This is an optimization exercise on Yosys and OpenROAD, whose aim is small area, a short achievable clock period and few clock cycles, not a production implementation.
At most, simulation tests tie the RTL to the original design; equivalence was not proved.
The series may have gaps, and a smaller design here may also do less where the tests do not look.
No functional check of the RTL was part of runs 2 and 3.
Power figures rest on the tool's default switching activity, not on a simulated workload.

==> flow/design.v <==
module Top(
    input                           sys_clk     ,
    input                           sys_rst_n   ,
    input                           trig        ,
    output  reg                     vld         ,
    input                   [9:0]   data_in     ,
    output  wire    signed  [12:0]  sin_out     ,
    output  wire    signed  [12:0]  cos_out
);
wire [7:0] r = data_in[7:0];
reg  [7:0] w;        
reg        sw;       
reg        s_neg;
reg        c_neg;
reg        busy;
always @(posedge sys_clk) begin
    w     <= r[7] ? (8'd0 - r) : r;
    sw    <= data_in[8] ^ data_in[7];
    s_neg <= data_in[9];
    c_neg <= data_in[9] ^ data_in[8];
end
always @(posedge sys_clk or negedge sys_rst_n) begin
    if (~sys_rst_n) begin
        busy <= 1'b0;
        vld  <= 1'b0;
    end
    else begin
        busy <= trig;
        vld  <= busy;
    end
end
wire [10:0] s_t;
wire [11:0] c_t;
sc_tab tab (.a(w), .s(s_t), .c(c_t));
wire        fix = sw && (w == 8'd108);
wire        w0  = (w == 8'd0);
wire [11:0] s_mag = sw ? c_t : {1'b0, s_t};
wire [11:0] c_mag = sw ? (fix ? 12'd1259 : {1'b0, s_t}) : c_t;
wire        s_n = s_neg & ~(w0 & ~sw);
wire        c_n = c_neg & ~(w0 & sw);
function [11:0] lowzero;
    input [11:0] m;
    reg   [11:0] n;
    reg          a01, a23, a45, a67, a89, p4, p8;
    begin
        n   = ~m;
        a01 = n[0] & n[1];
        a23 = n[2] & n[3];
        a45 = n[4] & n[5];
        a67 = n[6] & n[7];
        a89 = n[8] & n[9];
        p4  = a01 & a23;
        p8  = p4 & (a45 & a67);
        lowzero[0]  = 1'b1;
        lowzero[1]  = n[0];
        lowzero[2]  = a01;
        lowzero[3]  = a01 & n[2];
        lowzero[4]  = p4;
        lowzero[5]  = p4 & n[4];
        lowzero[6]  = p4 & a45;
        lowzero[7]  = p4 & (a45 & n[6]);
        lowzero[8]  = p8;
        lowzero[9]  = p8 & n[8];
        lowzero[10] = p8 & a89;
        lowzero[11] = p8 & (a89 & n[10]);
    end
endfunction
wire [11:0] s_z = lowzero(s_mag);
wire [11:0] c_z = lowzero(c_mag);
reg  [12:0] s_r, c_r;
always @(posedge sys_clk) begin
    s_r <= {s_n, s_mag ^ ({12{s_n}} & ~s_z)};
    c_r <= {c_n, c_mag ^ ({12{c_n}} & ~c_z)};
end
assign sin_out = s_r;
assign cos_out = c_r;
endmodule
module sc_tab(
    input  [7:0] a,
    output [10:0] s,
    output [11:0] c
);
wire new_n32;
wire new_n33;
wire new_n34;
wire new_n35;
wire new_n36;
wire new_n37;
wire new_n39;
wire new_n40;
wire new_n41;
wire new_n42;
wire new_n43;
wire new_n44;
wire new_n45;
wire new_n47;
wire new_n48;
wire new_n49;
wire new_n50;
wire new_n51;
wire new_n52;
wire new_n53;
wire new_n54;
wire new_n55;
wire new_n56;
wire new_n57;
wire new_n58;
wire new_n59;
wire new_n60;
wire new_n61;
wire new_n62;
wire new_n63;
wire new_n64;
wire new_n65;
wire new_n66;
wire new_n67;
wire new_n68;
wire new_n69;
wire new_n70;
wire new_n71;
wire new_n72;
wire new_n73;
wire new_n74;
wire new_n75;
wire new_n76;
wire new_n77;
wire new_n78;
wire new_n79;
wire new_n80;
wire new_n81;
wire new_n82;
wire new_n83;
wire new_n84;
wire new_n85;
wire new_n86;
wire new_n87;
wire new_n88;
wire new_n89;
wire new_n90;
wire new_n91;
wire new_n92;
wire new_n93;
wire new_n94;
wire new_n95;
wire new_n96;
wire new_n97;
wire new_n98;
wire new_n99;
wire new_n100;
wire new_n101;
wire new_n102;
wire new_n103;
wire new_n104;
wire new_n106;
wire new_n107;
wire new_n108;
wire new_n109;
wire new_n110;
wire new_n111;
wire new_n113;
wire new_n114;
wire new_n115;
wire new_n116;
wire new_n117;
wire new_n118;
wire new_n119;
wire new_n120;
wire new_n121;
wire new_n122;
wire new_n123;
wire new_n124;
wire new_n125;
wire new_n126;
wire new_n127;
wire new_n128;
wire new_n129;
wire new_n130;
wire new_n131;
wire new_n132;
wire new_n133;
wire new_n134;
wire new_n135;
wire new_n136;
wire new_n137;
wire new_n138;
wire new_n139;
wire new_n140;
wire new_n141;
wire new_n142;
wire new_n143;
wire new_n144;
wire new_n145;
wire new_n146;
wire new_n147;
wire new_n148;
wire new_n149;
wire new_n150;
wire new_n151;
wire new_n152;
wire new_n153;
wire new_n154;
wire new_n155;
wire new_n156;
wire new_n157;
wire new_n158;
wire new_n159;
wire new_n160;
wire new_n161;
wire new_n162;
wire new_n163;
wire new_n164;
wire new_n165;
wire new_n166;
wire new_n167;
wire new_n168;
wire new_n169;
wire new_n170;
wire new_n171;
wire new_n172;
wire new_n173;
wire new_n175;
wire new_n176;
wire new_n177;
wire new_n178;
wire new_n179;
wire new_n180;
wire new_n181;
wire new_n182;
wire new_n183;
wire new_n184;
wire new_n185;
wire new_n186;
wire new_n187;
wire new_n188;
wire new_n189;
wire new_n190;
wire new_n191;
wire new_n192;
wire new_n193;
wire new_n194;
wire new_n195;
wire new_n196;
wire new_n197;
wire new_n198;
wire new_n199;
wire new_n200;
wire new_n201;
wire new_n202;
wire new_n203;
wire new_n204;
wire new_n205;
wire new_n206;
wire new_n207;
wire new_n208;
wire new_n209;
wire new_n210;
wire new_n211;
wire new_n212;
wire new_n213;
wire new_n214;
wire new_n215;
wire new_n216;
wire new_n217;
wire new_n218;
wire new_n219;
wire new_n220;
wire new_n221;
wire new_n222;
wire new_n223;
wire new_n224;
wire new_n225;
wire new_n226;
wire new_n227;
wire new_n228;
wire new_n229;
wire new_n230;
wire new_n231;
wire new_n232;
wire new_n233;
wire new_n234;
wire new_n235;
wire new_n236;
wire new_n237;
wire new_n238;
wire new_n240;
wire new_n241;
wire new_n242;
wire new_n243;
wire new_n244;
wire new_n246;
wire new_n247;
wire new_n248;
wire new_n249;
wire new_n250;
wire new_n251;
wire new_n252;
wire new_n253;
wire new_n254;
wire new_n255;
wire new_n256;
wire new_n257;
wire new_n258;
wire new_n259;
wire new_n260;
wire new_n261;
wire new_n262;
wire new_n263;
wire new_n264;
wire new_n265;
wire new_n266;
wire new_n267;
wire new_n268;
wire new_n269;
wire new_n270;
wire new_n271;
wire new_n272;
wire new_n273;
wire new_n274;
wire new_n275;
wire new_n276;
wire new_n277;
wire new_n278;
wire new_n279;
wire new_n281;
wire new_n282;
wire new_n283;
wire new_n284;
wire new_n285;
wire new_n286;
wire new_n287;
wire new_n288;
wire new_n289;
wire new_n290;
wire new_n291;
wire new_n292;
wire new_n293;
wire new_n294;
wire new_n295;
wire new_n296;
wire new_n297;
wire new_n298;
wire new_n299;
wire new_n300;
wire new_n301;
wire new_n302;
wire new_n303;
wire new_n304;
wire new_n305;
wire new_n306;
wire new_n307;
wire new_n308;
wire new_n309;
wire new_n311;
wire new_n312;
wire new_n313;
wire new_n314;
wire new_n315;
wire new_n316;
wire new_n317;
wire new_n318;
wire new_n319;
wire new_n320;
wire new_n321;
wire new_n322;
wire new_n323;
wire new_n324;
wire new_n325;
wire new_n326;
wire new_n327;
wire new_n328;
wire new_n329;
wire new_n330;
wire new_n331;
wire new_n332;
wire new_n333;
wire new_n334;
wire new_n335;
wire new_n336;
wire new_n337;
wire new_n338;
wire new_n339;
wire new_n340;
wire new_n341;
wire new_n342;
wire new_n344;
wire new_n345;
wire new_n346;
wire new_n347;
wire new_n348;
wire new_n349;
wire new_n350;
wire new_n351;
wire new_n352;
wire new_n353;
wire new_n354;
wire new_n355;
wire new_n356;
wire new_n357;
wire new_n358;
wire new_n359;
wire new_n360;
wire new_n361;
wire new_n362;
wire new_n363;
wire new_n364;
wire new_n365;
wire new_n366;
wire new_n367;
wire new_n368;
wire new_n369;
wire new_n370;
wire new_n371;
wire new_n372;
wire new_n374;
wire new_n375;
wire new_n377;
wire new_n379;
wire new_n380;
wire new_n382;
wire new_n383;
wire new_n384;
wire new_n385;
wire new_n386;
wire new_n387;
wire new_n388;
wire new_n390;
wire new_n391;
wire new_n392;
wire new_n393;
wire new_n394;
wire new_n395;
wire new_n396;
wire new_n397;
wire new_n398;
wire new_n399;
wire new_n400;
wire new_n401;
wire new_n402;
wire new_n403;
wire new_n404;
wire new_n405;
wire new_n407;
wire new_n408;
wire new_n409;
wire new_n410;
wire new_n411;
wire new_n412;
wire new_n413;
wire new_n414;
wire new_n415;
wire new_n416;
wire new_n417;
wire new_n418;
wire new_n420;
wire new_n421;
wire new_n422;
wire new_n423;
wire new_n424;
wire new_n425;
wire new_n426;
wire new_n427;
wire new_n428;
wire new_n429;
wire new_n430;
wire new_n431;
wire new_n432;
wire new_n433;
wire new_n434;
wire new_n435;
wire new_n436;
wire new_n437;
wire new_n438;
wire new_n439;
wire new_n440;
wire new_n441;
wire new_n442;
wire new_n444;
wire new_n445;
wire new_n446;
wire new_n447;
wire new_n448;
wire new_n449;
wire new_n450;
wire new_n451;
wire new_n452;
wire new_n453;
wire new_n454;
wire new_n455;
wire new_n456;
wire new_n457;
wire new_n458;
wire new_n459;
wire new_n460;
wire new_n461;
wire new_n462;
wire new_n463;
wire new_n464;
wire new_n465;
wire new_n466;
wire new_n467;
wire new_n468;
wire new_n470;
wire new_n471;
wire new_n472;
wire new_n473;
wire new_n474;
wire new_n475;
wire new_n476;
wire new_n477;
wire new_n478;
wire new_n479;
wire new_n480;
wire new_n481;
wire new_n482;
wire new_n483;
wire new_n484;
wire new_n485;
wire new_n486;
wire new_n487;
wire new_n488;
wire new_n489;
wire new_n490;
wire new_n491;
wire new_n492;
wire new_n493;
wire new_n494;
wire new_n496;
wire new_n497;
wire new_n498;
wire new_n499;
wire new_n500;
wire new_n501;
wire new_n502;
wire new_n503;
wire new_n504;
wire new_n505;
wire new_n506;
wire new_n507;
wire new_n508;
wire new_n509;
wire new_n510;
wire new_n511;
wire new_n512;
wire new_n513;
wire new_n514;
wire new_n515;
wire new_n516;
wire new_n517;
wire new_n518;
wire new_n519;
wire new_n520;
wire new_n521;
wire new_n522;
wire new_n523;
wire new_n524;
wire new_n525;
wire new_n526;
wire new_n527;
wire new_n529;
wire new_n530;
wire new_n531;
wire new_n532;
wire new_n533;
wire new_n534;
wire new_n535;
wire new_n536;
wire new_n537;
wire new_n538;
wire new_n539;
wire new_n540;
wire new_n541;
wire new_n542;
wire new_n543;
wire new_n544;
wire new_n545;
wire new_n546;
wire new_n547;
wire new_n548;
wire new_n549;
wire new_n550;
wire new_n551;
wire new_n552;
wire new_n553;
wire new_n554;
wire new_n555;
wire new_n556;
wire new_n557;
wire new_n558;
wire new_n559;
wire new_n560;
assign new_n32 = a[2] & a[1];
assign new_n33 = ~a[3] & ~new_n32;
assign new_n34 = a[6] & a[4];
assign new_n35 = ~new_n33 & new_n34;
assign new_n36 = ~a[7] & ~new_n35;
assign new_n37 = a[6] & a[5];
assign s[10] = ~(new_n36 & ~new_n37);
assign new_n39 = ~a[4] & ~a[3];
assign new_n40 = ~a[2] & ~a[1];
assign new_n41 = ~a[4] & new_n40;
assign new_n42 = ~a[6] & a[5];
assign new_n43 = ~new_n41 & new_n42;
assign new_n44 = ~new_n39 & new_n43;
assign new_n45 = ~a[6] & ~new_n44;
assign s[9] = ~s[10] & ~new_n45;
assign new_n47 = ~a[5] & a[4];
assign new_n48 = a[1] & a[0];
assign new_n49 = ~a[4] & ~new_n48;
assign new_n50 = a[6] & a[3];
assign new_n51 = new_n49 & new_n50;
assign new_n52 = ~a[6] & new_n48;
assign new_n53 = ~a[4] & a[3];
assign new_n54 = new_n52 & new_n53;
assign new_n55 = ~a[6] & new_n39;
assign new_n56 = ~new_n54 & ~new_n55;
assign new_n57 = ~new_n51 & new_n56;
assign new_n58 = a[5] & ~new_n57;
assign new_n59 = a[4] & a[3];
assign new_n60 = ~new_n52 & new_n59;
assign new_n61 = ~a[5] & ~a[1];
assign new_n62 = new_n39 & ~new_n61;
assign new_n63 = ~new_n60 & ~new_n62;
assign new_n64 = ~new_n37 & ~new_n63;
assign new_n65 = ~a[1] & ~a[0];
assign new_n66 = new_n47 & new_n65;
assign new_n67 = a[5] & ~a[4];
assign new_n68 = ~a[3] & ~new_n67;
assign new_n69 = ~a[5] & a[1];
assign new_n70 = a[6] & ~new_n65;
assign new_n71 = ~new_n69 & new_n70;
assign new_n72 = new_n68 & new_n71;
assign new_n73 = ~new_n66 & ~new_n72;
assign new_n74 = ~new_n64 & new_n73;
assign new_n75 = ~new_n58 & new_n74;
assign new_n76 = a[2] & new_n75;
assign new_n77 = a[6] & ~a[4];
assign new_n78 = a[5] & a[3];
assign new_n79 = ~a[6] & ~a[5];
assign new_n80 = a[1] & ~new_n79;
assign new_n81 = ~new_n78 & ~new_n80;
assign new_n82 = new_n77 & ~new_n81;
assign new_n83 = a[4] & ~a[3];
assign new_n84 = ~a[5] & new_n83;
assign new_n85 = ~a[4] & a[1];
assign new_n86 = a[3] & new_n42;
assign new_n87 = ~new_n85 & new_n86;
assign new_n88 = ~new_n84 & ~new_n87;
assign new_n89 = ~new_n82 & new_n88;
assign new_n90 = ~new_n76 & ~new_n89;
assign new_n91 = ~new_n42 & new_n68;
assign new_n92 = ~new_n34 & new_n78;
assign new_n93 = ~new_n91 & ~new_n92;
assign new_n94 = new_n76 & new_n93;
assign new_n95 = ~new_n90 & ~new_n94;
assign new_n96 = new_n47 & new_n95;
assign new_n97 = a[3] & new_n95;
assign new_n98 = new_n67 & ~new_n97;
assign new_n99 = ~new_n96 & ~new_n98;
assign new_n100 = ~a[6] & ~new_n99;
assign new_n101 = new_n59 & new_n76;
assign new_n102 = ~a[6] & ~new_n101;
assign new_n103 = new_n99 & ~new_n102;
assign new_n104 = ~a[7] & ~new_n103;
assign s[8] = ~(~new_n100 & new_n104);
assign new_n106 = ~new_n55 & new_n95;
assign new_n107 = ~a[5] & ~a[4];
assign new_n108 = new_n48 & new_n107;
assign new_n109 = new_n106 & ~new_n108;
assign new_n110 = ~a[3] & new_n107;
assign new_n111 = ~new_n109 & ~new_n110;
assign s[7] = ~(~a[7] & ~new_n111);
assign new_n113 = ~a[6] & ~a[3];
assign new_n114 = ~a[1] & a[0];
assign new_n115 = ~a[4] & a[2];
assign new_n116 = a[4] & ~a[2];
assign new_n117 = ~new_n115 & ~new_n116;
assign new_n118 = new_n114 & ~new_n117;
assign new_n119 = ~a[2] & ~a[0];
assign new_n120 = ~new_n32 & ~new_n40;
assign new_n121 = ~new_n119 & new_n120;
assign new_n122 = new_n107 & ~new_n121;
assign new_n123 = a[2] & ~a[0];
assign new_n124 = ~a[6] & a[1];
assign new_n125 = ~new_n107 & ~new_n124;
assign new_n126 = ~new_n123 & ~new_n125;
assign new_n127 = a[6] & ~a[1];
assign new_n128 = new_n61 & new_n123;
assign new_n129 = ~new_n127 & ~new_n128;
assign new_n130 = ~new_n126 & new_n129;
assign new_n131 = ~new_n122 & ~new_n130;
assign new_n132 = ~new_n118 & new_n131;
assign new_n133 = new_n50 & new_n123;
assign new_n134 = ~a[2] & a[0];
assign new_n135 = a[6] & a[1];
assign new_n136 = ~new_n47 & new_n135;
assign new_n137 = ~new_n134 & new_n136;
assign new_n138 = ~new_n133 & ~new_n137;
assign new_n139 = ~new_n132 & new_n138;
assign new_n140 = ~new_n113 & ~new_n139;
assign new_n141 = a[1] & ~a[0];
assign new_n142 = ~new_n114 & ~new_n141;
assign new_n143 = a[6] & new_n142;
assign new_n144 = ~new_n40 & ~new_n143;
assign new_n145 = ~a[3] & ~new_n144;
assign new_n146 = a[6] & ~new_n123;
assign new_n147 = ~new_n32 & ~new_n146;
assign new_n148 = ~a[5] & ~new_n48;
assign new_n149 = ~new_n134 & new_n148;
assign new_n150 = ~new_n147 & new_n149;
assign new_n151 = ~new_n145 & ~new_n150;
assign new_n152 = new_n131 & new_n151;
assign new_n153 = ~a[3] & ~new_n152;
assign new_n154 = ~new_n140 & ~new_n153;
assign new_n155 = a[3] & a[2];
assign new_n156 = ~a[3] & ~a[2];
assign new_n157 = ~new_n155 & ~new_n156;
assign new_n158 = a[5] & ~a[1];
assign new_n159 = ~new_n69 & ~new_n158;
assign new_n160 = new_n77 & ~new_n159;
assign new_n161 = ~new_n157 & new_n160;
assign new_n162 = ~a[7] & ~new_n161;
assign new_n163 = ~new_n154 & new_n162;
assign new_n164 = new_n75 & ~new_n163;
assign new_n165 = ~a[6] & a[4];
assign new_n166 = ~a[5] & a[3];
assign new_n167 = ~new_n47 & ~new_n50;
assign new_n168 = ~new_n166 & ~new_n167;
assign new_n169 = ~new_n165 & ~new_n168;
assign new_n170 = new_n163 & ~new_n169;
assign new_n171 = ~a[2] & ~new_n170;
assign new_n172 = ~new_n164 & new_n171;
assign new_n173 = ~a[7] & ~new_n76;
assign s[6] = ~new_n172 & new_n173;
assign new_n175 = ~a[6] & new_n40;
assign new_n176 = ~a[4] & new_n142;
assign new_n177 = a[4] & ~a[1];
assign new_n178 = ~new_n119 & new_n177;
assign new_n179 = a[6] & ~new_n178;
assign new_n180 = ~new_n176 & new_n179;
assign new_n181 = ~new_n175 & ~new_n180;
assign new_n182 = new_n78 & ~new_n181;
assign new_n183 = a[1] & new_n134;
assign new_n184 = new_n151 & ~new_n183;
assign new_n185 = ~new_n182 & new_n184;
assign new_n186 = new_n77 & new_n134;
assign new_n187 = ~new_n55 & ~new_n107;
assign new_n188 = ~new_n186 & new_n187;
assign new_n189 = ~new_n185 & new_n188;
assign new_n190 = ~a[3] & a[0];
assign new_n191 = ~a[2] & ~new_n79;
assign new_n192 = new_n190 & new_n191;
assign new_n193 = ~a[3] & ~a[0];
assign new_n194 = ~a[2] & ~new_n166;
assign new_n195 = ~new_n193 & new_n194;
assign new_n196 = ~new_n37 & ~new_n195;
assign new_n197 = ~new_n123 & ~new_n134;
assign new_n198 = ~new_n158 & ~new_n197;
assign new_n199 = new_n196 & new_n198;
assign new_n200 = ~new_n192 & ~new_n199;
assign new_n201 = ~new_n189 & ~new_n200;
assign new_n202 = a[2] & a[0];
assign new_n203 = a[4] & new_n202;
assign new_n204 = a[3] & a[0];
assign new_n205 = a[6] & ~new_n204;
assign new_n206 = new_n165 & ~new_n190;
assign new_n207 = a[6] & a[2];
assign new_n208 = a[4] & ~new_n207;
assign new_n209 = new_n190 & ~new_n208;
assign new_n210 = ~new_n206 & ~new_n209;
assign new_n211 = ~new_n205 & new_n210;
assign new_n212 = ~new_n133 & ~new_n211;
assign new_n213 = ~new_n203 & ~new_n212;
assign new_n214 = ~new_n47 & ~new_n69;
assign new_n215 = new_n213 & ~new_n214;
assign new_n216 = new_n201 & ~new_n215;
assign new_n217 = ~new_n32 & ~new_n110;
assign new_n218 = ~a[0] & ~new_n217;
assign new_n219 = ~a[5] & ~new_n115;
assign new_n220 = ~a[6] & ~new_n219;
assign new_n221 = new_n116 & new_n142;
assign new_n222 = ~a[5] & new_n221;
assign new_n223 = ~new_n220 & ~new_n222;
assign new_n224 = ~new_n218 & new_n223;
assign new_n225 = ~a[6] & a[2];
assign new_n226 = ~a[5] & ~a[3];
assign new_n227 = ~new_n225 & new_n226;
assign new_n228 = ~new_n224 & new_n227;
assign new_n229 = new_n189 & ~new_n228;
assign new_n230 = ~new_n216 & ~new_n229;
assign new_n231 = a[2] & ~a[1];
assign new_n232 = new_n68 & new_n231;
assign new_n233 = ~new_n230 & new_n232;
assign new_n234 = a[5] & a[1];
assign new_n235 = ~new_n48 & ~new_n234;
assign new_n236 = new_n205 & ~new_n235;
assign new_n237 = ~new_n117 & new_n236;
assign new_n238 = new_n163 & ~new_n237;
assign s[5] = ~(~new_n233 & new_n238);
assign new_n240 = ~new_n53 & ~new_n83;
assign new_n241 = ~a[1] & ~new_n240;
assign new_n242 = new_n107 & ~new_n241;
assign new_n243 = new_n184 & new_n242;
assign new_n244 = new_n230 & ~new_n243;
assign s[4] = ~a[7] & ~new_n244;
assign new_n246 = ~new_n53 & ~new_n114;
assign new_n247 = ~new_n204 & new_n246;
assign new_n248 = ~a[4] & ~new_n119;
assign new_n249 = ~a[2] & a[1];
assign new_n250 = ~new_n248 & new_n249;
assign new_n251 = ~new_n247 & new_n250;
assign new_n252 = ~new_n221 & ~new_n251;
assign new_n253 = new_n50 & ~new_n252;
assign new_n254 = ~a[0] & new_n77;
assign new_n255 = new_n210 & ~new_n254;
assign new_n256 = new_n61 & new_n255;
assign new_n257 = ~a[3] & new_n41;
assign new_n258 = ~new_n141 & ~new_n257;
assign new_n259 = ~a[6] & ~new_n258;
assign new_n260 = a[4] & new_n204;
assign new_n261 = ~new_n85 & ~new_n260;
assign new_n262 = new_n207 & ~new_n261;
assign new_n263 = a[6] & ~new_n59;
assign new_n264 = new_n123 & new_n263;
assign new_n265 = new_n114 & ~new_n207;
assign new_n266 = a[5] & ~new_n265;
assign new_n267 = ~new_n264 & new_n266;
assign new_n268 = ~new_n262 & new_n267;
assign new_n269 = ~new_n259 & new_n268;
assign new_n270 = ~new_n256 & ~new_n269;
assign new_n271 = ~new_n253 & ~new_n270;
assign new_n272 = ~new_n207 & ~new_n236;
assign new_n273 = new_n47 & ~new_n272;
assign new_n274 = a[6] & ~new_n107;
assign new_n275 = new_n33 & new_n274;
assign new_n276 = ~new_n273 & new_n275;
assign new_n277 = new_n69 & ~new_n276;
assign new_n278 = ~new_n213 & new_n277;
assign new_n279 = ~new_n271 & ~new_n278;
assign s[3] = ~(~a[7] & ~new_n279);
assign new_n281 = a[4] & ~new_n156;
assign new_n282 = ~new_n226 & new_n281;
assign new_n283 = new_n226 & ~new_n281;
assign new_n284 = new_n114 & ~new_n283;
assign new_n285 = ~new_n282 & new_n284;
assign new_n286 = a[6] & ~new_n285;
assign new_n287 = ~new_n32 & ~new_n286;
assign new_n288 = a[3] & ~new_n114;
assign new_n289 = ~new_n234 & ~new_n288;
assign new_n290 = a[4] & ~new_n249;
assign new_n291 = ~new_n289 & new_n290;
assign new_n292 = ~new_n78 & ~new_n234;
assign new_n293 = ~new_n193 & ~new_n231;
assign new_n294 = ~new_n292 & ~new_n293;
assign new_n295 = new_n134 & new_n166;
assign new_n296 = ~new_n294 & ~new_n295;
assign new_n297 = ~new_n291 & new_n296;
assign new_n298 = new_n224 & new_n297;
assign new_n299 = ~new_n287 & new_n298;
assign new_n300 = new_n155 & new_n242;
assign new_n301 = ~a[6] & ~new_n300;
assign new_n302 = a[5] & ~a[3];
assign new_n303 = new_n41 & new_n302;
assign new_n304 = ~new_n166 & ~new_n303;
assign new_n305 = ~a[0] & ~new_n304;
assign new_n306 = a[0] & new_n304;
assign new_n307 = ~new_n305 & ~new_n306;
assign new_n308 = new_n301 & new_n307;
assign new_n309 = ~a[7] & ~new_n308;
assign s[2] = ~new_n299 & new_n309;
assign new_n311 = a[1] & new_n119;
assign new_n312 = ~new_n175 & ~new_n178;
assign new_n313 = ~new_n311 & new_n312;
assign new_n314 = a[3] & ~new_n313;
assign new_n315 = new_n162 & ~new_n314;
assign new_n316 = ~new_n40 & new_n240;
assign new_n317 = new_n42 & ~new_n316;
assign new_n318 = ~a[4] & ~a[0];
assign new_n319 = ~a[3] & ~new_n197;
assign new_n320 = ~new_n115 & ~new_n319;
assign new_n321 = ~new_n318 & ~new_n320;
assign new_n322 = new_n37 & ~new_n321;
assign new_n323 = ~new_n317 & ~new_n322;
assign new_n324 = new_n315 & ~new_n323;
assign new_n325 = new_n48 & new_n210;
assign new_n326 = ~a[6] & ~new_n325;
assign new_n327 = a[6] & new_n213;
assign new_n328 = new_n59 & ~new_n135;
assign new_n329 = ~new_n327 & ~new_n328;
assign new_n330 = ~new_n114 & ~new_n329;
assign new_n331 = ~new_n326 & ~new_n330;
assign new_n332 = ~a[2] & ~new_n331;
assign new_n333 = ~new_n138 & new_n315;
assign new_n334 = new_n225 & new_n325;
assign new_n335 = new_n231 & new_n263;
assign new_n336 = ~a[7] & ~a[5];
assign new_n337 = new_n83 & new_n127;
assign new_n338 = new_n336 & ~new_n337;
assign new_n339 = ~new_n335 & new_n338;
assign new_n340 = ~new_n334 & new_n339;
assign new_n341 = ~new_n333 & new_n340;
assign new_n342 = ~new_n332 & new_n341;
assign s[1] = ~(~new_n324 & ~new_n342);
assign new_n344 = new_n65 & ~new_n155;
assign new_n345 = new_n263 & new_n344;
assign new_n346 = ~new_n127 & ~new_n142;
assign new_n347 = ~new_n47 & ~new_n79;
assign new_n348 = ~new_n123 & new_n347;
assign new_n349 = ~new_n240 & ~new_n348;
assign new_n350 = ~new_n346 & new_n349;
assign new_n351 = new_n68 & ~new_n281;
assign new_n352 = ~new_n148 & ~new_n351;
assign new_n353 = ~new_n122 & new_n352;
assign new_n354 = ~new_n349 & ~new_n353;
assign new_n355 = ~new_n350 & ~new_n354;
assign new_n356 = ~new_n124 & ~new_n127;
assign new_n357 = new_n240 & ~new_n356;
assign new_n358 = ~new_n189 & new_n357;
assign new_n359 = ~new_n355 & ~new_n358;
assign new_n360 = new_n207 & ~new_n247;
assign new_n361 = a[1] & ~new_n155;
assign new_n362 = ~new_n117 & new_n361;
assign new_n363 = ~a[6] & a[3];
assign new_n364 = ~new_n40 & ~new_n363;
assign new_n365 = ~a[0] & ~new_n32;
assign new_n366 = ~new_n364 & new_n365;
assign new_n367 = a[5] & ~new_n175;
assign new_n368 = ~new_n366 & new_n367;
assign new_n369 = ~new_n362 & new_n368;
assign new_n370 = ~new_n360 & new_n369;
assign new_n371 = ~new_n359 & ~new_n370;
assign new_n372 = ~new_n345 & ~new_n371;
assign s[0] = ~a[7] & ~new_n372;
assign new_n374 = new_n68 & new_n175;
assign new_n375 = new_n318 & new_n374;
assign c[11] = ~a[7] & new_n375;
assign new_n377 = ~new_n36 & ~new_n336;
assign c[9] = ~new_n375 & ~new_n377;
assign new_n379 = ~s[10] & ~new_n375;
assign new_n380 = ~new_n273 & new_n379;
assign c[8] = ~(~new_n377 & ~new_n380);
assign new_n382 = new_n33 & new_n67;
assign new_n383 = a[6] & ~new_n382;
assign new_n384 = a[5] & ~new_n40;
assign new_n385 = new_n59 & new_n384;
assign new_n386 = ~new_n375 & ~new_n385;
assign new_n387 = ~new_n383 & new_n386;
assign new_n388 = new_n36 & ~new_n273;
assign c[7] = ~(~new_n387 & new_n388);
assign new_n390 = ~a[2] & new_n158;
assign new_n391 = ~new_n48 & new_n116;
assign new_n392 = new_n302 & ~new_n391;
assign new_n393 = ~a[0] & new_n41;
assign new_n394 = ~a[6] & ~new_n393;
assign new_n395 = ~new_n392 & new_n394;
assign new_n396 = new_n390 & new_n395;
assign new_n397 = ~a[7] & ~new_n375;
assign new_n398 = new_n43 & ~new_n240;
assign new_n399 = ~new_n32 & ~new_n107;
assign new_n400 = ~new_n202 & new_n399;
assign new_n401 = new_n50 & ~new_n158;
assign new_n402 = ~new_n400 & new_n401;
assign new_n403 = ~new_n398 & ~new_n402;
assign new_n404 = new_n397 & new_n403;
assign new_n405 = ~new_n276 & new_n404;
assign c[6] = ~new_n396 & new_n405;
assign new_n407 = a[6] & ~new_n120;
assign new_n408 = new_n214 & new_n407;
assign new_n409 = ~new_n273 & ~new_n408;
assign new_n410 = ~new_n201 & ~new_n409;
assign new_n411 = ~a[5] & ~new_n202;
assign new_n412 = ~new_n32 & new_n411;
assign new_n413 = new_n59 & ~new_n384;
assign new_n414 = ~new_n412 & new_n413;
assign new_n415 = new_n395 & ~new_n414;
assign new_n416 = new_n53 & new_n412;
assign new_n417 = ~a[7] & ~new_n416;
assign new_n418 = ~new_n415 & new_n417;
assign c[5] = ~(~new_n410 & new_n418);
assign new_n420 = ~new_n49 & new_n191;
assign new_n421 = a[2] & ~new_n166;
assign new_n422 = ~new_n65 & ~new_n421;
assign new_n423 = new_n223 & ~new_n422;
assign new_n424 = ~new_n420 & ~new_n423;
assign new_n425 = new_n61 & ~new_n202;
assign new_n426 = new_n157 & new_n425;
assign new_n427 = ~new_n424 & new_n426;
assign new_n428 = a[1] & ~new_n196;
assign new_n429 = ~a[4] & new_n157;
assign new_n430 = new_n158 & ~new_n429;
assign new_n431 = ~new_n115 & new_n193;
assign new_n432 = ~new_n430 & ~new_n431;
assign new_n433 = ~a[6] & new_n134;
assign new_n434 = a[5] & ~new_n433;
assign new_n435 = new_n432 & new_n434;
assign new_n436 = a[3] & ~a[2];
assign new_n437 = ~new_n143 & ~new_n436;
assign new_n438 = a[4] & ~new_n437;
assign new_n439 = ~new_n435 & ~new_n438;
assign new_n440 = new_n424 & new_n439;
assign new_n441 = ~new_n428 & ~new_n440;
assign new_n442 = ~new_n427 & new_n441;
assign c[4] = ~a[7] & ~new_n442;
assign new_n444 = ~new_n207 & ~new_n390;
assign new_n445 = ~a[0] & ~new_n444;
assign new_n446 = new_n80 & ~new_n363;
assign new_n447 = ~new_n255 & new_n446;
assign new_n448 = ~new_n445 & ~new_n447;
assign new_n449 = new_n165 & new_n411;
assign new_n450 = ~a[2] & new_n127;
assign new_n451 = a[3] & new_n450;
assign new_n452 = ~new_n37 & ~new_n451;
assign new_n453 = ~new_n449 & new_n452;
assign new_n454 = ~new_n300 & new_n453;
assign new_n455 = new_n432 & new_n454;
assign new_n456 = ~new_n448 & new_n455;
assign new_n457 = new_n47 & new_n120;
assign new_n458 = a[6] & new_n257;
assign new_n459 = ~new_n457 & ~new_n458;
assign new_n460 = ~a[0] & ~new_n42;
assign new_n461 = ~new_n344 & ~new_n460;
assign new_n462 = ~new_n374 & ~new_n461;
assign new_n463 = new_n459 & new_n462;
assign new_n464 = a[6] & a[0];
assign new_n465 = ~new_n459 & new_n464;
assign new_n466 = ~new_n463 & ~new_n465;
assign new_n467 = ~new_n455 & new_n466;
assign new_n468 = ~new_n456 & ~new_n467;
assign c[3] = ~(~a[7] & ~new_n468);
assign new_n470 = a[0] & new_n177;
assign new_n471 = ~new_n318 & ~new_n470;
assign new_n472 = ~a[6] & ~new_n471;
assign new_n473 = new_n106 & new_n472;
assign new_n474 = ~new_n110 & ~new_n158;
assign new_n475 = ~new_n197 & ~new_n474;
assign new_n476 = new_n59 & new_n141;
assign new_n477 = ~new_n475 & ~new_n476;
assign new_n478 = ~new_n76 & ~new_n477;
assign new_n479 = ~new_n151 & new_n165;
assign new_n480 = ~new_n37 & ~new_n335;
assign new_n481 = ~new_n316 & ~new_n480;
assign new_n482 = ~new_n224 & new_n450;
assign new_n483 = ~new_n481 & ~new_n482;
assign new_n484 = ~new_n479 & new_n483;
assign new_n485 = ~new_n131 & ~new_n421;
assign new_n486 = ~new_n302 & ~new_n436;
assign new_n487 = ~new_n485 & new_n486;
assign new_n488 = ~new_n83 & new_n120;
assign new_n489 = a[0] & ~new_n488;
assign new_n490 = ~new_n487 & new_n489;
assign new_n491 = ~new_n243 & ~new_n490;
assign new_n492 = new_n484 & new_n491;
assign new_n493 = ~new_n478 & new_n492;
assign new_n494 = ~new_n473 & new_n493;
assign c[2] = ~a[7] & ~new_n494;
assign new_n496 = a[5] & ~new_n201;
assign new_n497 = new_n201 & new_n255;
assign new_n498 = ~new_n127 & ~new_n190;
assign new_n499 = new_n240 & ~new_n498;
assign new_n500 = ~new_n240 & new_n498;
assign new_n501 = new_n197 & ~new_n500;
assign new_n502 = ~new_n499 & new_n501;
assign new_n503 = ~new_n497 & ~new_n502;
assign new_n504 = ~new_n496 & new_n503;
assign new_n505 = new_n205 & new_n292;
assign new_n506 = ~new_n121 & ~new_n264;
assign new_n507 = ~new_n505 & new_n506;
assign new_n508 = ~new_n317 & ~new_n507;
assign new_n509 = ~new_n504 & new_n508;
assign new_n510 = ~a[6] & new_n311;
assign new_n511 = ~new_n106 & new_n510;
assign new_n512 = a[0] & ~new_n241;
assign new_n513 = ~a[3] & new_n85;
assign new_n514 = ~new_n512 & ~new_n513;
assign new_n515 = new_n81 & ~new_n514;
assign new_n516 = new_n116 & ~new_n124;
assign new_n517 = new_n193 & new_n516;
assign new_n518 = ~new_n114 & new_n120;
assign new_n519 = ~a[4] & new_n127;
assign new_n520 = a[3] & ~new_n165;
assign new_n521 = ~new_n519 & new_n520;
assign new_n522 = new_n67 & new_n521;
assign new_n523 = ~new_n518 & new_n522;
assign new_n524 = ~new_n517 & ~new_n523;
assign new_n525 = ~new_n515 & new_n524;
assign new_n526 = ~new_n511 & new_n525;
assign new_n527 = ~new_n509 & new_n526;
assign c[1] = ~a[7] & ~new_n527;
assign new_n529 = ~new_n85 & new_n119;
assign new_n530 = ~new_n177 & new_n529;
assign new_n531 = new_n521 & ~new_n530;
assign new_n532 = ~a[3] & ~new_n510;
assign new_n533 = ~new_n32 & ~new_n207;
assign new_n534 = new_n248 & new_n533;
assign new_n535 = a[4] & ~new_n533;
assign new_n536 = ~new_n534 & ~new_n535;
assign new_n537 = new_n532 & new_n536;
assign new_n538 = ~new_n531 & ~new_n537;
assign new_n539 = ~new_n202 & ~new_n262;
assign new_n540 = ~new_n176 & ~new_n539;
assign new_n541 = ~a[6] & ~new_n141;
assign new_n542 = ~new_n50 & ~new_n83;
assign new_n543 = ~new_n541 & new_n542;
assign new_n544 = a[5] & ~new_n543;
assign new_n545 = ~new_n540 & ~new_n544;
assign new_n546 = ~new_n538 & new_n545;
assign new_n547 = ~new_n48 & new_n53;
assign new_n548 = ~new_n207 & new_n547;
assign new_n549 = ~new_n197 & new_n548;
assign new_n550 = ~new_n114 & new_n207;
assign new_n551 = ~new_n264 & new_n550;
assign new_n552 = new_n544 & ~new_n551;
assign new_n553 = ~new_n549 & new_n552;
assign new_n554 = ~new_n209 & ~new_n450;
assign new_n555 = ~new_n117 & ~new_n554;
assign new_n556 = ~new_n251 & ~new_n517;
assign new_n557 = ~new_n555 & new_n556;
assign new_n558 = new_n553 & new_n557;
assign new_n559 = ~new_n546 & ~new_n558;
assign new_n560 = ~new_n54 & ~new_n559;
assign c[0] = ~a[7] & ~new_n560;
assign c[10] = ~c[11];
endmodule
==> flow/flow/run.sh <==
#!/bin/bash
# The standard layout (standard.sh) with one added step and three settings:
#  - after the standard synthesis, the combinational logic between the standard
#    synthesis's flip-flops is mapped again by ABC for area (remap.script); the
#    flip-flops, their names and cell types are left as they are;
#  - synthesis maps no adder cells (ADDER_MAP_FILE empty);
#  - port buffers are buf_2 instead of the delay buffer buffer_ports picks;
#  - timing repair aims for SETUP_SLACK_MARGIN ns of setup slack.
# The clock period and constraints are the standard flow's. Each tool's output goes to a log here.
set -euo pipefail
W=$(pwd)
R=$W/orfs/results/$FLOW_PLATFORM/Top/base
P=$FLOW_HOME/platforms/$FLOW_PLATFORM
LIB=$P/lib/sky130_fd_sc_hd__tt_025C_1v80.lib
VARS=(ADDER_MAP_FILE= "BUFFER_PORTS_ARGS=-buffer_cell sky130_fd_sc_hd__buf_2" SETUP_SLACK_MARGIN=7.2)

bash standard.sh "${VARS[@]}" synth > synth.log 2>&1

cp "$R/1_2_yosys.v" "$W/standard_1_2_yosys.v"
python3 flow/split_lib.py "$LIB" "$P/config.mk" remap_comb.lib remap_seq.lib remap_dont_use.txt > split_lib.log 2>&1
cat > remap.ys <<EOT
read_liberty -lib remap_seq.lib
read_liberty -ignore_miss_func remap_comb.lib
read_verilog -defer $W/standard_1_2_yosys.v
hierarchy -top $FLOW_TOP
flatten
rename -hide w:*.*
opt_clean -purge
abc -liberty $LIB $(cat remap_dont_use.txt) -script $W/flow/remap.script
opt_clean -purge
hilomap -singleton -hicell sky130_fd_sc_hd__conb_1 HI -locell sky130_fd_sc_hd__conb_1 LO
splitnets
opt_clean -purge
insbuf -buf sky130_fd_sc_hd__buf_4 A X
stat -liberty $LIB
write_verilog -noattr -nohex -nodec $R/1_2_yosys.v
EOT
yosys -l remap.log -q remap.ys > /dev/null 2>&1
rm -f "$R/1_synth.odb" "$R/1_synth.sdc"

bash standard.sh "${VARS[@]}" finish > layout.log 2>&1
rm -f remap_comb.lib remap_seq.lib
==> flow/flow/remap.script <==
strash
dch
map -B 0.9
topo
stime -c
buffer -c
upsize -c -D 1500
dnsize -c -D 1500
==> flow/flow/split_lib.py <==
# split_lib.py LIB PLATFORM_CONFIG COMB_OUT SEQ_OUT DONTUSE_OUT
# Splits a Liberty file into its combinational cells (with functions) and the rest
# (flip-flops, latches, cells without a function), and writes the platform's
# DONT_USE_CELLS as yosys abc -dont_use arguments.
import re, sys
lib, cfg, comb_out, seq_out, du_out = sys.argv[1:6]
src = open(lib).read()
starts = [(m.start(), m.group(1)) for m in
          re.finditer(r'\n\s*cell\s*\(\s*"?([A-Za-z0-9_]+)"?\s*\)\s*\{', src)]
def block_end(pos):
    j = src.index('{', pos); depth = 0
    while True:
        c = src[j]
        if c == '{': depth += 1
        elif c == '}':
            depth -= 1
            if depth == 0: return j + 1
        j += 1
header = src[:starts[0][0]]
comb, seq = [], []
for pos, name in starts:
    body = src[pos:block_end(pos)]
    is_seq = re.search(r'\n\s*(ff|latch|statetable)\s*\(', body) is not None
    (seq if (is_seq or 'function' not in body) else comb).append(body)
open(comb_out, 'w').write(header + ''.join(comb) + '\n}\n')
open(seq_out, 'w').write(header + ''.join(seq) + '\n}\n')
# DONT_USE_CELLS += \ name name \ ... up to the first line not ending in a backslash
lines = open(cfg).read().split('\n')
du = []
for i, l in enumerate(lines):
    if re.match(r'\s*export\s+DONT_USE_CELLS\s*\+?=', l):
        j = i
        while True:
            du += re.findall(r'sky130_fd_sc_hd__[A-Za-z0-9_]+', lines[j])
            if not lines[j].rstrip().endswith('\\'): break
            j += 1
open(du_out, 'w').write(' '.join('-dont_use ' + c for c in du) + '\n')
print(len(comb), 'combinational cells,', len(seq), 'others,', len(du), 'dont_use')
==> flow/standard.sh <==
#!/bin/bash
# synth_recipe.tcl (not shown) runs the flow's synth.tcl, then flattens the netlist and writes it again
# the make line also repeats each setting of config.mk as NAME=value (left out here)
make -C /OpenROAD-flow-scripts/flow DESIGN_CONFIG=/design/flow/config.mk WORK_HOME=/design/flow/orfs CLKGATE_MAP_FILE= SYNTH_SCRIPT=/design/flow/synth_recipe.tcl "${@:-finish}"
==> flow/config.mk <==
export PLATFORM = sky130hd
export DESIGN_NAME = Top
export DESIGN_NICKNAME = Top
export VERILOG_FILES = /design/flow/design.v
export SDC_FILE = /design/flow/constraint.sdc
export NUM_CORES = 4
export LEC_CHECK = 0
export ABC_AREA = 1
export CAP_MARGIN = 20
export CORE_MARGIN = 2
export CORE_UTILIZATION = 40
export SLEW_MARGIN = 20
export SYNTH_MEMORY_MAX_BITS = 32768
==> flow/constraint.sdc <==
create_clock -name core_clock -period 10.0 [get_ports {sys_clk}]
set_input_delay 2.0000 -clock core_clock [delete_from_list [all_inputs] [get_ports {sys_clk}]]
set_output_delay 2.0000 -clock core_clock [all_outputs]
set_load 0.01 [all_outputs]
==> out/qor.yml, run 1 <==
run_status:
  status: "no timing/DRC/antenna violations"
final_layout:
  buf_share_pct: 7.365
  seq-cell-share_pct: 18.90
  multi_input_area_share_pct: 60.39
  layout_common_cells: "nand2_1 (219), inv_1 (70), nor2_1 (63)"
  final_area_mm2: 0.004264
  multiInputGateArea_mm2: 0.002575
  drive_gt1_share_pct: 15.63
  multi_input_cells: 531
  seq_cell_count: 39
  layout.nets: 722
  fin_cells: 821
  seqCellArea_um2: 805.8
  nFillCells: 1011
  layout_commonest_cell: "nand2_1"
  antenna_cells: 0
  fin_util_pct: 46.81
  inv_count: 82
  buffers: 50
  largest_class: "multi-input combinational cells"
  nClkBuffers: 5
  clock_area_share_pct: 1.966
cts:
  clock_sinks: 39
  cts_hold_buf: 0
  cts-resized-gates: 7
  path_clk_slew_ns: 0.08
  cts_setup_buffers: 0
  clock_path_buffers: 2
  htree_num_levels: 2
  cts_root_buffer: "clkbuf_8"
  cts_tree: "done"
  clock_latency_ns: 0.30
  tritoncts.num_buffers: 5
sta:
  holdWs_ns: 0.3611
  finalCritPeriodShare_pct: 27.93
  fin_crit_ns: 2.793
  clock.fmax_mhz: 358.0
  slew_violations: 0
  setup_tns_ns: 0
  hold_viol_final: 0
  finalClockSkew_ns: 0.007387
  grt_setup_unrepaired: "yes"
  setup_viol: 0
  worstMarginPinSlew_ns: 0.6377
  timing.slew.headroom_pct: 57.44
global_routing:
  first_global_vias: 4634
  met2_usage_pct: 47.82
  use_met3_pct: 7.382
  overflow: 0
  use_met1_pct: 43.53
  grt_max_degree: 28
  grt_pass1_wl_mm: 24.93
  busiest_layer: "met2"
  antenna_found_initial: 0
worst_setup_path:
  worst-r2r-cell-count: 16
  crit_required_ns: 8.00
  cp_num_buf_inv: 1
  start_kind: "flop"
  cpMaxStageDelayCell: "dfrtp_1"
  cp-end-kind: "output port"
  crit_chain: "buf_2"
  worstPathArrival_ns: 0.79
  critical_path.max_fanout: 1
  r2r-end: "s_r[5]"
  rrSetupSlack_ns: 7.33
  worstSetupStartpoint: "vld"
  rr_startpoint: "w[2]"
  max_stage_delay_ns: 0.36
  critical_path.top_delay_family: "flip-flops"
  worstSetupPathType: "reg2out"
  crit_cells: 1
  crit_end: "vld"
yosys:
  synth_area_mm2: 0.003694
  synth_area_per_cell_um2: 5.596
  synthesis.nets: 673
  synth_warnings: 1
  syn_inst: 660
place:
  dp_hpwl_mm: 12.27
  place_area_mm2: 0.004006
  dp_cells: 805
  gp_congestion: 1.049
  place.port_buffers: 39
drt:
  met1_length_mm: 6.309
  via_per_inst: 6.117
  top_layer: "met4"
  firstDrtPassIters: 7
  met2WireLength_mm: 6.532
  wl_met3_mm: 2.121
  via_count: 5022
  drcViolationCount: 0
  ant_nets: 0
  drt-initial-drc-count: 784
pwr:
  p_per_area_mw_per_mm2: 179.6
  peakVddDrop_mv: 0.09202
  p_leak_nw: 2.279
floorplanning:
  io_pins: 40
  rows: 35
  core_mm2: 0.009109
  die_area_mm2: 0.01002
  die_h_um: 100.1
  die_x_um: 100.1
  taps: 111
  start_util_pct: 40.55
hold_path:
  hold_path.startpoint: "busy"
  min_to: "vld"
  min_path_cells: 0
  hp-class: "reg2reg"
job:
  drv_cap: 0
Testbench counts for the RTL of run 1, summed over its fixed seeds: cycles 4,800.
run 1: sequential cells by signal, indices dropped and copies added (netlist names):
| name | cells |
|---|---|
| busy | 1 |
| c_neg | 1 |
| c_r | 13 |
| s_neg | 1 |
| s_r | 13 |
| sw | 1 |
| vld | 1 |
| w | 8 |
run 1: worst register-to-register path, cell delays in order (launching register included):
cell,delay (ns)
dfxtp_1,0.35
buf_8,0.24
inv_12,0.10
nor2_1,0.21
inv_1,0.11
nand2_1,0.08
inv_2,0.08
o311ai_1,0.50
nand2_1,0.12
nand2_1,0.09
nand2_1,0.09
nand2_1,0.08
nand2_1,0.15
nand4_1,0.15
nand2_1,0.09
nand3_1,0.08
nand2_1,0.05
run 1: where the power goes:
group | internal, W | total [W] | leakage [nW] | switching [W]
Clock | 0.0000478 | 0.000106 | 0.0477 | 0.0000586
Sequential | 0.000194 | 0.000211 | 0.336 | 0.0000168
Combinational | 0.000138 | 0.000448 | 1.90 | 0.000310
run 1: stage by stage:
step	setup WS [ns]	power [W]
6_report	7.207	0.0007659
5_1_grt	7.183	0.0008154
4_1_cts	7.204	0.0007356
3_5_place_dp	6.897	0.0006278
3_3_place_gp	6.775	0.0006354
2_1_floorplan	7.315	0.0004915
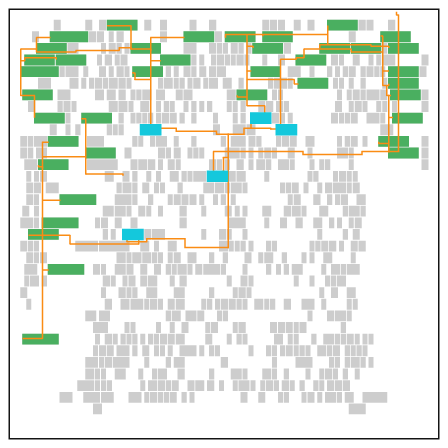
*Clock distribution, run 1*
Key: orange = clock wires [length 591 µm]; green = flip-flops [count 39]; cyan = cells driving clock nets [count 5]
There are 6 routed clock nets.
Clk pwr share: 13.9%
P_clk: 0.000106 W

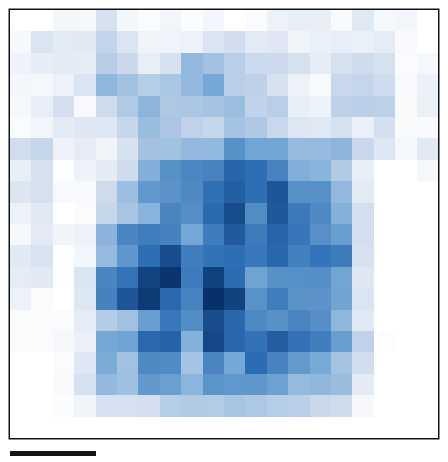
*Routed metal per tile, run 1*
Bar = 20 µm. 20 x 20 tiles, from white (low) to dark blue (high), scaled to the fullest tile. Values are wire area over tile area, all layers added.
18% of the tiles are nearly empty. 27% of the tiles are over half the peak. The mean over all tiles is 0.29. The emptiest ninth of the die: upper right. The fullest tile reaches 1.0.
final wirelength: 16.13 mm
WL/cell: 19.64 µm
All-Layer GR Usage: 32.38%

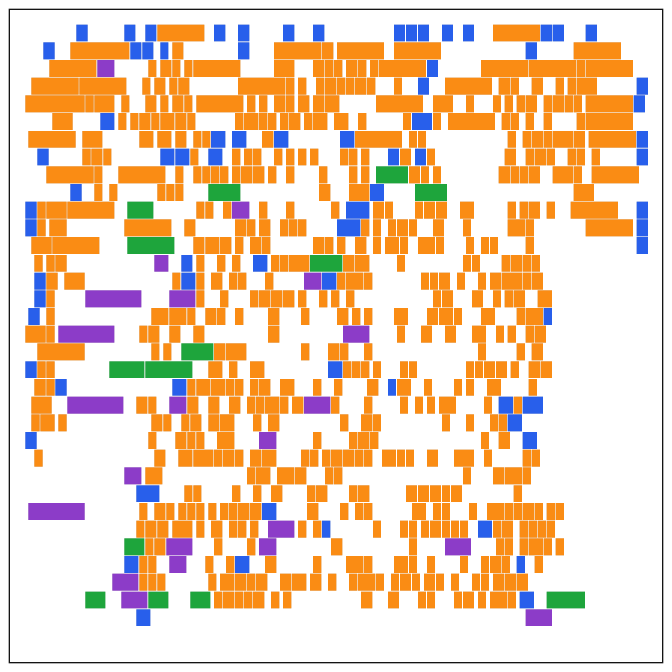
*Cells by drive strength, run 1*
Key: purple = drive 3 to 4 [cells 22]; green = drive 6 and up [cells 14]; blue = drive 2 [cells 75]; orange = drive 1 or less [cells 599]
worst setup margin: 7.207 ns
area grow syn2layout: 15.45%

## Run 2: what changed since run 1
--- a/flow/design.v
+++ b/flow/design.v
@@ -11,12 +11,12 @@
 reg  [7:0] w;        
 reg        sw;       
-reg        s_neg;
-reg        c_neg;
+reg        s_n;      
+reg        c_n;      
 reg        busy;
 always @(posedge sys_clk) begin
     w     <= r[7] ? (8'd0 - r) : r;
     sw    <= data_in[8] ^ data_in[7];
-    s_neg <= data_in[9];
-    c_neg <= data_in[9] ^ data_in[8];
+    s_n   <= data_in[9] & ~(r == 8'd0 & ~data_in[8]);
+    c_n   <= (data_in[9] ^ data_in[8]) & ~(r == 8'd0 & data_in[8]);
 end
 always @(posedge sys_clk or negedge sys_rst_n) begin
@@ -34,9 +34,6 @@
 sc_tab tab (.a(w), .s(s_t), .c(c_t));
 wire        fix = sw && (w == 8'd108);
-wire        w0  = (w == 8'd0);
 wire [11:0] s_mag = sw ? c_t : {1'b0, s_t};
 wire [11:0] c_mag = sw ? (fix ? 12'd1259 : {1'b0, s_t}) : c_t;
-wire        s_n = s_neg & ~(w0 & ~sw);
-wire        c_n = c_neg & ~(w0 & sw);
 function [11:0] lowzero;
     input [11:0] m;
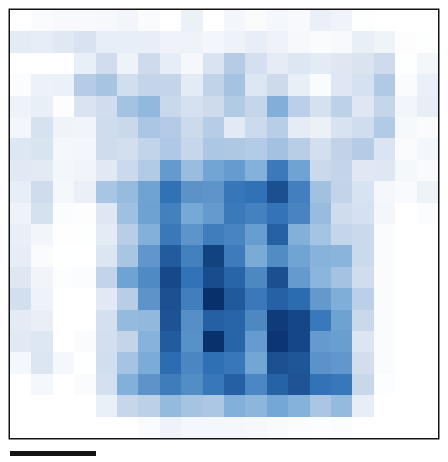
*Routed metal per tile, run 2*
Bar = 20 µm. 20 x 20 tiles, from white (low) to dark blue (high), scaled to the fullest tile. Values are wire area over tile area, all layers added.
23% of the tiles are over half the peak. The mean over all tiles is 0.29. The fullest tile reaches 1.1. 18% of the tiles are nearly empty.

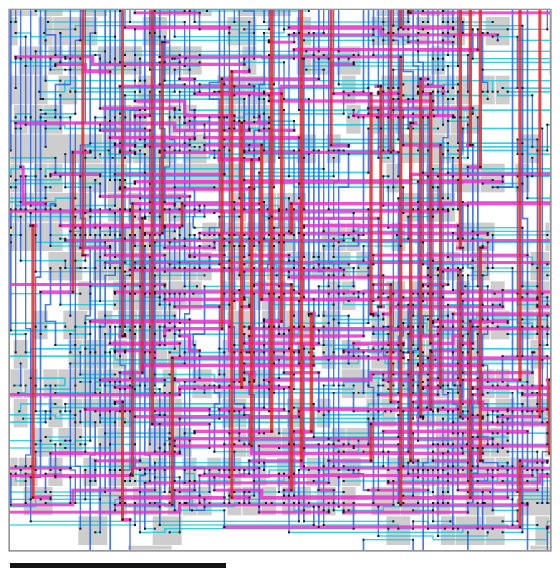
*Close-up of the layout, run 2*
Bar = 20 µm. Region (25, 5) to (75, 55) µm. Cells in gray, sequential cells in the stronger gray; small squares are vias.
Key: red = met4; magenta = met3; cyan = met1; blue = met2
Most frequent: nand2_1 (98), nand3_1 (28), nor2_1 (27). 289 logic cells have their middle in the window. Sequential cells in the window: 0.

==> out/qor.yml, run 2 <==
floorplanning:
  die_area_mm2: 0.009921  # -0.97%
  io_pins: 40  # unchanged
  core_mm2: 0.008806  # -3.3%
  die_h_um: 99.61  # -0.48%
  die_x_um: 99.61  # -0.48%
cts:
  clock_latency_ns: 0.29  # about the same
  cts-resized-gates: 22  # +15
  htree_num_levels: 2  # unchanged
  clock_sinks: 39  # unchanged
  clock_path_buffers: 2  # unchanged
  path_clk_slew_ns: 0.08  # about the same
  cts_hold_buf: 0  # unchanged
  tritoncts.num_buffers: 5  # unchanged
pwr:
  p_per_area_mw_per_mm2: 180.8  # +0.66%
  power.total_w: 0.0008031  # +4.9%
  p_switching_w: 0.0003796  # -1.6%
  p_leak_nw: 2.307  # +1.2%
  p_seq_share_pct: 27.0  # -0.6 points
  comb_power_share_pct: 55.7  # -2.9 points
  intPower_w: 0.0004234  # +11%
  peakVddDrop_mv: 0.08693  # -5.5%
worst_setup_path:
  worst-r2r-cell-count: 14  # -2
  worstPathArrival_ns: 0.78  # about the same
  r2r-end: "s_r[5]"
  critical_path.max_fanout: 1  # unchanged
  cp_num_buf_inv: 1  # unchanged
  crit_chain: "buf_2"
  cpMaxStageDelayCell: "dfrtp_1"
  worstSetupPathType: "reg2out"
  start_kind: "flop"
  cp-end-kind: "output port"
  max_stage_delay_ns: 0.36  # about the same
  rrSetupSlack_ns: 7.31  # -0.02 ns
  crit_required_ns: 8.00  # about the same
  rr_startpoint: "w[6]"
yosys:
  synth_area_mm2: 0.003656  # -1.0%
  synth_warnings: 1  # unchanged
  synth_area_per_cell_um2: 5.599  # about the same
  syn_inst: 653  # -1.1%
global_routing:
  grt_max_degree: 29  # +3.6%
  met2_usage_pct: 43.40  # -4.4 points
  first_global_vias: 4453  # -3.9%
  use_met3_pct: 10.40  # +3.0 points
  overflow: 0  # unchanged
  grt.total_usage_pct: 30.22  # -2.2 points
  antenna_found_initial: 1  # +1
  busiest_layer: "met2"
sta:
  hold_viol_final: 0  # unchanged
  setup_viol: 0  # unchanged
  grt_setup_unrepaired: "yes"
  clock.fmax_mhz: 359.6  # +0.43%
  worst_slack_ns: 7.219  # +0.01203 ns
  holdWs_ns: 0.3581  # -0.003001 ns
  finalClockSkew_ns: 0.002439  # -0.004948 ns
hold_path:
  min_to: "vld"
  hold_path.startpoint: "busy"
  hp-class: "reg2reg"
  min_path_cells: 0  # unchanged
place:
  gp_congestion: 1.153  # +9.9%
  dp_worst_setup_slack_ns: 6.772  # -0.1248 ns
  dp_hpwl_mm: 11.15  # -9.1%
  dp_cells: 793  # -1.5%
drt:
  drt-total-wl_mm: 15.50  # -3.9%
  ant_nets: 0  # unchanged
  routedWlPerCell_um: 18.83  # -4.1%
  firstDrtPassIters: 8  # +1
  drcViolationCount: 0  # unchanged
  wl_met3_mm: 2.234  # +5.3%
  drt-initial-drc-count: 736  # -6.1%
final_layout:
  layout_common_cells: "nand2_1 (218), inv_1 (61), nand3_1 (60)"
  drive_gt1_share_pct: 19.72  # +4.1 points
  layout.nets: 727  # +0.69%
  antenna_cells: 0  # unchanged
  reg_top3: "c_r x13, s_r x13, w x8"
  fin_cells: 823  # +0.24%
  nFillCells: 921  # -8.9%
  final_area_mm2: 0.004442  # +4.2%
job:
  drv_cap: 0  # unchanged
run_status:
  status: "no timing/DRC/antenna violations"
[run 2: worst max-delay path by stage]
stage / slack, ns / to / cells after the start / startpoint
after floorplan: 7.05 / c_n / 12 / data_in[1]
after global placement: 6.67 / c_r[6] / 19 / w[5]
after detailed placement: 6.77 / c_r[5] / 19 / w[5]
after CTS: 7.19 / s_n / 13 / data_in[1]
after global routing: 7.06 / s_n / 13 / data_in[1]
final: 7.22 / vld / 1 / vld
[run 2: layout make-up]
type                            instances  area (µm²)  share of cell area (%)
Clock inverter                          2       35.03                  0.7887
Timing Repair Buffer                   61       426.7                   9.606
Tap cell                              108       135.1                   3.042
Timing Repair inverter                  2       10.01                  0.2254
Sequential cell                        39       814.5                   18.34
Clock buffer                            6       82.58                   1.859
Inverter                               76       314.1                   7.070
Multi-Input combinational cell        529        2624                   59.07
[run 2: power by group through the flow]
| stage | clock network (W) | logic, W | registers (W) |
|---|---|---|---|
| CTS | 0.000141 | 0.000397 | 0.000219 |
| detailed placement | 0 | 0.000392 | 0.000222 |
| finish | 0.000139 | 0.000447 | 0.000217 |
| floorplan | 0 | 0.000246 | 0.000242 |
| global route | 0.000151 | 0.000483 | 0.000222 |
| global placement | 0 | 0.000401 | 0.000223 |
## Run 3: what changed since run 2
--- a/flow/flow/run.sh
+++ b/flow/flow/run.sh
@@ -13,5 +13,5 @@
 P=$FLOW_HOME/platforms/$FLOW_PLATFORM
 LIB=$P/lib/sky130_fd_sc_hd__tt_025C_1v80.lib
-VARS=(ADDER_MAP_FILE= "BUFFER_PORTS_ARGS=-buffer_cell sky130_fd_sc_hd__buf_2" SETUP_SLACK_MARGIN=7.2)
+VARS=(ADDER_MAP_FILE= "BUFFER_PORTS_ARGS=-buffer_cell sky130_fd_sc_hd__buf_2" SETUP_SLACK_MARGIN=7.12)
 
 bash standard.sh "${VARS[@]}" synth > synth.log 2>&1
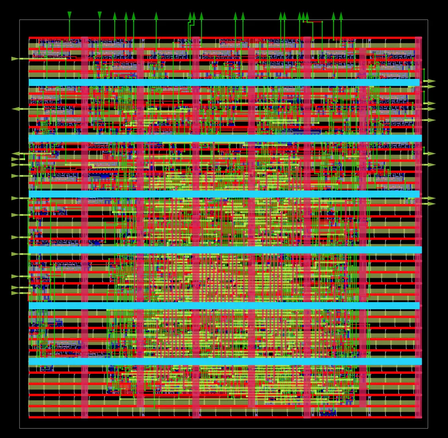
*Top view of the die, run 3*
final wirelength: 15.21 mm
Die W: 99.61 µm

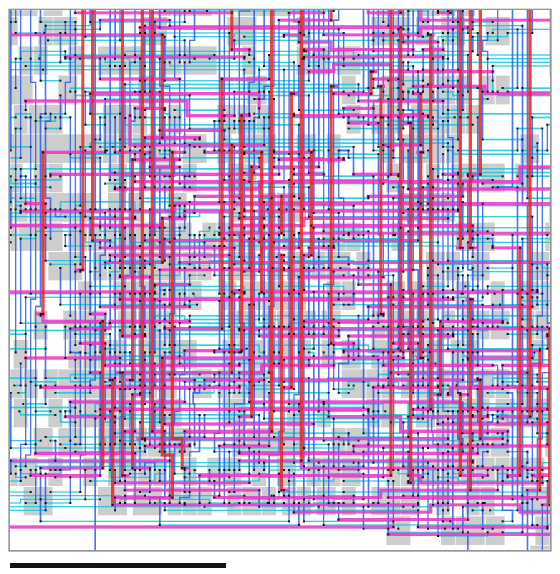
*Close-up of the layout, run 3*
Bar = 20 µm. Region (25, 5) to (75, 55) µm. Cells in gray, sequential cells in the stronger gray; small squares are vias.
Key: red = met4; blue = met2; magenta = met3; cyan = met1
286 logic cells have their middle in the window. Most frequent: nand2_1 (101), nand3_1 (28), nor2_1 (27). Sequential cells in the window: 0.

==> out/qor.yml, run 3 <==
sta:
  grt_setup_unrepaired: "yes"
  finalClockSkew_ns: 0.004644  # +0.002206 ns
  fin_crit_ns: 2.903
  hold_viol_final: 0  # unchanged
  worst_slack_ns: 7.097  # -0.1223 ns
  worstMarginPinSlew_ns: 0.6306
  setup_tns_ns: 0
  finalCritPeriodShare_pct: 29.03
  setup_viol: 0  # unchanged
  holdWs_ns: 0.3578  # -0.0003120 ns
  clock.fmax_mhz: 344.4  # -4.2%
  timing.slew.headroom_pct: 57.96
  slew_violations: 0
worst_setup_path:
  rr_startpoint: "w[6]"
  cpMaxStageDelayCell: "nor2_2"
  cp-end-kind: "flop"
  worstPathArrival_ns: 3.10  # +2.32 ns
  crit_chain: "buf_8 > nor2_4 > nand2_2 > nor2_2 > inv_1 > nor2_1 > inv_1 > nor2_2 > inv_2 > nor3_2 > inv_1 > nor2_1 > nor2_1"
  r2r-end: "s_r[6]"
  rrSetupSlack_ns: 7.29  # -0.02 ns
  crit_required_ns: 10.19  # +2.19 ns
  worstSetupPathType: "in2reg"
  max_stage_delay_ns: 0.14  # -0.22 ns
  critical_path.top_delay_family: "simple AND/OR/NAND/NOR gates"
  critical_path.max_fanout: 2  # +1
  start_kind: "input pin"
  worst-r2r-cell-count: 14  # unchanged
  cp_num_buf_inv: 5  # +4
global_routing:
  grt_pass1_wl_mm: 23.17
  antenna_found_initial: 1  # unchanged
  overflow: 0  # unchanged
  busiest_layer: "met2"
  first_global_vias: 4415  # -0.85%
  use_met3_pct: 10.61  # +0.21 points
  grt.total_usage_pct: 30.07  # -0.16 points
  met2_usage_pct: 42.93  # -0.47 points
  use_met1_pct: 39.03
  grt_max_degree: 29  # unchanged
hold_path:
  min_path_cells: 0  # unchanged
  hold_path.startpoint: "busy"
  min_to: "vld"
  hp-class: "reg2reg"
drt:
  top_layer: "met4"
  ant_nets: 0  # unchanged
  routedWlPerCell_um: 18.55  # -1.5%
  wl_met3_mm: 2.233  # about the same
  met2WireLength_mm: 6.126
  drt-initial-drc-count: 831  # +13%
  firstDrtPassIters: 8  # unchanged
  drcViolationCount: 0  # unchanged
  met1_length_mm: 5.705
  via_count: 4981
  via_per_inst: 6.074
final_layout:
  fin_cells: 820  # -0.36%
  final_area_mm2: 0.004354  # -2.0%
  multi_input_area_share_pct: 59.45  # +0.38 points
  seq_cell_count: 39  # unchanged
  drive_gt1_share_pct: 18.42  # -1.3 points
  buf_share_pct: 8.621  # -0.98 points
  layout.nets: 723  # -0.55%
  antenna_cells: 1  # +1
  layout_commonest_cell: "nand2_1"
  inv_count: 78  # unchanged
  reg_top3: "c_r x13, s_r x13, w x8"
  seq-cell-share_pct: 18.62  # +0.28 points
  multiInputGateArea_mm2: 0.002589  # -1.3%
  buffers: 57  # -6.6%
  fin_util_pct: 49.45
  multi_input_cells: 529  # unchanged
  nClkBuffers: 6  # unchanged
  clock_area_share_pct: 2.701  # +0.053 points
  layout_common_cells: "nand2_1 (222), inv_1 (61), nand3_1 (60)"
  seqCellArea_um2: 810.8  # -0.46%
  largest_class: "multi-input combinational cells"
  syn_to_final_growth_pct: 19.10
  nFillCells: 934  # +1.4%
yosys:
  synth_area_mm2: 0.003656  # unchanged
  syn_inst: 653  # unchanged
  synth_area_per_cell_um2: 5.599  # unchanged
  synth_warnings: 1  # unchanged
  synthesis.nets: 666
place:
  dp_worst_setup_slack_ns: 6.772  # unchanged
  place_area_mm2: 0.003950
  dp_hpwl_mm: 11.15  # unchanged
  gp_congestion: 1.153  # unchanged
  place.port_buffers: 39
  dp_cells: 793  # unchanged
pwr:
  peakVddDrop_mv: 0.08691  # about the same
  p_leak_nw: 2.253  # -2.3%
  p_per_area_mw_per_mm2: 182.1  # +0.74%
  power.total_w: 0.0007930  # -1.3%
run_status:
  status: "no timing/DRC/antenna violations"
floorplanning:
  taps: 108  # unchanged
  die_area_mm2: 0.009921  # unchanged
  io_pins: 40  # unchanged
  start_util_pct: 41.52
  core_mm2: 0.008806  # unchanged
  rows: 34
cts:
  htree_num_levels: 2  # unchanged
  clock_latency_ns: 0.29  # about the same
  cts_root_buffer: "clkbuf_8"
  cts_hold_buf: 0  # unchanged
  cts_tree: "done"
  clock_sinks: 39  # unchanged
  path_clk_slew_ns: 0.08  # about the same
  tritoncts.num_buffers: 5  # unchanged
  clock_path_buffers: 2  # unchanged
job:
  drv_cap: 0  # unchanged
[run 3: cell types whose count changed in the layout (fill, tap and decap cells not counted), sizes merged]
cell / previous run / this run
buf: 60 / 57
clkbuf: 7 / 6
clkinv: 3 / 2
clkinvlp: 4 / 5
diode: 0 / 1
[run 3: power breakdown]
group	total, W	leakage [nW]	internal [W]	switching (W)
Clock	0.000138	0.0612	0.0000808	0.0000577
Sequential	0.000216	0.337	0.000195	0.0000211
Combinational	0.000438	1.86	0.000143	0.000295
[run 3: repair_timing]
action / 4_1_cts / 5_1_grt
gates resized for setup: 10 / 44
pin swaps: 0 / 8
buffers inserted: 0 / 16
gates cloned: 1 / 1
endpoints found under the setup margin: 18 / 17
[run 3: worst max-delay path by stage]
stage | slack [ns] | start | endpoint | depth (start not counted)
floorplan | 7.05 | data_in[1] | c_n | 12
global placement | 6.67 | w[5] | c_r[6] | 19
detailed placement | 6.77 | w[5] | c_r[5] | 19
CTS | 7.13 | data_in[1] | c_n | 13
global route | 6.93 | data_in[0] | s_n | 13
finish | 7.10 | data_in[0] | s_n | 13
## Run 4: what changed since run 3
--- a/flow/design.v
+++ b/flow/design.v
@@ -11,12 +11,12 @@
 reg  [7:0] w;        
 reg        sw;       
-reg        s_n;      
-reg        c_n;      
+reg        s_neg;
+reg        c_neg;
 reg        busy;
 always @(posedge sys_clk) begin
     w     <= r[7] ? (8'd0 - r) : r;
     sw    <= data_in[8] ^ data_in[7];
-    s_n   <= data_in[9] & ~(r == 8'd0 & ~data_in[8]);
-    c_n   <= (data_in[9] ^ data_in[8]) & ~(r == 8'd0 & data_in[8]);
+    s_neg <= data_in[9];
+    c_neg <= data_in[9] ^ data_in[8];
 end
 always @(posedge sys_clk or negedge sys_rst_n) begin
@@ -34,6 +34,9 @@
 sc_tab tab (.a(w), .s(s_t), .c(c_t));
 wire        fix = sw && (w == 8'd108);
+wire        w0  = (w == 8'd0);
 wire [11:0] s_mag = sw ? c_t : {1'b0, s_t};
 wire [11:0] c_mag = sw ? (fix ? 12'd1259 : {1'b0, s_t}) : c_t;
+wire        s_n = s_neg & ~(w0 & ~sw);
+wire        c_n = c_neg & ~(w0 & sw);
 function [11:0] lowzero;
     input [11:0] m;
==> flow/flow/remap.script (replaced) <==
strash
dch
map -B 0.9
topo
stime -c
buffer -c
upsize -c -D 1600
dnsize -c -D 1600
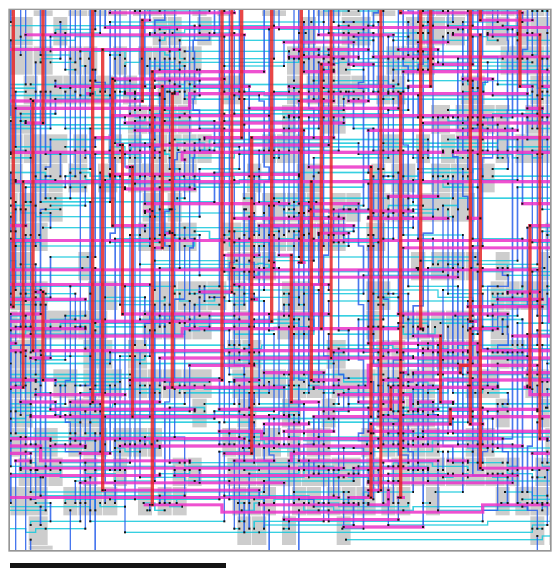
*Close-up of the layout, run 4*
Bar = 20 µm. Region (25, 5) to (75, 55) µm. Cells in gray, sequential cells in the stronger gray; small squares are vias.
Key: red = met4; magenta = met3; blue = met2; cyan = met1
Sequential cells in the window: 0. 266 logic cells have their middle in the window. Most frequent: nand2_1 (82), nor2_1 (32), inv_1 (32).

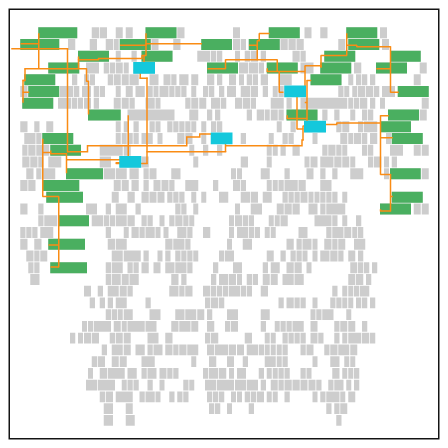
*Clock distribution, run 4*
Key: orange = clock wires [length 502 µm]; green = flip-flops [count 39]; cyan = cells driving clock nets [count 5]
There are 6 routed clock nets.
worst-skew pair later-pin latency: 0.29 ns
Clk pwr share: 18.9%
Fin Clk Skew: 0.006589 ns
P_clk: 0.000154 W

==> out/qor.yml, run 4 <==
pwr:
  maxPowerGroup: "combinational cells"
  p_per_area_mw_per_mm2: 189.1  # +3.8%
  p_seq_share_pct: 26.0  # -1.3 points
  sw_frac_of_total_pct: 46.92  # -0.25 points
  p_comb_w: 0.000449  # +3%
  comb_power_share_pct: 55.0  # -0.3 points
  p_leak_nw: 2.328  # +3.3%
  peakVddDrop_mv: 0.09095  # +4.6%
cts:
  cts_tree: "done"
  cts_root_buffer: "clkbuf_8"
  path_clk_slew_ns: 0.07  # about the same
  cts_hold_buf: 0  # unchanged
  tritoncts.num_buffers: 5  # unchanged
  clock_path_buffers: 2  # unchanged
drt:
  drcViolationCount: 0  # unchanged
  wl_met3_mm: 2.480  # +11%
  drt-initial-drc-count: 853  # +2.6%
  via_count: 5114  # +2.7%
  ant_nets: 0  # unchanged
  met2WireLength_mm: 6.351  # +3.7%
  routedWlPerCell_um: 19.52  # +5.2%
  top_layer: "met4"
  met1_length_mm: 6.138  # +7.6%
  drt-total-wl_mm: 16.18  # +6.4%
floorplanning:
  rows: 34  # unchanged
  die_x_um: 99.10  # -0.51%
  die_area_mm2: 0.009820  # -1.0%
global_routing:
  first_global_vias: 4662  # +5.6%
  grt.total_usage_pct: 31.47  # +1.4 points
  grt_pass1_wl_mm: 24.16  # +4.3%
  use_met3_pct: 12.23  # +1.6 points
  met2_usage_pct: 43.61  # +0.68 points
  grt_max_degree: 26  # -10%
  busiest_layer: "met2"
  use_met1_pct: 40.74  # +1.7 points
  antenna_found_initial: 0  # -1
final_layout:
  layout.nets: 733  # +1.4%
  syn_to_final_growth_pct: 19.09  # about the same
  layout_commonest_cell: "nand2_1"
  nFillCells: 945  # +1.2%
  layout_common_cells: "nand2_1 (225), inv_1 (73), nor2_1 (65)"
  antenna_cells: 0  # -1
sta:
  setup_tns_ns: 0  # unchanged
  hold_viol_final: 0  # unchanged
  setup_viol: 0  # unchanged
  worst_slack_ns: 7.214  # +0.1175 ns
  grt_setup_unrepaired: "yes"
  timing.slew.headroom_pct: 55.03  # -2.9 points
  finalCritPeriodShare_pct: 27.86  # -1.2 points
yosys:
  synthesis.nets: 673  # +1.1%
  synth_area_per_cell_um2: 5.481  # -2.1%
  synth_area_mm2: 0.003617  # -1.1%
  syn_inst: 660  # +1.1%
run_status:
  status: "no timing/DRC/antenna violations"
worst_setup_path:
  critical_path.top_delay_family: "flip-flops"
  crit_required_ns: 8.00  # -2.19 ns
  cpMaxStageDelayCell: "dfrtp_1"
  worstSetupPathType: "reg2out"
  crit_chain: "buf_2"
  worstPathArrival_ns: 0.79  # -2.31 ns
place:
  gp_congestion: 1.147  # -0.50%
job:
  drv_cap: 0  # unchanged
hold_path:
  hp-class: "reg2reg"
Testbench counts for the RTL of run 4, summed over its fixed seeds: cycles 4,800.
## run 4: area by class of cell
type	instances	area (µm²)	share of cell area, %
Clock buffer	6	72.57	1.685
Inverter	82	320.3	7.435
Clock inverter	2	60.06	1.394
Sequential cell	39	810.8	18.82
Tap cell	108	135.1	3.137
Timing Repair Buffer	61	367.9	8.539
Multi-Input combinational cell	531	2541	58.99
## run 4: what timing repair did
item | CTS | global route
buffers inserted | 4 | 15
cloned | 0 | 1
resized for setup | 10 | 28
pin swaps | 0 | 1
endpoints found under the setup margin | 18 | 16
## run 4: metrics by stage
stage	area [µm²]	util [%]	cells	hold WS [ns]	total power (W)
finish	4308	49.16	829	0.3536	0.0008147
detailed placement	3923	44.76	801	0.3449	0.0006174
CTS	4105	46.84	813	0.3591	0.0007772
global placement	3923	44.76	801	0.3371	0.0006246
global route	4308	49.16	829	0.3610	0.0008609
floorplan	3617	-	660	0.3312	0.0004822
## run 4: worst paths after layout
check,start,to,slack [ns],cells after the start
worst max-delay path,vld,vld,7.21,1
worst min-delay path,busy,vld,0.35,0
worst max register to register,w[5],s_r[3],7.22,19
worst min register to register,busy,vld,0.35,0
max in group asynchronous,sys_rst_n,busy,8.43,1
min in group asynchronous,sys_rst_n,vld,1.47,1
## Run 5: what changed since run 4
==> flow/flow/remap.script (replaced) <==
strash
dch
map -B 0.9
topo
stime -c
buffer -c
upsize -c -D 1700
dnsize -c -D 1700
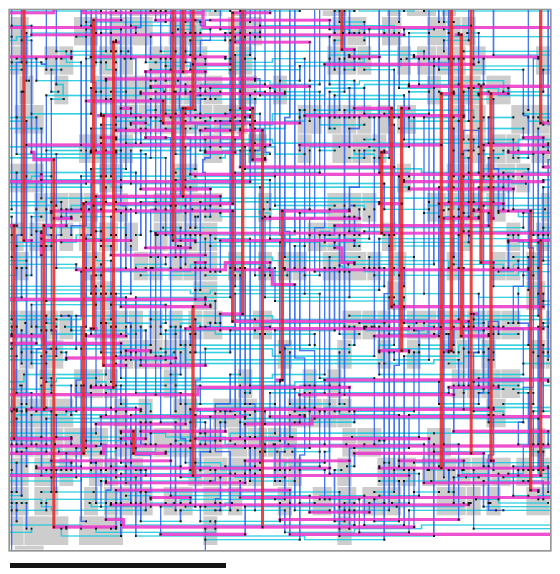
*Close-up of the layout, run 5*
Bar = 20 µm. Region (24, 5) to (74, 55) µm. Cells in gray, sequential cells in the stronger gray; small squares are vias.
Key: magenta = met3; red = met4; cyan = met1; blue = met2
262 logic cells have their middle in the window. Most frequent: nand2_1 (82), nor2_1 (34), inv_1 (32). Sequential cells in the window: 0.

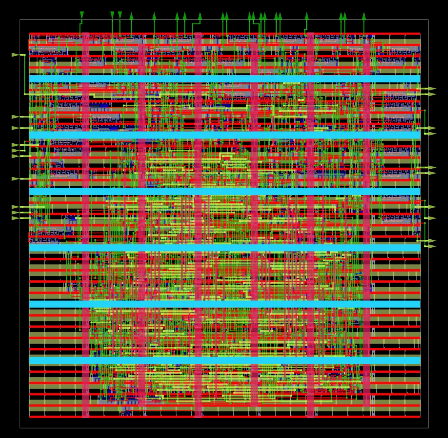
*Top view of the die, run 5*
Die Y: 98.60 µm
IO Count: 40

==> out/qor.yml, run 5 <==
sta:
  grt_setup_unrepaired: "yes"
  holdWs_ns: 0.3546  # +0.001009 ns
  finalClockSkew_ns: 0.01013  # +0.003543 ns
  hold_viol_final: 0  # unchanged
  setup_tns_ns: 0  # unchanged
  worstMarginPinSlew_ns: 0.6251
  clock.fmax_mhz: 359.4
  slew_violations: 0
  fin_crit_ns: 2.782
  finalCritPeriodShare_pct: 27.82  # -0.038 points
  timing.slew.headroom_pct: 58.28  # +3.2 points
  worst_slack_ns: 7.218  # +0.003830 ns
  setup_viol: 0  # unchanged
final_layout:
  nFillCells: 933  # -1.3%
  layout_commonest_cell: "nand2_1"
  reg_top3: "c_r x13, s_r x13, w x8"
  nClkBuffers: 6  # unchanged
  seqCellArea_um2: 803.3  # -0.93%
  buffers: 47  # -23%
  clock_area_share_pct: 3.145  # +0.067 points
  largest_class: "multi-input combinational cells"
  seq-cell-share_pct: 19.05  # +0.23 points
  layout.nets: 718  # -2.0%
  seq_cell_count: 39  # unchanged
  multi_input_cells: 530  # -0.19%
  buf_share_pct: 6.736  # -1.8 points
  syn_to_final_growth_pct: 17.79
  multi_input_area_share_pct: 59.88  # +0.89 points
  inv_count: 82  # unchanged
  antenna_cells: 0  # unchanged
  layout_common_cells: "nand2_1 (222), inv_1 (73), nor2_1 (66)"
  multiInputGateArea_mm2: 0.002525  # -0.64%
  drive_gt1_share_pct: 13.31
pwr:
  p_per_area_mw_per_mm2: 188.1  # -0.56%
  p_switching_w: 0.0003662
  p_leak_nw: 2.262  # -2.8%
  p_clk_share_pct: 19.6  # +0.7 points
  p_seq_share_pct: 26.9  # +0.9 points
  sw_frac_of_total_pct: 46.18  # -0.73 points
  comb_power_share_pct: 53.5  # -1.5 points
  intPower_w: 0.0004268
  peakVddDrop_mv: 0.1344  # +48%
worst_setup_path:
  cp-end-kind: "output port"
  crit_required_ns: 8.00  # about the same
  max_stage_delay_ns: 0.36
  cpMaxStageDelayCell: "dfrtp_1"
  worstSetupStartpoint: "vld"
  worstSetupPathType: "reg2out"
  worstPathArrival_ns: 0.78  # about the same
  critical_path.max_fanout: 1
  cp_num_buf_inv: 1
  crit_chain: "buf_2"
  critical_path.top_delay_family: "flip-flops"
  start_kind: "flop"
  rr_startpoint: "w[4]"
job:
  drv_cap: 0  # unchanged
drt:
  routedWlPerCell_um: 18.55  # -5.0%
  drt-initial-drc-count: 697  # -18%
  met2WireLength_mm: 6.314  # -0.58%
  drcViolationCount: 0  # unchanged
  top_layer: "met4"
  wl_met3_mm: 1.960  # -21%
  via_count: 4974  # -2.7%
  drt-total-wl_mm: 15.10  # -6.7%
  via_per_inst: 6.111
  ant_nets: 0  # unchanged
  firstDrtPassIters: 10
  met1_length_mm: 5.991  # -2.4%
cts:
  path_clk_slew_ns: 0.08  # about the same
  cts_tree: "done"
  clock_latency_ns: 0.29  # about the same
  tritoncts.num_buffers: 5  # unchanged
  cts-resized-gates: 14  # +4
  clock_sinks: 39
  cts_setup_buffers: 1  # -3
  htree_num_levels: 2
  clock_path_buffers: 2  # unchanged
  cts_hold_buf: 0  # unchanged
  cts_root_buffer: "clkbuf_8"
place:
  dp_hpwl_mm: 11.56
  gp_congestion: 1.126  # -1.8%
  place.port_buffers: 39
  dp_worst_setup_slack_ns: 6.305
global_routing:
  use_met1_pct: 42.26  # +1.5 points
  antenna_found_initial: 0  # unchanged
  overflow: 0
  met2_usage_pct: 45.63  # +2.0 points
  grt_pass1_wl_mm: 23.76  # -1.6%
  grt_max_degree: 28  # +7.7%
  grt.total_usage_pct: 30.82  # -0.65 points
  use_met3_pct: 8.369  # -3.9 points
  first_global_vias: 4464  # -4.2%
  busiest_layer: "met2"
yosys:
  syn_inst: 660  # unchanged
  synth_area_per_cell_um2: 5.424  # -1.0%
  synthesis.nets: 673  # unchanged
  synth_area_mm2: 0.003580  # -1.0%
  synth_warnings: 1
floorplanning:
  start_util_pct: 41.05
  core_mm2: 0.008721
  die_area_mm2: 0.009722  # -1.0%
  rows: 34  # unchanged
  die_x_um: 98.60  # -0.50%
  taps: 108  # unchanged
hold_path:
  hp-class: "reg2reg"
  hold_path.startpoint: "busy"
run_status:
  status: "no timing/DRC/antenna violations"
run 5: final timing paths:
kind / end / slack, ns / cells after the start
worst min-delay path: vld / 0.35 / 0
worst max-delay path: vld / 7.22 / 1
max in group asynchronous: busy / 8.43 / 1
worst max register to register: s_r[3] / 7.28 / 20
worst min register to register: vld / 0.35 / 0
min in group asynchronous: vld / 1.48 / 1
run 5: metrics by stage:
step / util [%] / std cells / power (W) / cell area (µm²)
after detailed placement: 44.71 / 802 / 0.0006068 / 3899
after floorplan: - / 660 / 0.0004769 / 3580
after CTS: 46.66 / 811 / 0.0007649 / 4069
after global placement: 44.71 / 802 / 0.0006150 / 3899
after global routing: 48.35 / 814 / 0.0008440 / 4217
final: 48.35 / 814 / 0.0007930 / 4217
run 5: power groups by stage:
| stage | clock, W | sequential, W | combinational [W] |
|---|---|---|---|
| 2_1_floorplan | 0 | 0.000237 | 0.000240 |
| 3_3_place_gp | 0 | 0.000215 | 0.000400 |
| 3_5_place_dp | 0 | 0.000216 | 0.000391 |
| 4_1_cts | 0.000157 | 0.000213 | 0.000395 |
| 5_1_grt | 0.000165 | 0.000218 | 0.000462 |
| 6_report | 0.000156 | 0.000213 | 0.000424 |
## Run 6: what changed since run 5
==> flow/flow/remap.script (replaced) <==
strash
dch
map -B 0.9
topo
stime -c
buffer -c
upsize -c -D 1500
dnsize -c -D 1500
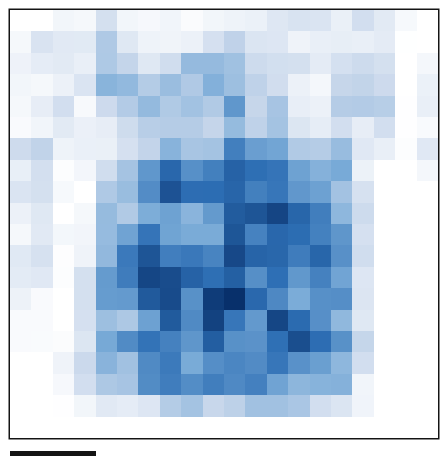
*Routed metal per tile, run 6*
Bar = 20 µm. 20 x 20 tiles, from white (low) to dark blue (high), scaled to the fullest tile. Values are wire area over tile area, all layers added.
The mean over all tiles is 0.29. The emptiest ninth of the die: upper right. 20% of the tiles are nearly empty. 27% of the tiles are over half the peak. The fullest tile reaches 0.96. The densest ninth of the die: center.

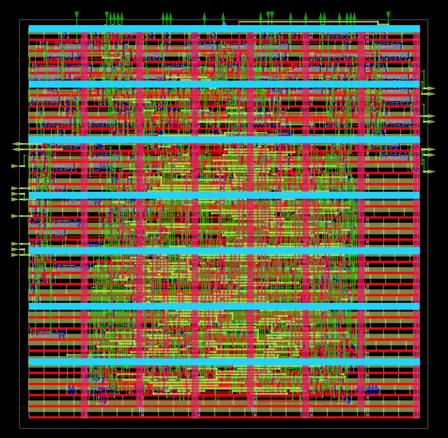
*Top view of the die, run 6*
Core Util, Final: 45.49%
Layout Cells excl Fill: 813
Finished Cell Area: 0.004144 mm²
Die Y: 100.1 µm
FP Rows: 35

==> out/qor.yml, run 6 <==
run_status:
  status: "no timing/DRC/antenna violations"
drt:
  top_layer: "met4"
  drt-total-wl_mm: 16.03  # +6.2%
  drt-initial-drc-count: 852  # +22%
  firstDrtPassIters: 8  # -2
  wl_met3_mm: 1.916  # -2.2%
  ant_nets: 0  # unchanged
  met1_length_mm: 6.400  # +6.8%
  drcViolationCount: 0  # unchanged
  via_per_inst: 6.125  # +0.24%
  met2WireLength_mm: 6.635  # +5.1%
job:
  drv_cap: 0  # unchanged
cts:
  clock_path_buffers: 2  # unchanged
  tritoncts.num_buffers: 5  # unchanged
  htree_num_levels: 2  # unchanged
  cts_root_buffer: "clkbuf_8"
  path_clk_slew_ns: 0.08  # about the same
  clock_sinks: 39  # unchanged
  cts_setup_buffers: 0  # -1
  cts_tree: "done"
  cts_hold_buf: 0  # unchanged
global_routing:
  busiest_layer: "met2"
  first_global_vias: 4676  # +4.7%
  antenna_found_initial: 0  # unchanged
  overflow: 0  # unchanged
  use_met1_pct: 42.33  # +0.071 points
  use_met3_pct: 8.914  # +0.54 points
  grt_pass1_wl_mm: 24.97  # +5.1%
  grt_max_degree: 28  # unchanged
  grt.total_usage_pct: 32.38  # +1.6 points
pwr:
  peakVddDrop_mv: 0.09200  # -32%
  comb_power_share_pct: 57.8  # +4.3 points
  intPower_w: 0.0003732  # -13%
  p_clk_share_pct: 14.0  # -5.6 points
  p_leak_nw: 2.223  # -1.7%
  p_seq_w: 0.000213  # about the same
  maxPowerGroup: "combinational cells"
  p_clk_w: 0.000106  # -32%
  p_switching_w: 0.0003806  # +3.9%
  p_seq_share_pct: 28.2  # +1.3 points
place:
  place.port_buffers: 39  # unchanged
  dp_hpwl_mm: 12.27  # +6.1%
  gp_congestion: 1.049  # -6.8%
floorplanning:
  io_pins: 40  # unchanged
  start_util_pct: 40.55  # -0.50 points
  die_x_um: 100.1  # +1.5%
  die_area_mm2: 0.01002  # +3.0%
sta:
  finalClockSkew_ns: 0.007444  # -0.002688 ns
  worstMarginPinSlew_ns: 0.6632  # +0.03807 ns
  slew_violations: 0  # unchanged
  finalCritPeriodShare_pct: 27.90  # +0.080 points
  hold_viol_final: 0  # unchanged
  setup_tns_ns: 0  # unchanged
  setup_viol: 0  # unchanged
  clock.fmax_mhz: 358.4  # -0.29%
  timing.slew.headroom_pct: 55.09  # -3.2 points
  fin_crit_ns: 2.790  # +0.007970 ns
  grt_setup_unrepaired: "no"
  holdWs_ns: 0.3612  # +0.006596 ns
final_layout:
  layout_commonest_cell: "nand2_1"
  antenna_cells: 0  # unchanged
  layout_common_cells: "nand2_1 (221), inv_1 (71), nor2_1 (64)"
  syn_to_final_growth_pct: 12.20
  layout.nets: 714  # -0.56%
  multiInputGateArea_mm2: 0.002531  # +0.25%
  reg_top3: "c_r x13, s_r x13, w x8"
  drive_gt1_share_pct: 13.96  # +0.65 points
  nFillCells: 1028  # +10%
  seqCellArea_um2: 805.8  # +0.31%
yosys:
  synth_area_per_cell_um2: 5.596  # +3.2%
  synthesis.nets: 673  # unchanged
  synth_warnings: 1  # unchanged
  synth_area_mm2: 0.003694  # +3.2%
worst_setup_path:
  cp-end-kind: "output port"
  critical_path.max_fanout: 1  # unchanged
  crit_chain: "buf_2"
  worstSetupPathType: "reg2out"
  start_kind: "flop"
  crit_required_ns: 8.00  # about the same
  cp_num_buf_inv: 1  # unchanged
run 6: metrics by stage:
stage                     cell area (µm²)  total power [W]  worst slack [ns]  util, %  std cells
after floorplan                      3694        0.0004915             7.315        -        660
after global placement               4006        0.0006354             6.775    43.98        805
after detailed placement             4006        0.0006278             6.897    43.98        805
after CTS                            4095        0.0007351             7.120    44.96        813
after global routing                 4144        0.0008043             7.122    45.49        813
final                                4144        0.0007539             7.210    45.49        813
run 6: what timing repair did:
item                                   CTS  global route
setup endpoints to repair               13            16
resized for setup                        4            19
endpoints found under the hold margin    0             0
run 6: worst paths after layout:
kind / start / to / slack (ns) / cells after the start
max in group asynchronous: sys_rst_n / busy / 8.43 / 1
worst max-delay path: vld / vld / 7.21 / 1
worst max register to register: w[4] / s_r[3] / 7.29 / 20
worst min register to register: busy / vld / 0.36 / 0
min in group asynchronous: sys_rst_n / busy / 1.47 / 1
worst min-delay path: busy / vld / 0.36 / 0
run 6: layout make-up:
class	count	area share, %
clock buffer	5	1.661
timing repair buffer	43	5.797
multi-input combinational	530	61.08
clock inverter	3	0.3623
sequential	39	19.44
tap	111	3.351
inverter	82	8.303
## Run 7: what changed since run 6
--- a/flow/flow/run.sh
+++ b/flow/flow/run.sh
@@ -13,5 +13,5 @@
 P=$FLOW_HOME/platforms/$FLOW_PLATFORM
 LIB=$P/lib/sky130_fd_sc_hd__tt_025C_1v80.lib
-VARS=(ADDER_MAP_FILE= "BUFFER_PORTS_ARGS=-buffer_cell sky130_fd_sc_hd__buf_2" SETUP_SLACK_MARGIN=7.12)
+VARS=(ADDER_MAP_FILE= "BUFFER_PORTS_ARGS=-buffer_cell sky130_fd_sc_hd__buf_2" SETUP_SLACK_MARGIN=7.12 "CTS_ARGS=-root_buf sky130_fd_sc_hd__clkbuf_16 -buf_list sky130_fd_sc_hd__clkbuf_16 -sink_clustering_size 50 -sink_clustering_max_diameter 500 -repair_clock_nets -dont_use_dummy_load")
 
 bash standard.sh "${VARS[@]}" synth > synth.log 2>&1
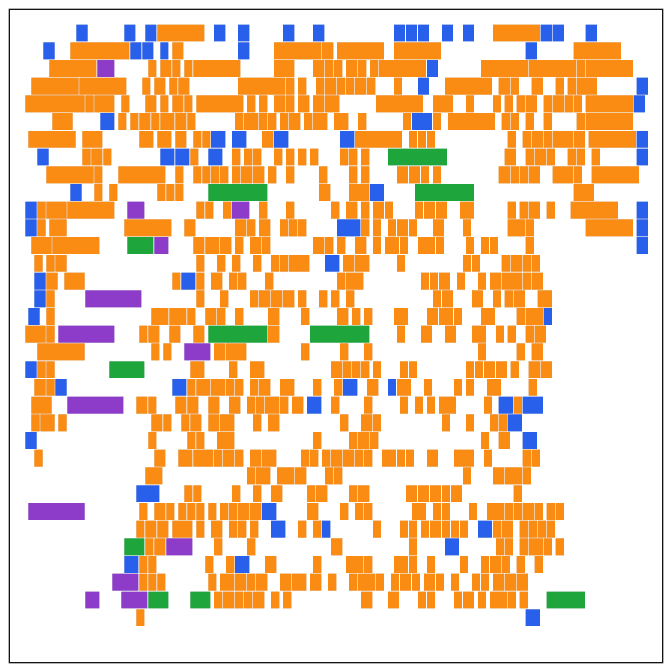
*Cells by drive strength, run 7*
Key: green = drive 6 and up [cells 11]; purple = drive 3 to 4 [cells 13]; blue = drive 2 [cells 71]; orange = drive 1 or less [cells 604]

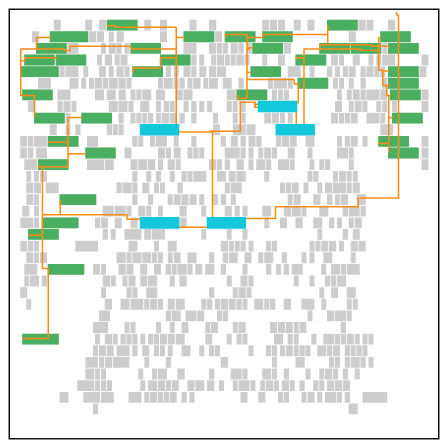
*Clock distribution, run 7*
Key: orange = clock wires [length 600 µm]; cyan = cells driving clock nets [count 5]; green = flip-flops [count 39]
There are 6 routed clock nets.
P_clk: 0.000145 W
Clk pwr share: 18.3%

==> out/qor.yml, run 7 <==
run_status:
  status: "no timing/DRC/antenna violations"
place:
  place.port_buffers: 39  # unchanged
  gp_congestion: 1.049  # unchanged
  place_area_mm2: 0.004006  # unchanged
  dp_hpwl_mm: 12.27  # unchanged
  dp_cells: 805  # unchanged
sta:
  clock.fmax_mhz: 360.8  # +0.67%
  fin_crit_ns: 2.771  # -0.01863 ns
  finalClockSkew_ns: 0.01146  # +0.004018 ns
  holdWs_ns: 0.3564  # -0.004841 ns
  slew_violations: 0  # unchanged
  hold_viol_final: 0  # unchanged
  timing.slew.headroom_pct: 57.55  # +2.5 points
  setup_viol: 0  # unchanged
  finalCritPeriodShare_pct: 27.71  # -0.19 points
  worstMarginPinSlew_ns: 0.6360  # -0.02723 ns
  setup_tns_ns: 0  # unchanged
  grt_setup_unrepaired: "no"
job:
  drv_cap: 0  # unchanged
worst_setup_path:
  r2r-end: "s_r[5]"
  crit_required_ns: 8.00  # about the same
  worstSetupPathType: "reg2out"
  critical_path.top_delay_family: "flip-flops"
  worstSetupStartpoint: "vld"
  cp_num_buf_inv: 1  # unchanged
  rr_startpoint: "w[2]"
  crit_chain: "buf_2"
  cpMaxStageDelayCell: "dfrtp_1"
  critical_path.max_fanout: 1  # unchanged
  worst-r2r-cell-count: 15  # -25%
  cp-end-kind: "output port"
  crit_end: "vld"
  max_stage_delay_ns: 0.35
  start_kind: "flop"
  rrSetupSlack_ns: 7.29  # about the same
  worstPathArrival_ns: 0.77
  crit_cells: 1  # unchanged
yosys:
  synth_warnings: 1  # unchanged
  synth_area_mm2: 0.003694  # unchanged
  synthesis.nets: 673  # unchanged
  syn_inst: 660
  synth_area_per_cell_um2: 5.596  # unchanged
pwr:
  peakVddDrop_mv: 0.09210  # +0.11%
  p_leak_nw: 2.236  # +0.59%
  p_per_area_mw_per_mm2: 189.5
  power.total_w: 0.0007923  # +5.1%
drt:
  drcViolationCount: 0  # unchanged
  drt-initial-drc-count: 726  # -15%
  via_per_inst: 6.178  # +0.85%
  drt-total-wl_mm: 15.94  # -0.55%
  firstDrtPassIters: 6  # -2
  routedWlPerCell_um: 19.68
  ant_nets: 0  # unchanged
  via_count: 5004
floorplanning:
  die_h_um: 100.1  # unchanged
  core_mm2: 0.009109
  start_util_pct: 40.55  # unchanged
  die_area_mm2: 0.01002  # unchanged
  die_x_um: 100.1  # unchanged
  rows: 35  # unchanged
  io_pins: 40  # unchanged
cts:
  cts_setup_buffers: 0  # unchanged
  htree_num_levels: 2  # unchanged
  clock_path_buffers: 2  # unchanged
  path_clk_slew_ns: 0.06  # -0.02 ns
  clock_sinks: 39  # unchanged
  tritoncts.num_buffers: 5  # unchanged
  clock_latency_ns: 0.29
  cts_tree: "done"
  cts_root_buffer: "clkbuf_16"
global_routing:
  overflow: 0  # unchanged
  grt_pass1_wl_mm: 25.03  # +0.25%
  grt.total_usage_pct: 32.59  # +0.20 points
  grt_max_degree: 28  # unchanged
  antenna_found_initial: 0  # unchanged
  first_global_vias: 4639  # -0.79%
hold_path:
  hold_path.startpoint: "busy"
  min_path_cells: 0  # unchanged
  min_to: "vld"
  hp-class: "reg2reg"
final_layout:
  nFillCells: 1024  # -0.39%
  antenna_cells: 0  # unchanged
  reg_top3: "c_r x13, s_r x13, w x8"
  syn_to_final_growth_pct: 13.21
  final_area_mm2: 0.004182  # +0.91%
  layout_common_cells: "nand2_1 (220), inv_1 (71), nor2_1 (65)"
  layout_commonest_cell: "nand2_1"
  fin_cells: 810  # -0.37%
  layout.nets: 714  # unchanged
  drive_gt1_share_pct: 13.59  # -0.37 points
-- run 7: layer usage --
metal,vias to the layer above,GRT usage (%),routed length [µm]
met5,-,0,0
met4,0,18.55,1154
met3,117,8.983,2017
met2,420,47.82,6571
met1,2218,42.93,6199
li1,2249,-,-
-- run 7: layout make-up --
class                   count  area [µm²]  share of cell area [%]
clock buffers               5       125.1                   2.992
multi-input cells         530        2531                   60.53
well taps                 111       138.9                   3.321
flip-flops and latches     39       805.8                   19.27
repair buffers             43       236.5                   5.655
inverters                  82       344.1                   8.229
-- run 7: metrics by stage --
stage / setup slack (ns) / util (%)
2_1_floorplan: 7.315 / -
3_3_place_gp: 6.775 / 43.98
3_5_place_dp: 6.897 / 43.98
4_1_cts: 7.130 / 45.41
5_1_grt: 7.125 / 45.91
6_report: 7.229 / 45.91
-- run 7: repair_timing --
| item | CTS | global route |
|---|---|---|
| setup endpoints to repair | 13 | 16 |
| gates resized for setup | 4 | 18 |
| hold buffers | 0 | 0 |
| endpoints found under the hold margin | 0 | 0 |
-- run 7: power breakdown --
group          internal (W)  switching, W
clock             0.0000880     0.0000573
combinational      0.000131      0.000303
sequential         0.000195     0.0000183
total              0.000414      0.000379

==> static timing again, ports no longer ideal <==
In the flow no input, the clock included, has a driving cell. The finished layouts below were timed again as built, in two steps.
Step 1: set_driving_cell puts a clkbuf_16 on sys_clk and a buf_2 on each other input, an assumption about the parent block.
Step 2 moves the port delays by t, midway between the first and last clock arrival at a register: inputs arrive t later, outputs are due t later. That takes back most of the time a late clock gives input paths.
Slacks: ideal ports / drivers / drivers and shift; pairs: ideal ports / drivers.
run	shift t [ns]	setup slack, ns	worst data-port slew with drivers (ns)
run 1	0.329	7.207 / 7.175 / 7.095	0.03
run 2	0.319	7.219 / 7.189 / 6.893	0.05
run 3	0.319	7.097 / 7.086 / 6.768	0.05
run 4	0.321	7.214 / 7.184 / 7.084	0.03
run 5	0.314	7.218 / 7.192 / 7.025	0.03
run 6	0.325	7.210 / 7.179 / 7.093	0.03
run 7	0.318	7.229 / 7.192 / 7.086	0.03
After both steps setup and hold are still met in every run listed. For run 3, which loses most, drivers alone change the setup slack by -0.011 ns; drivers and shift together by -0.329 ns.
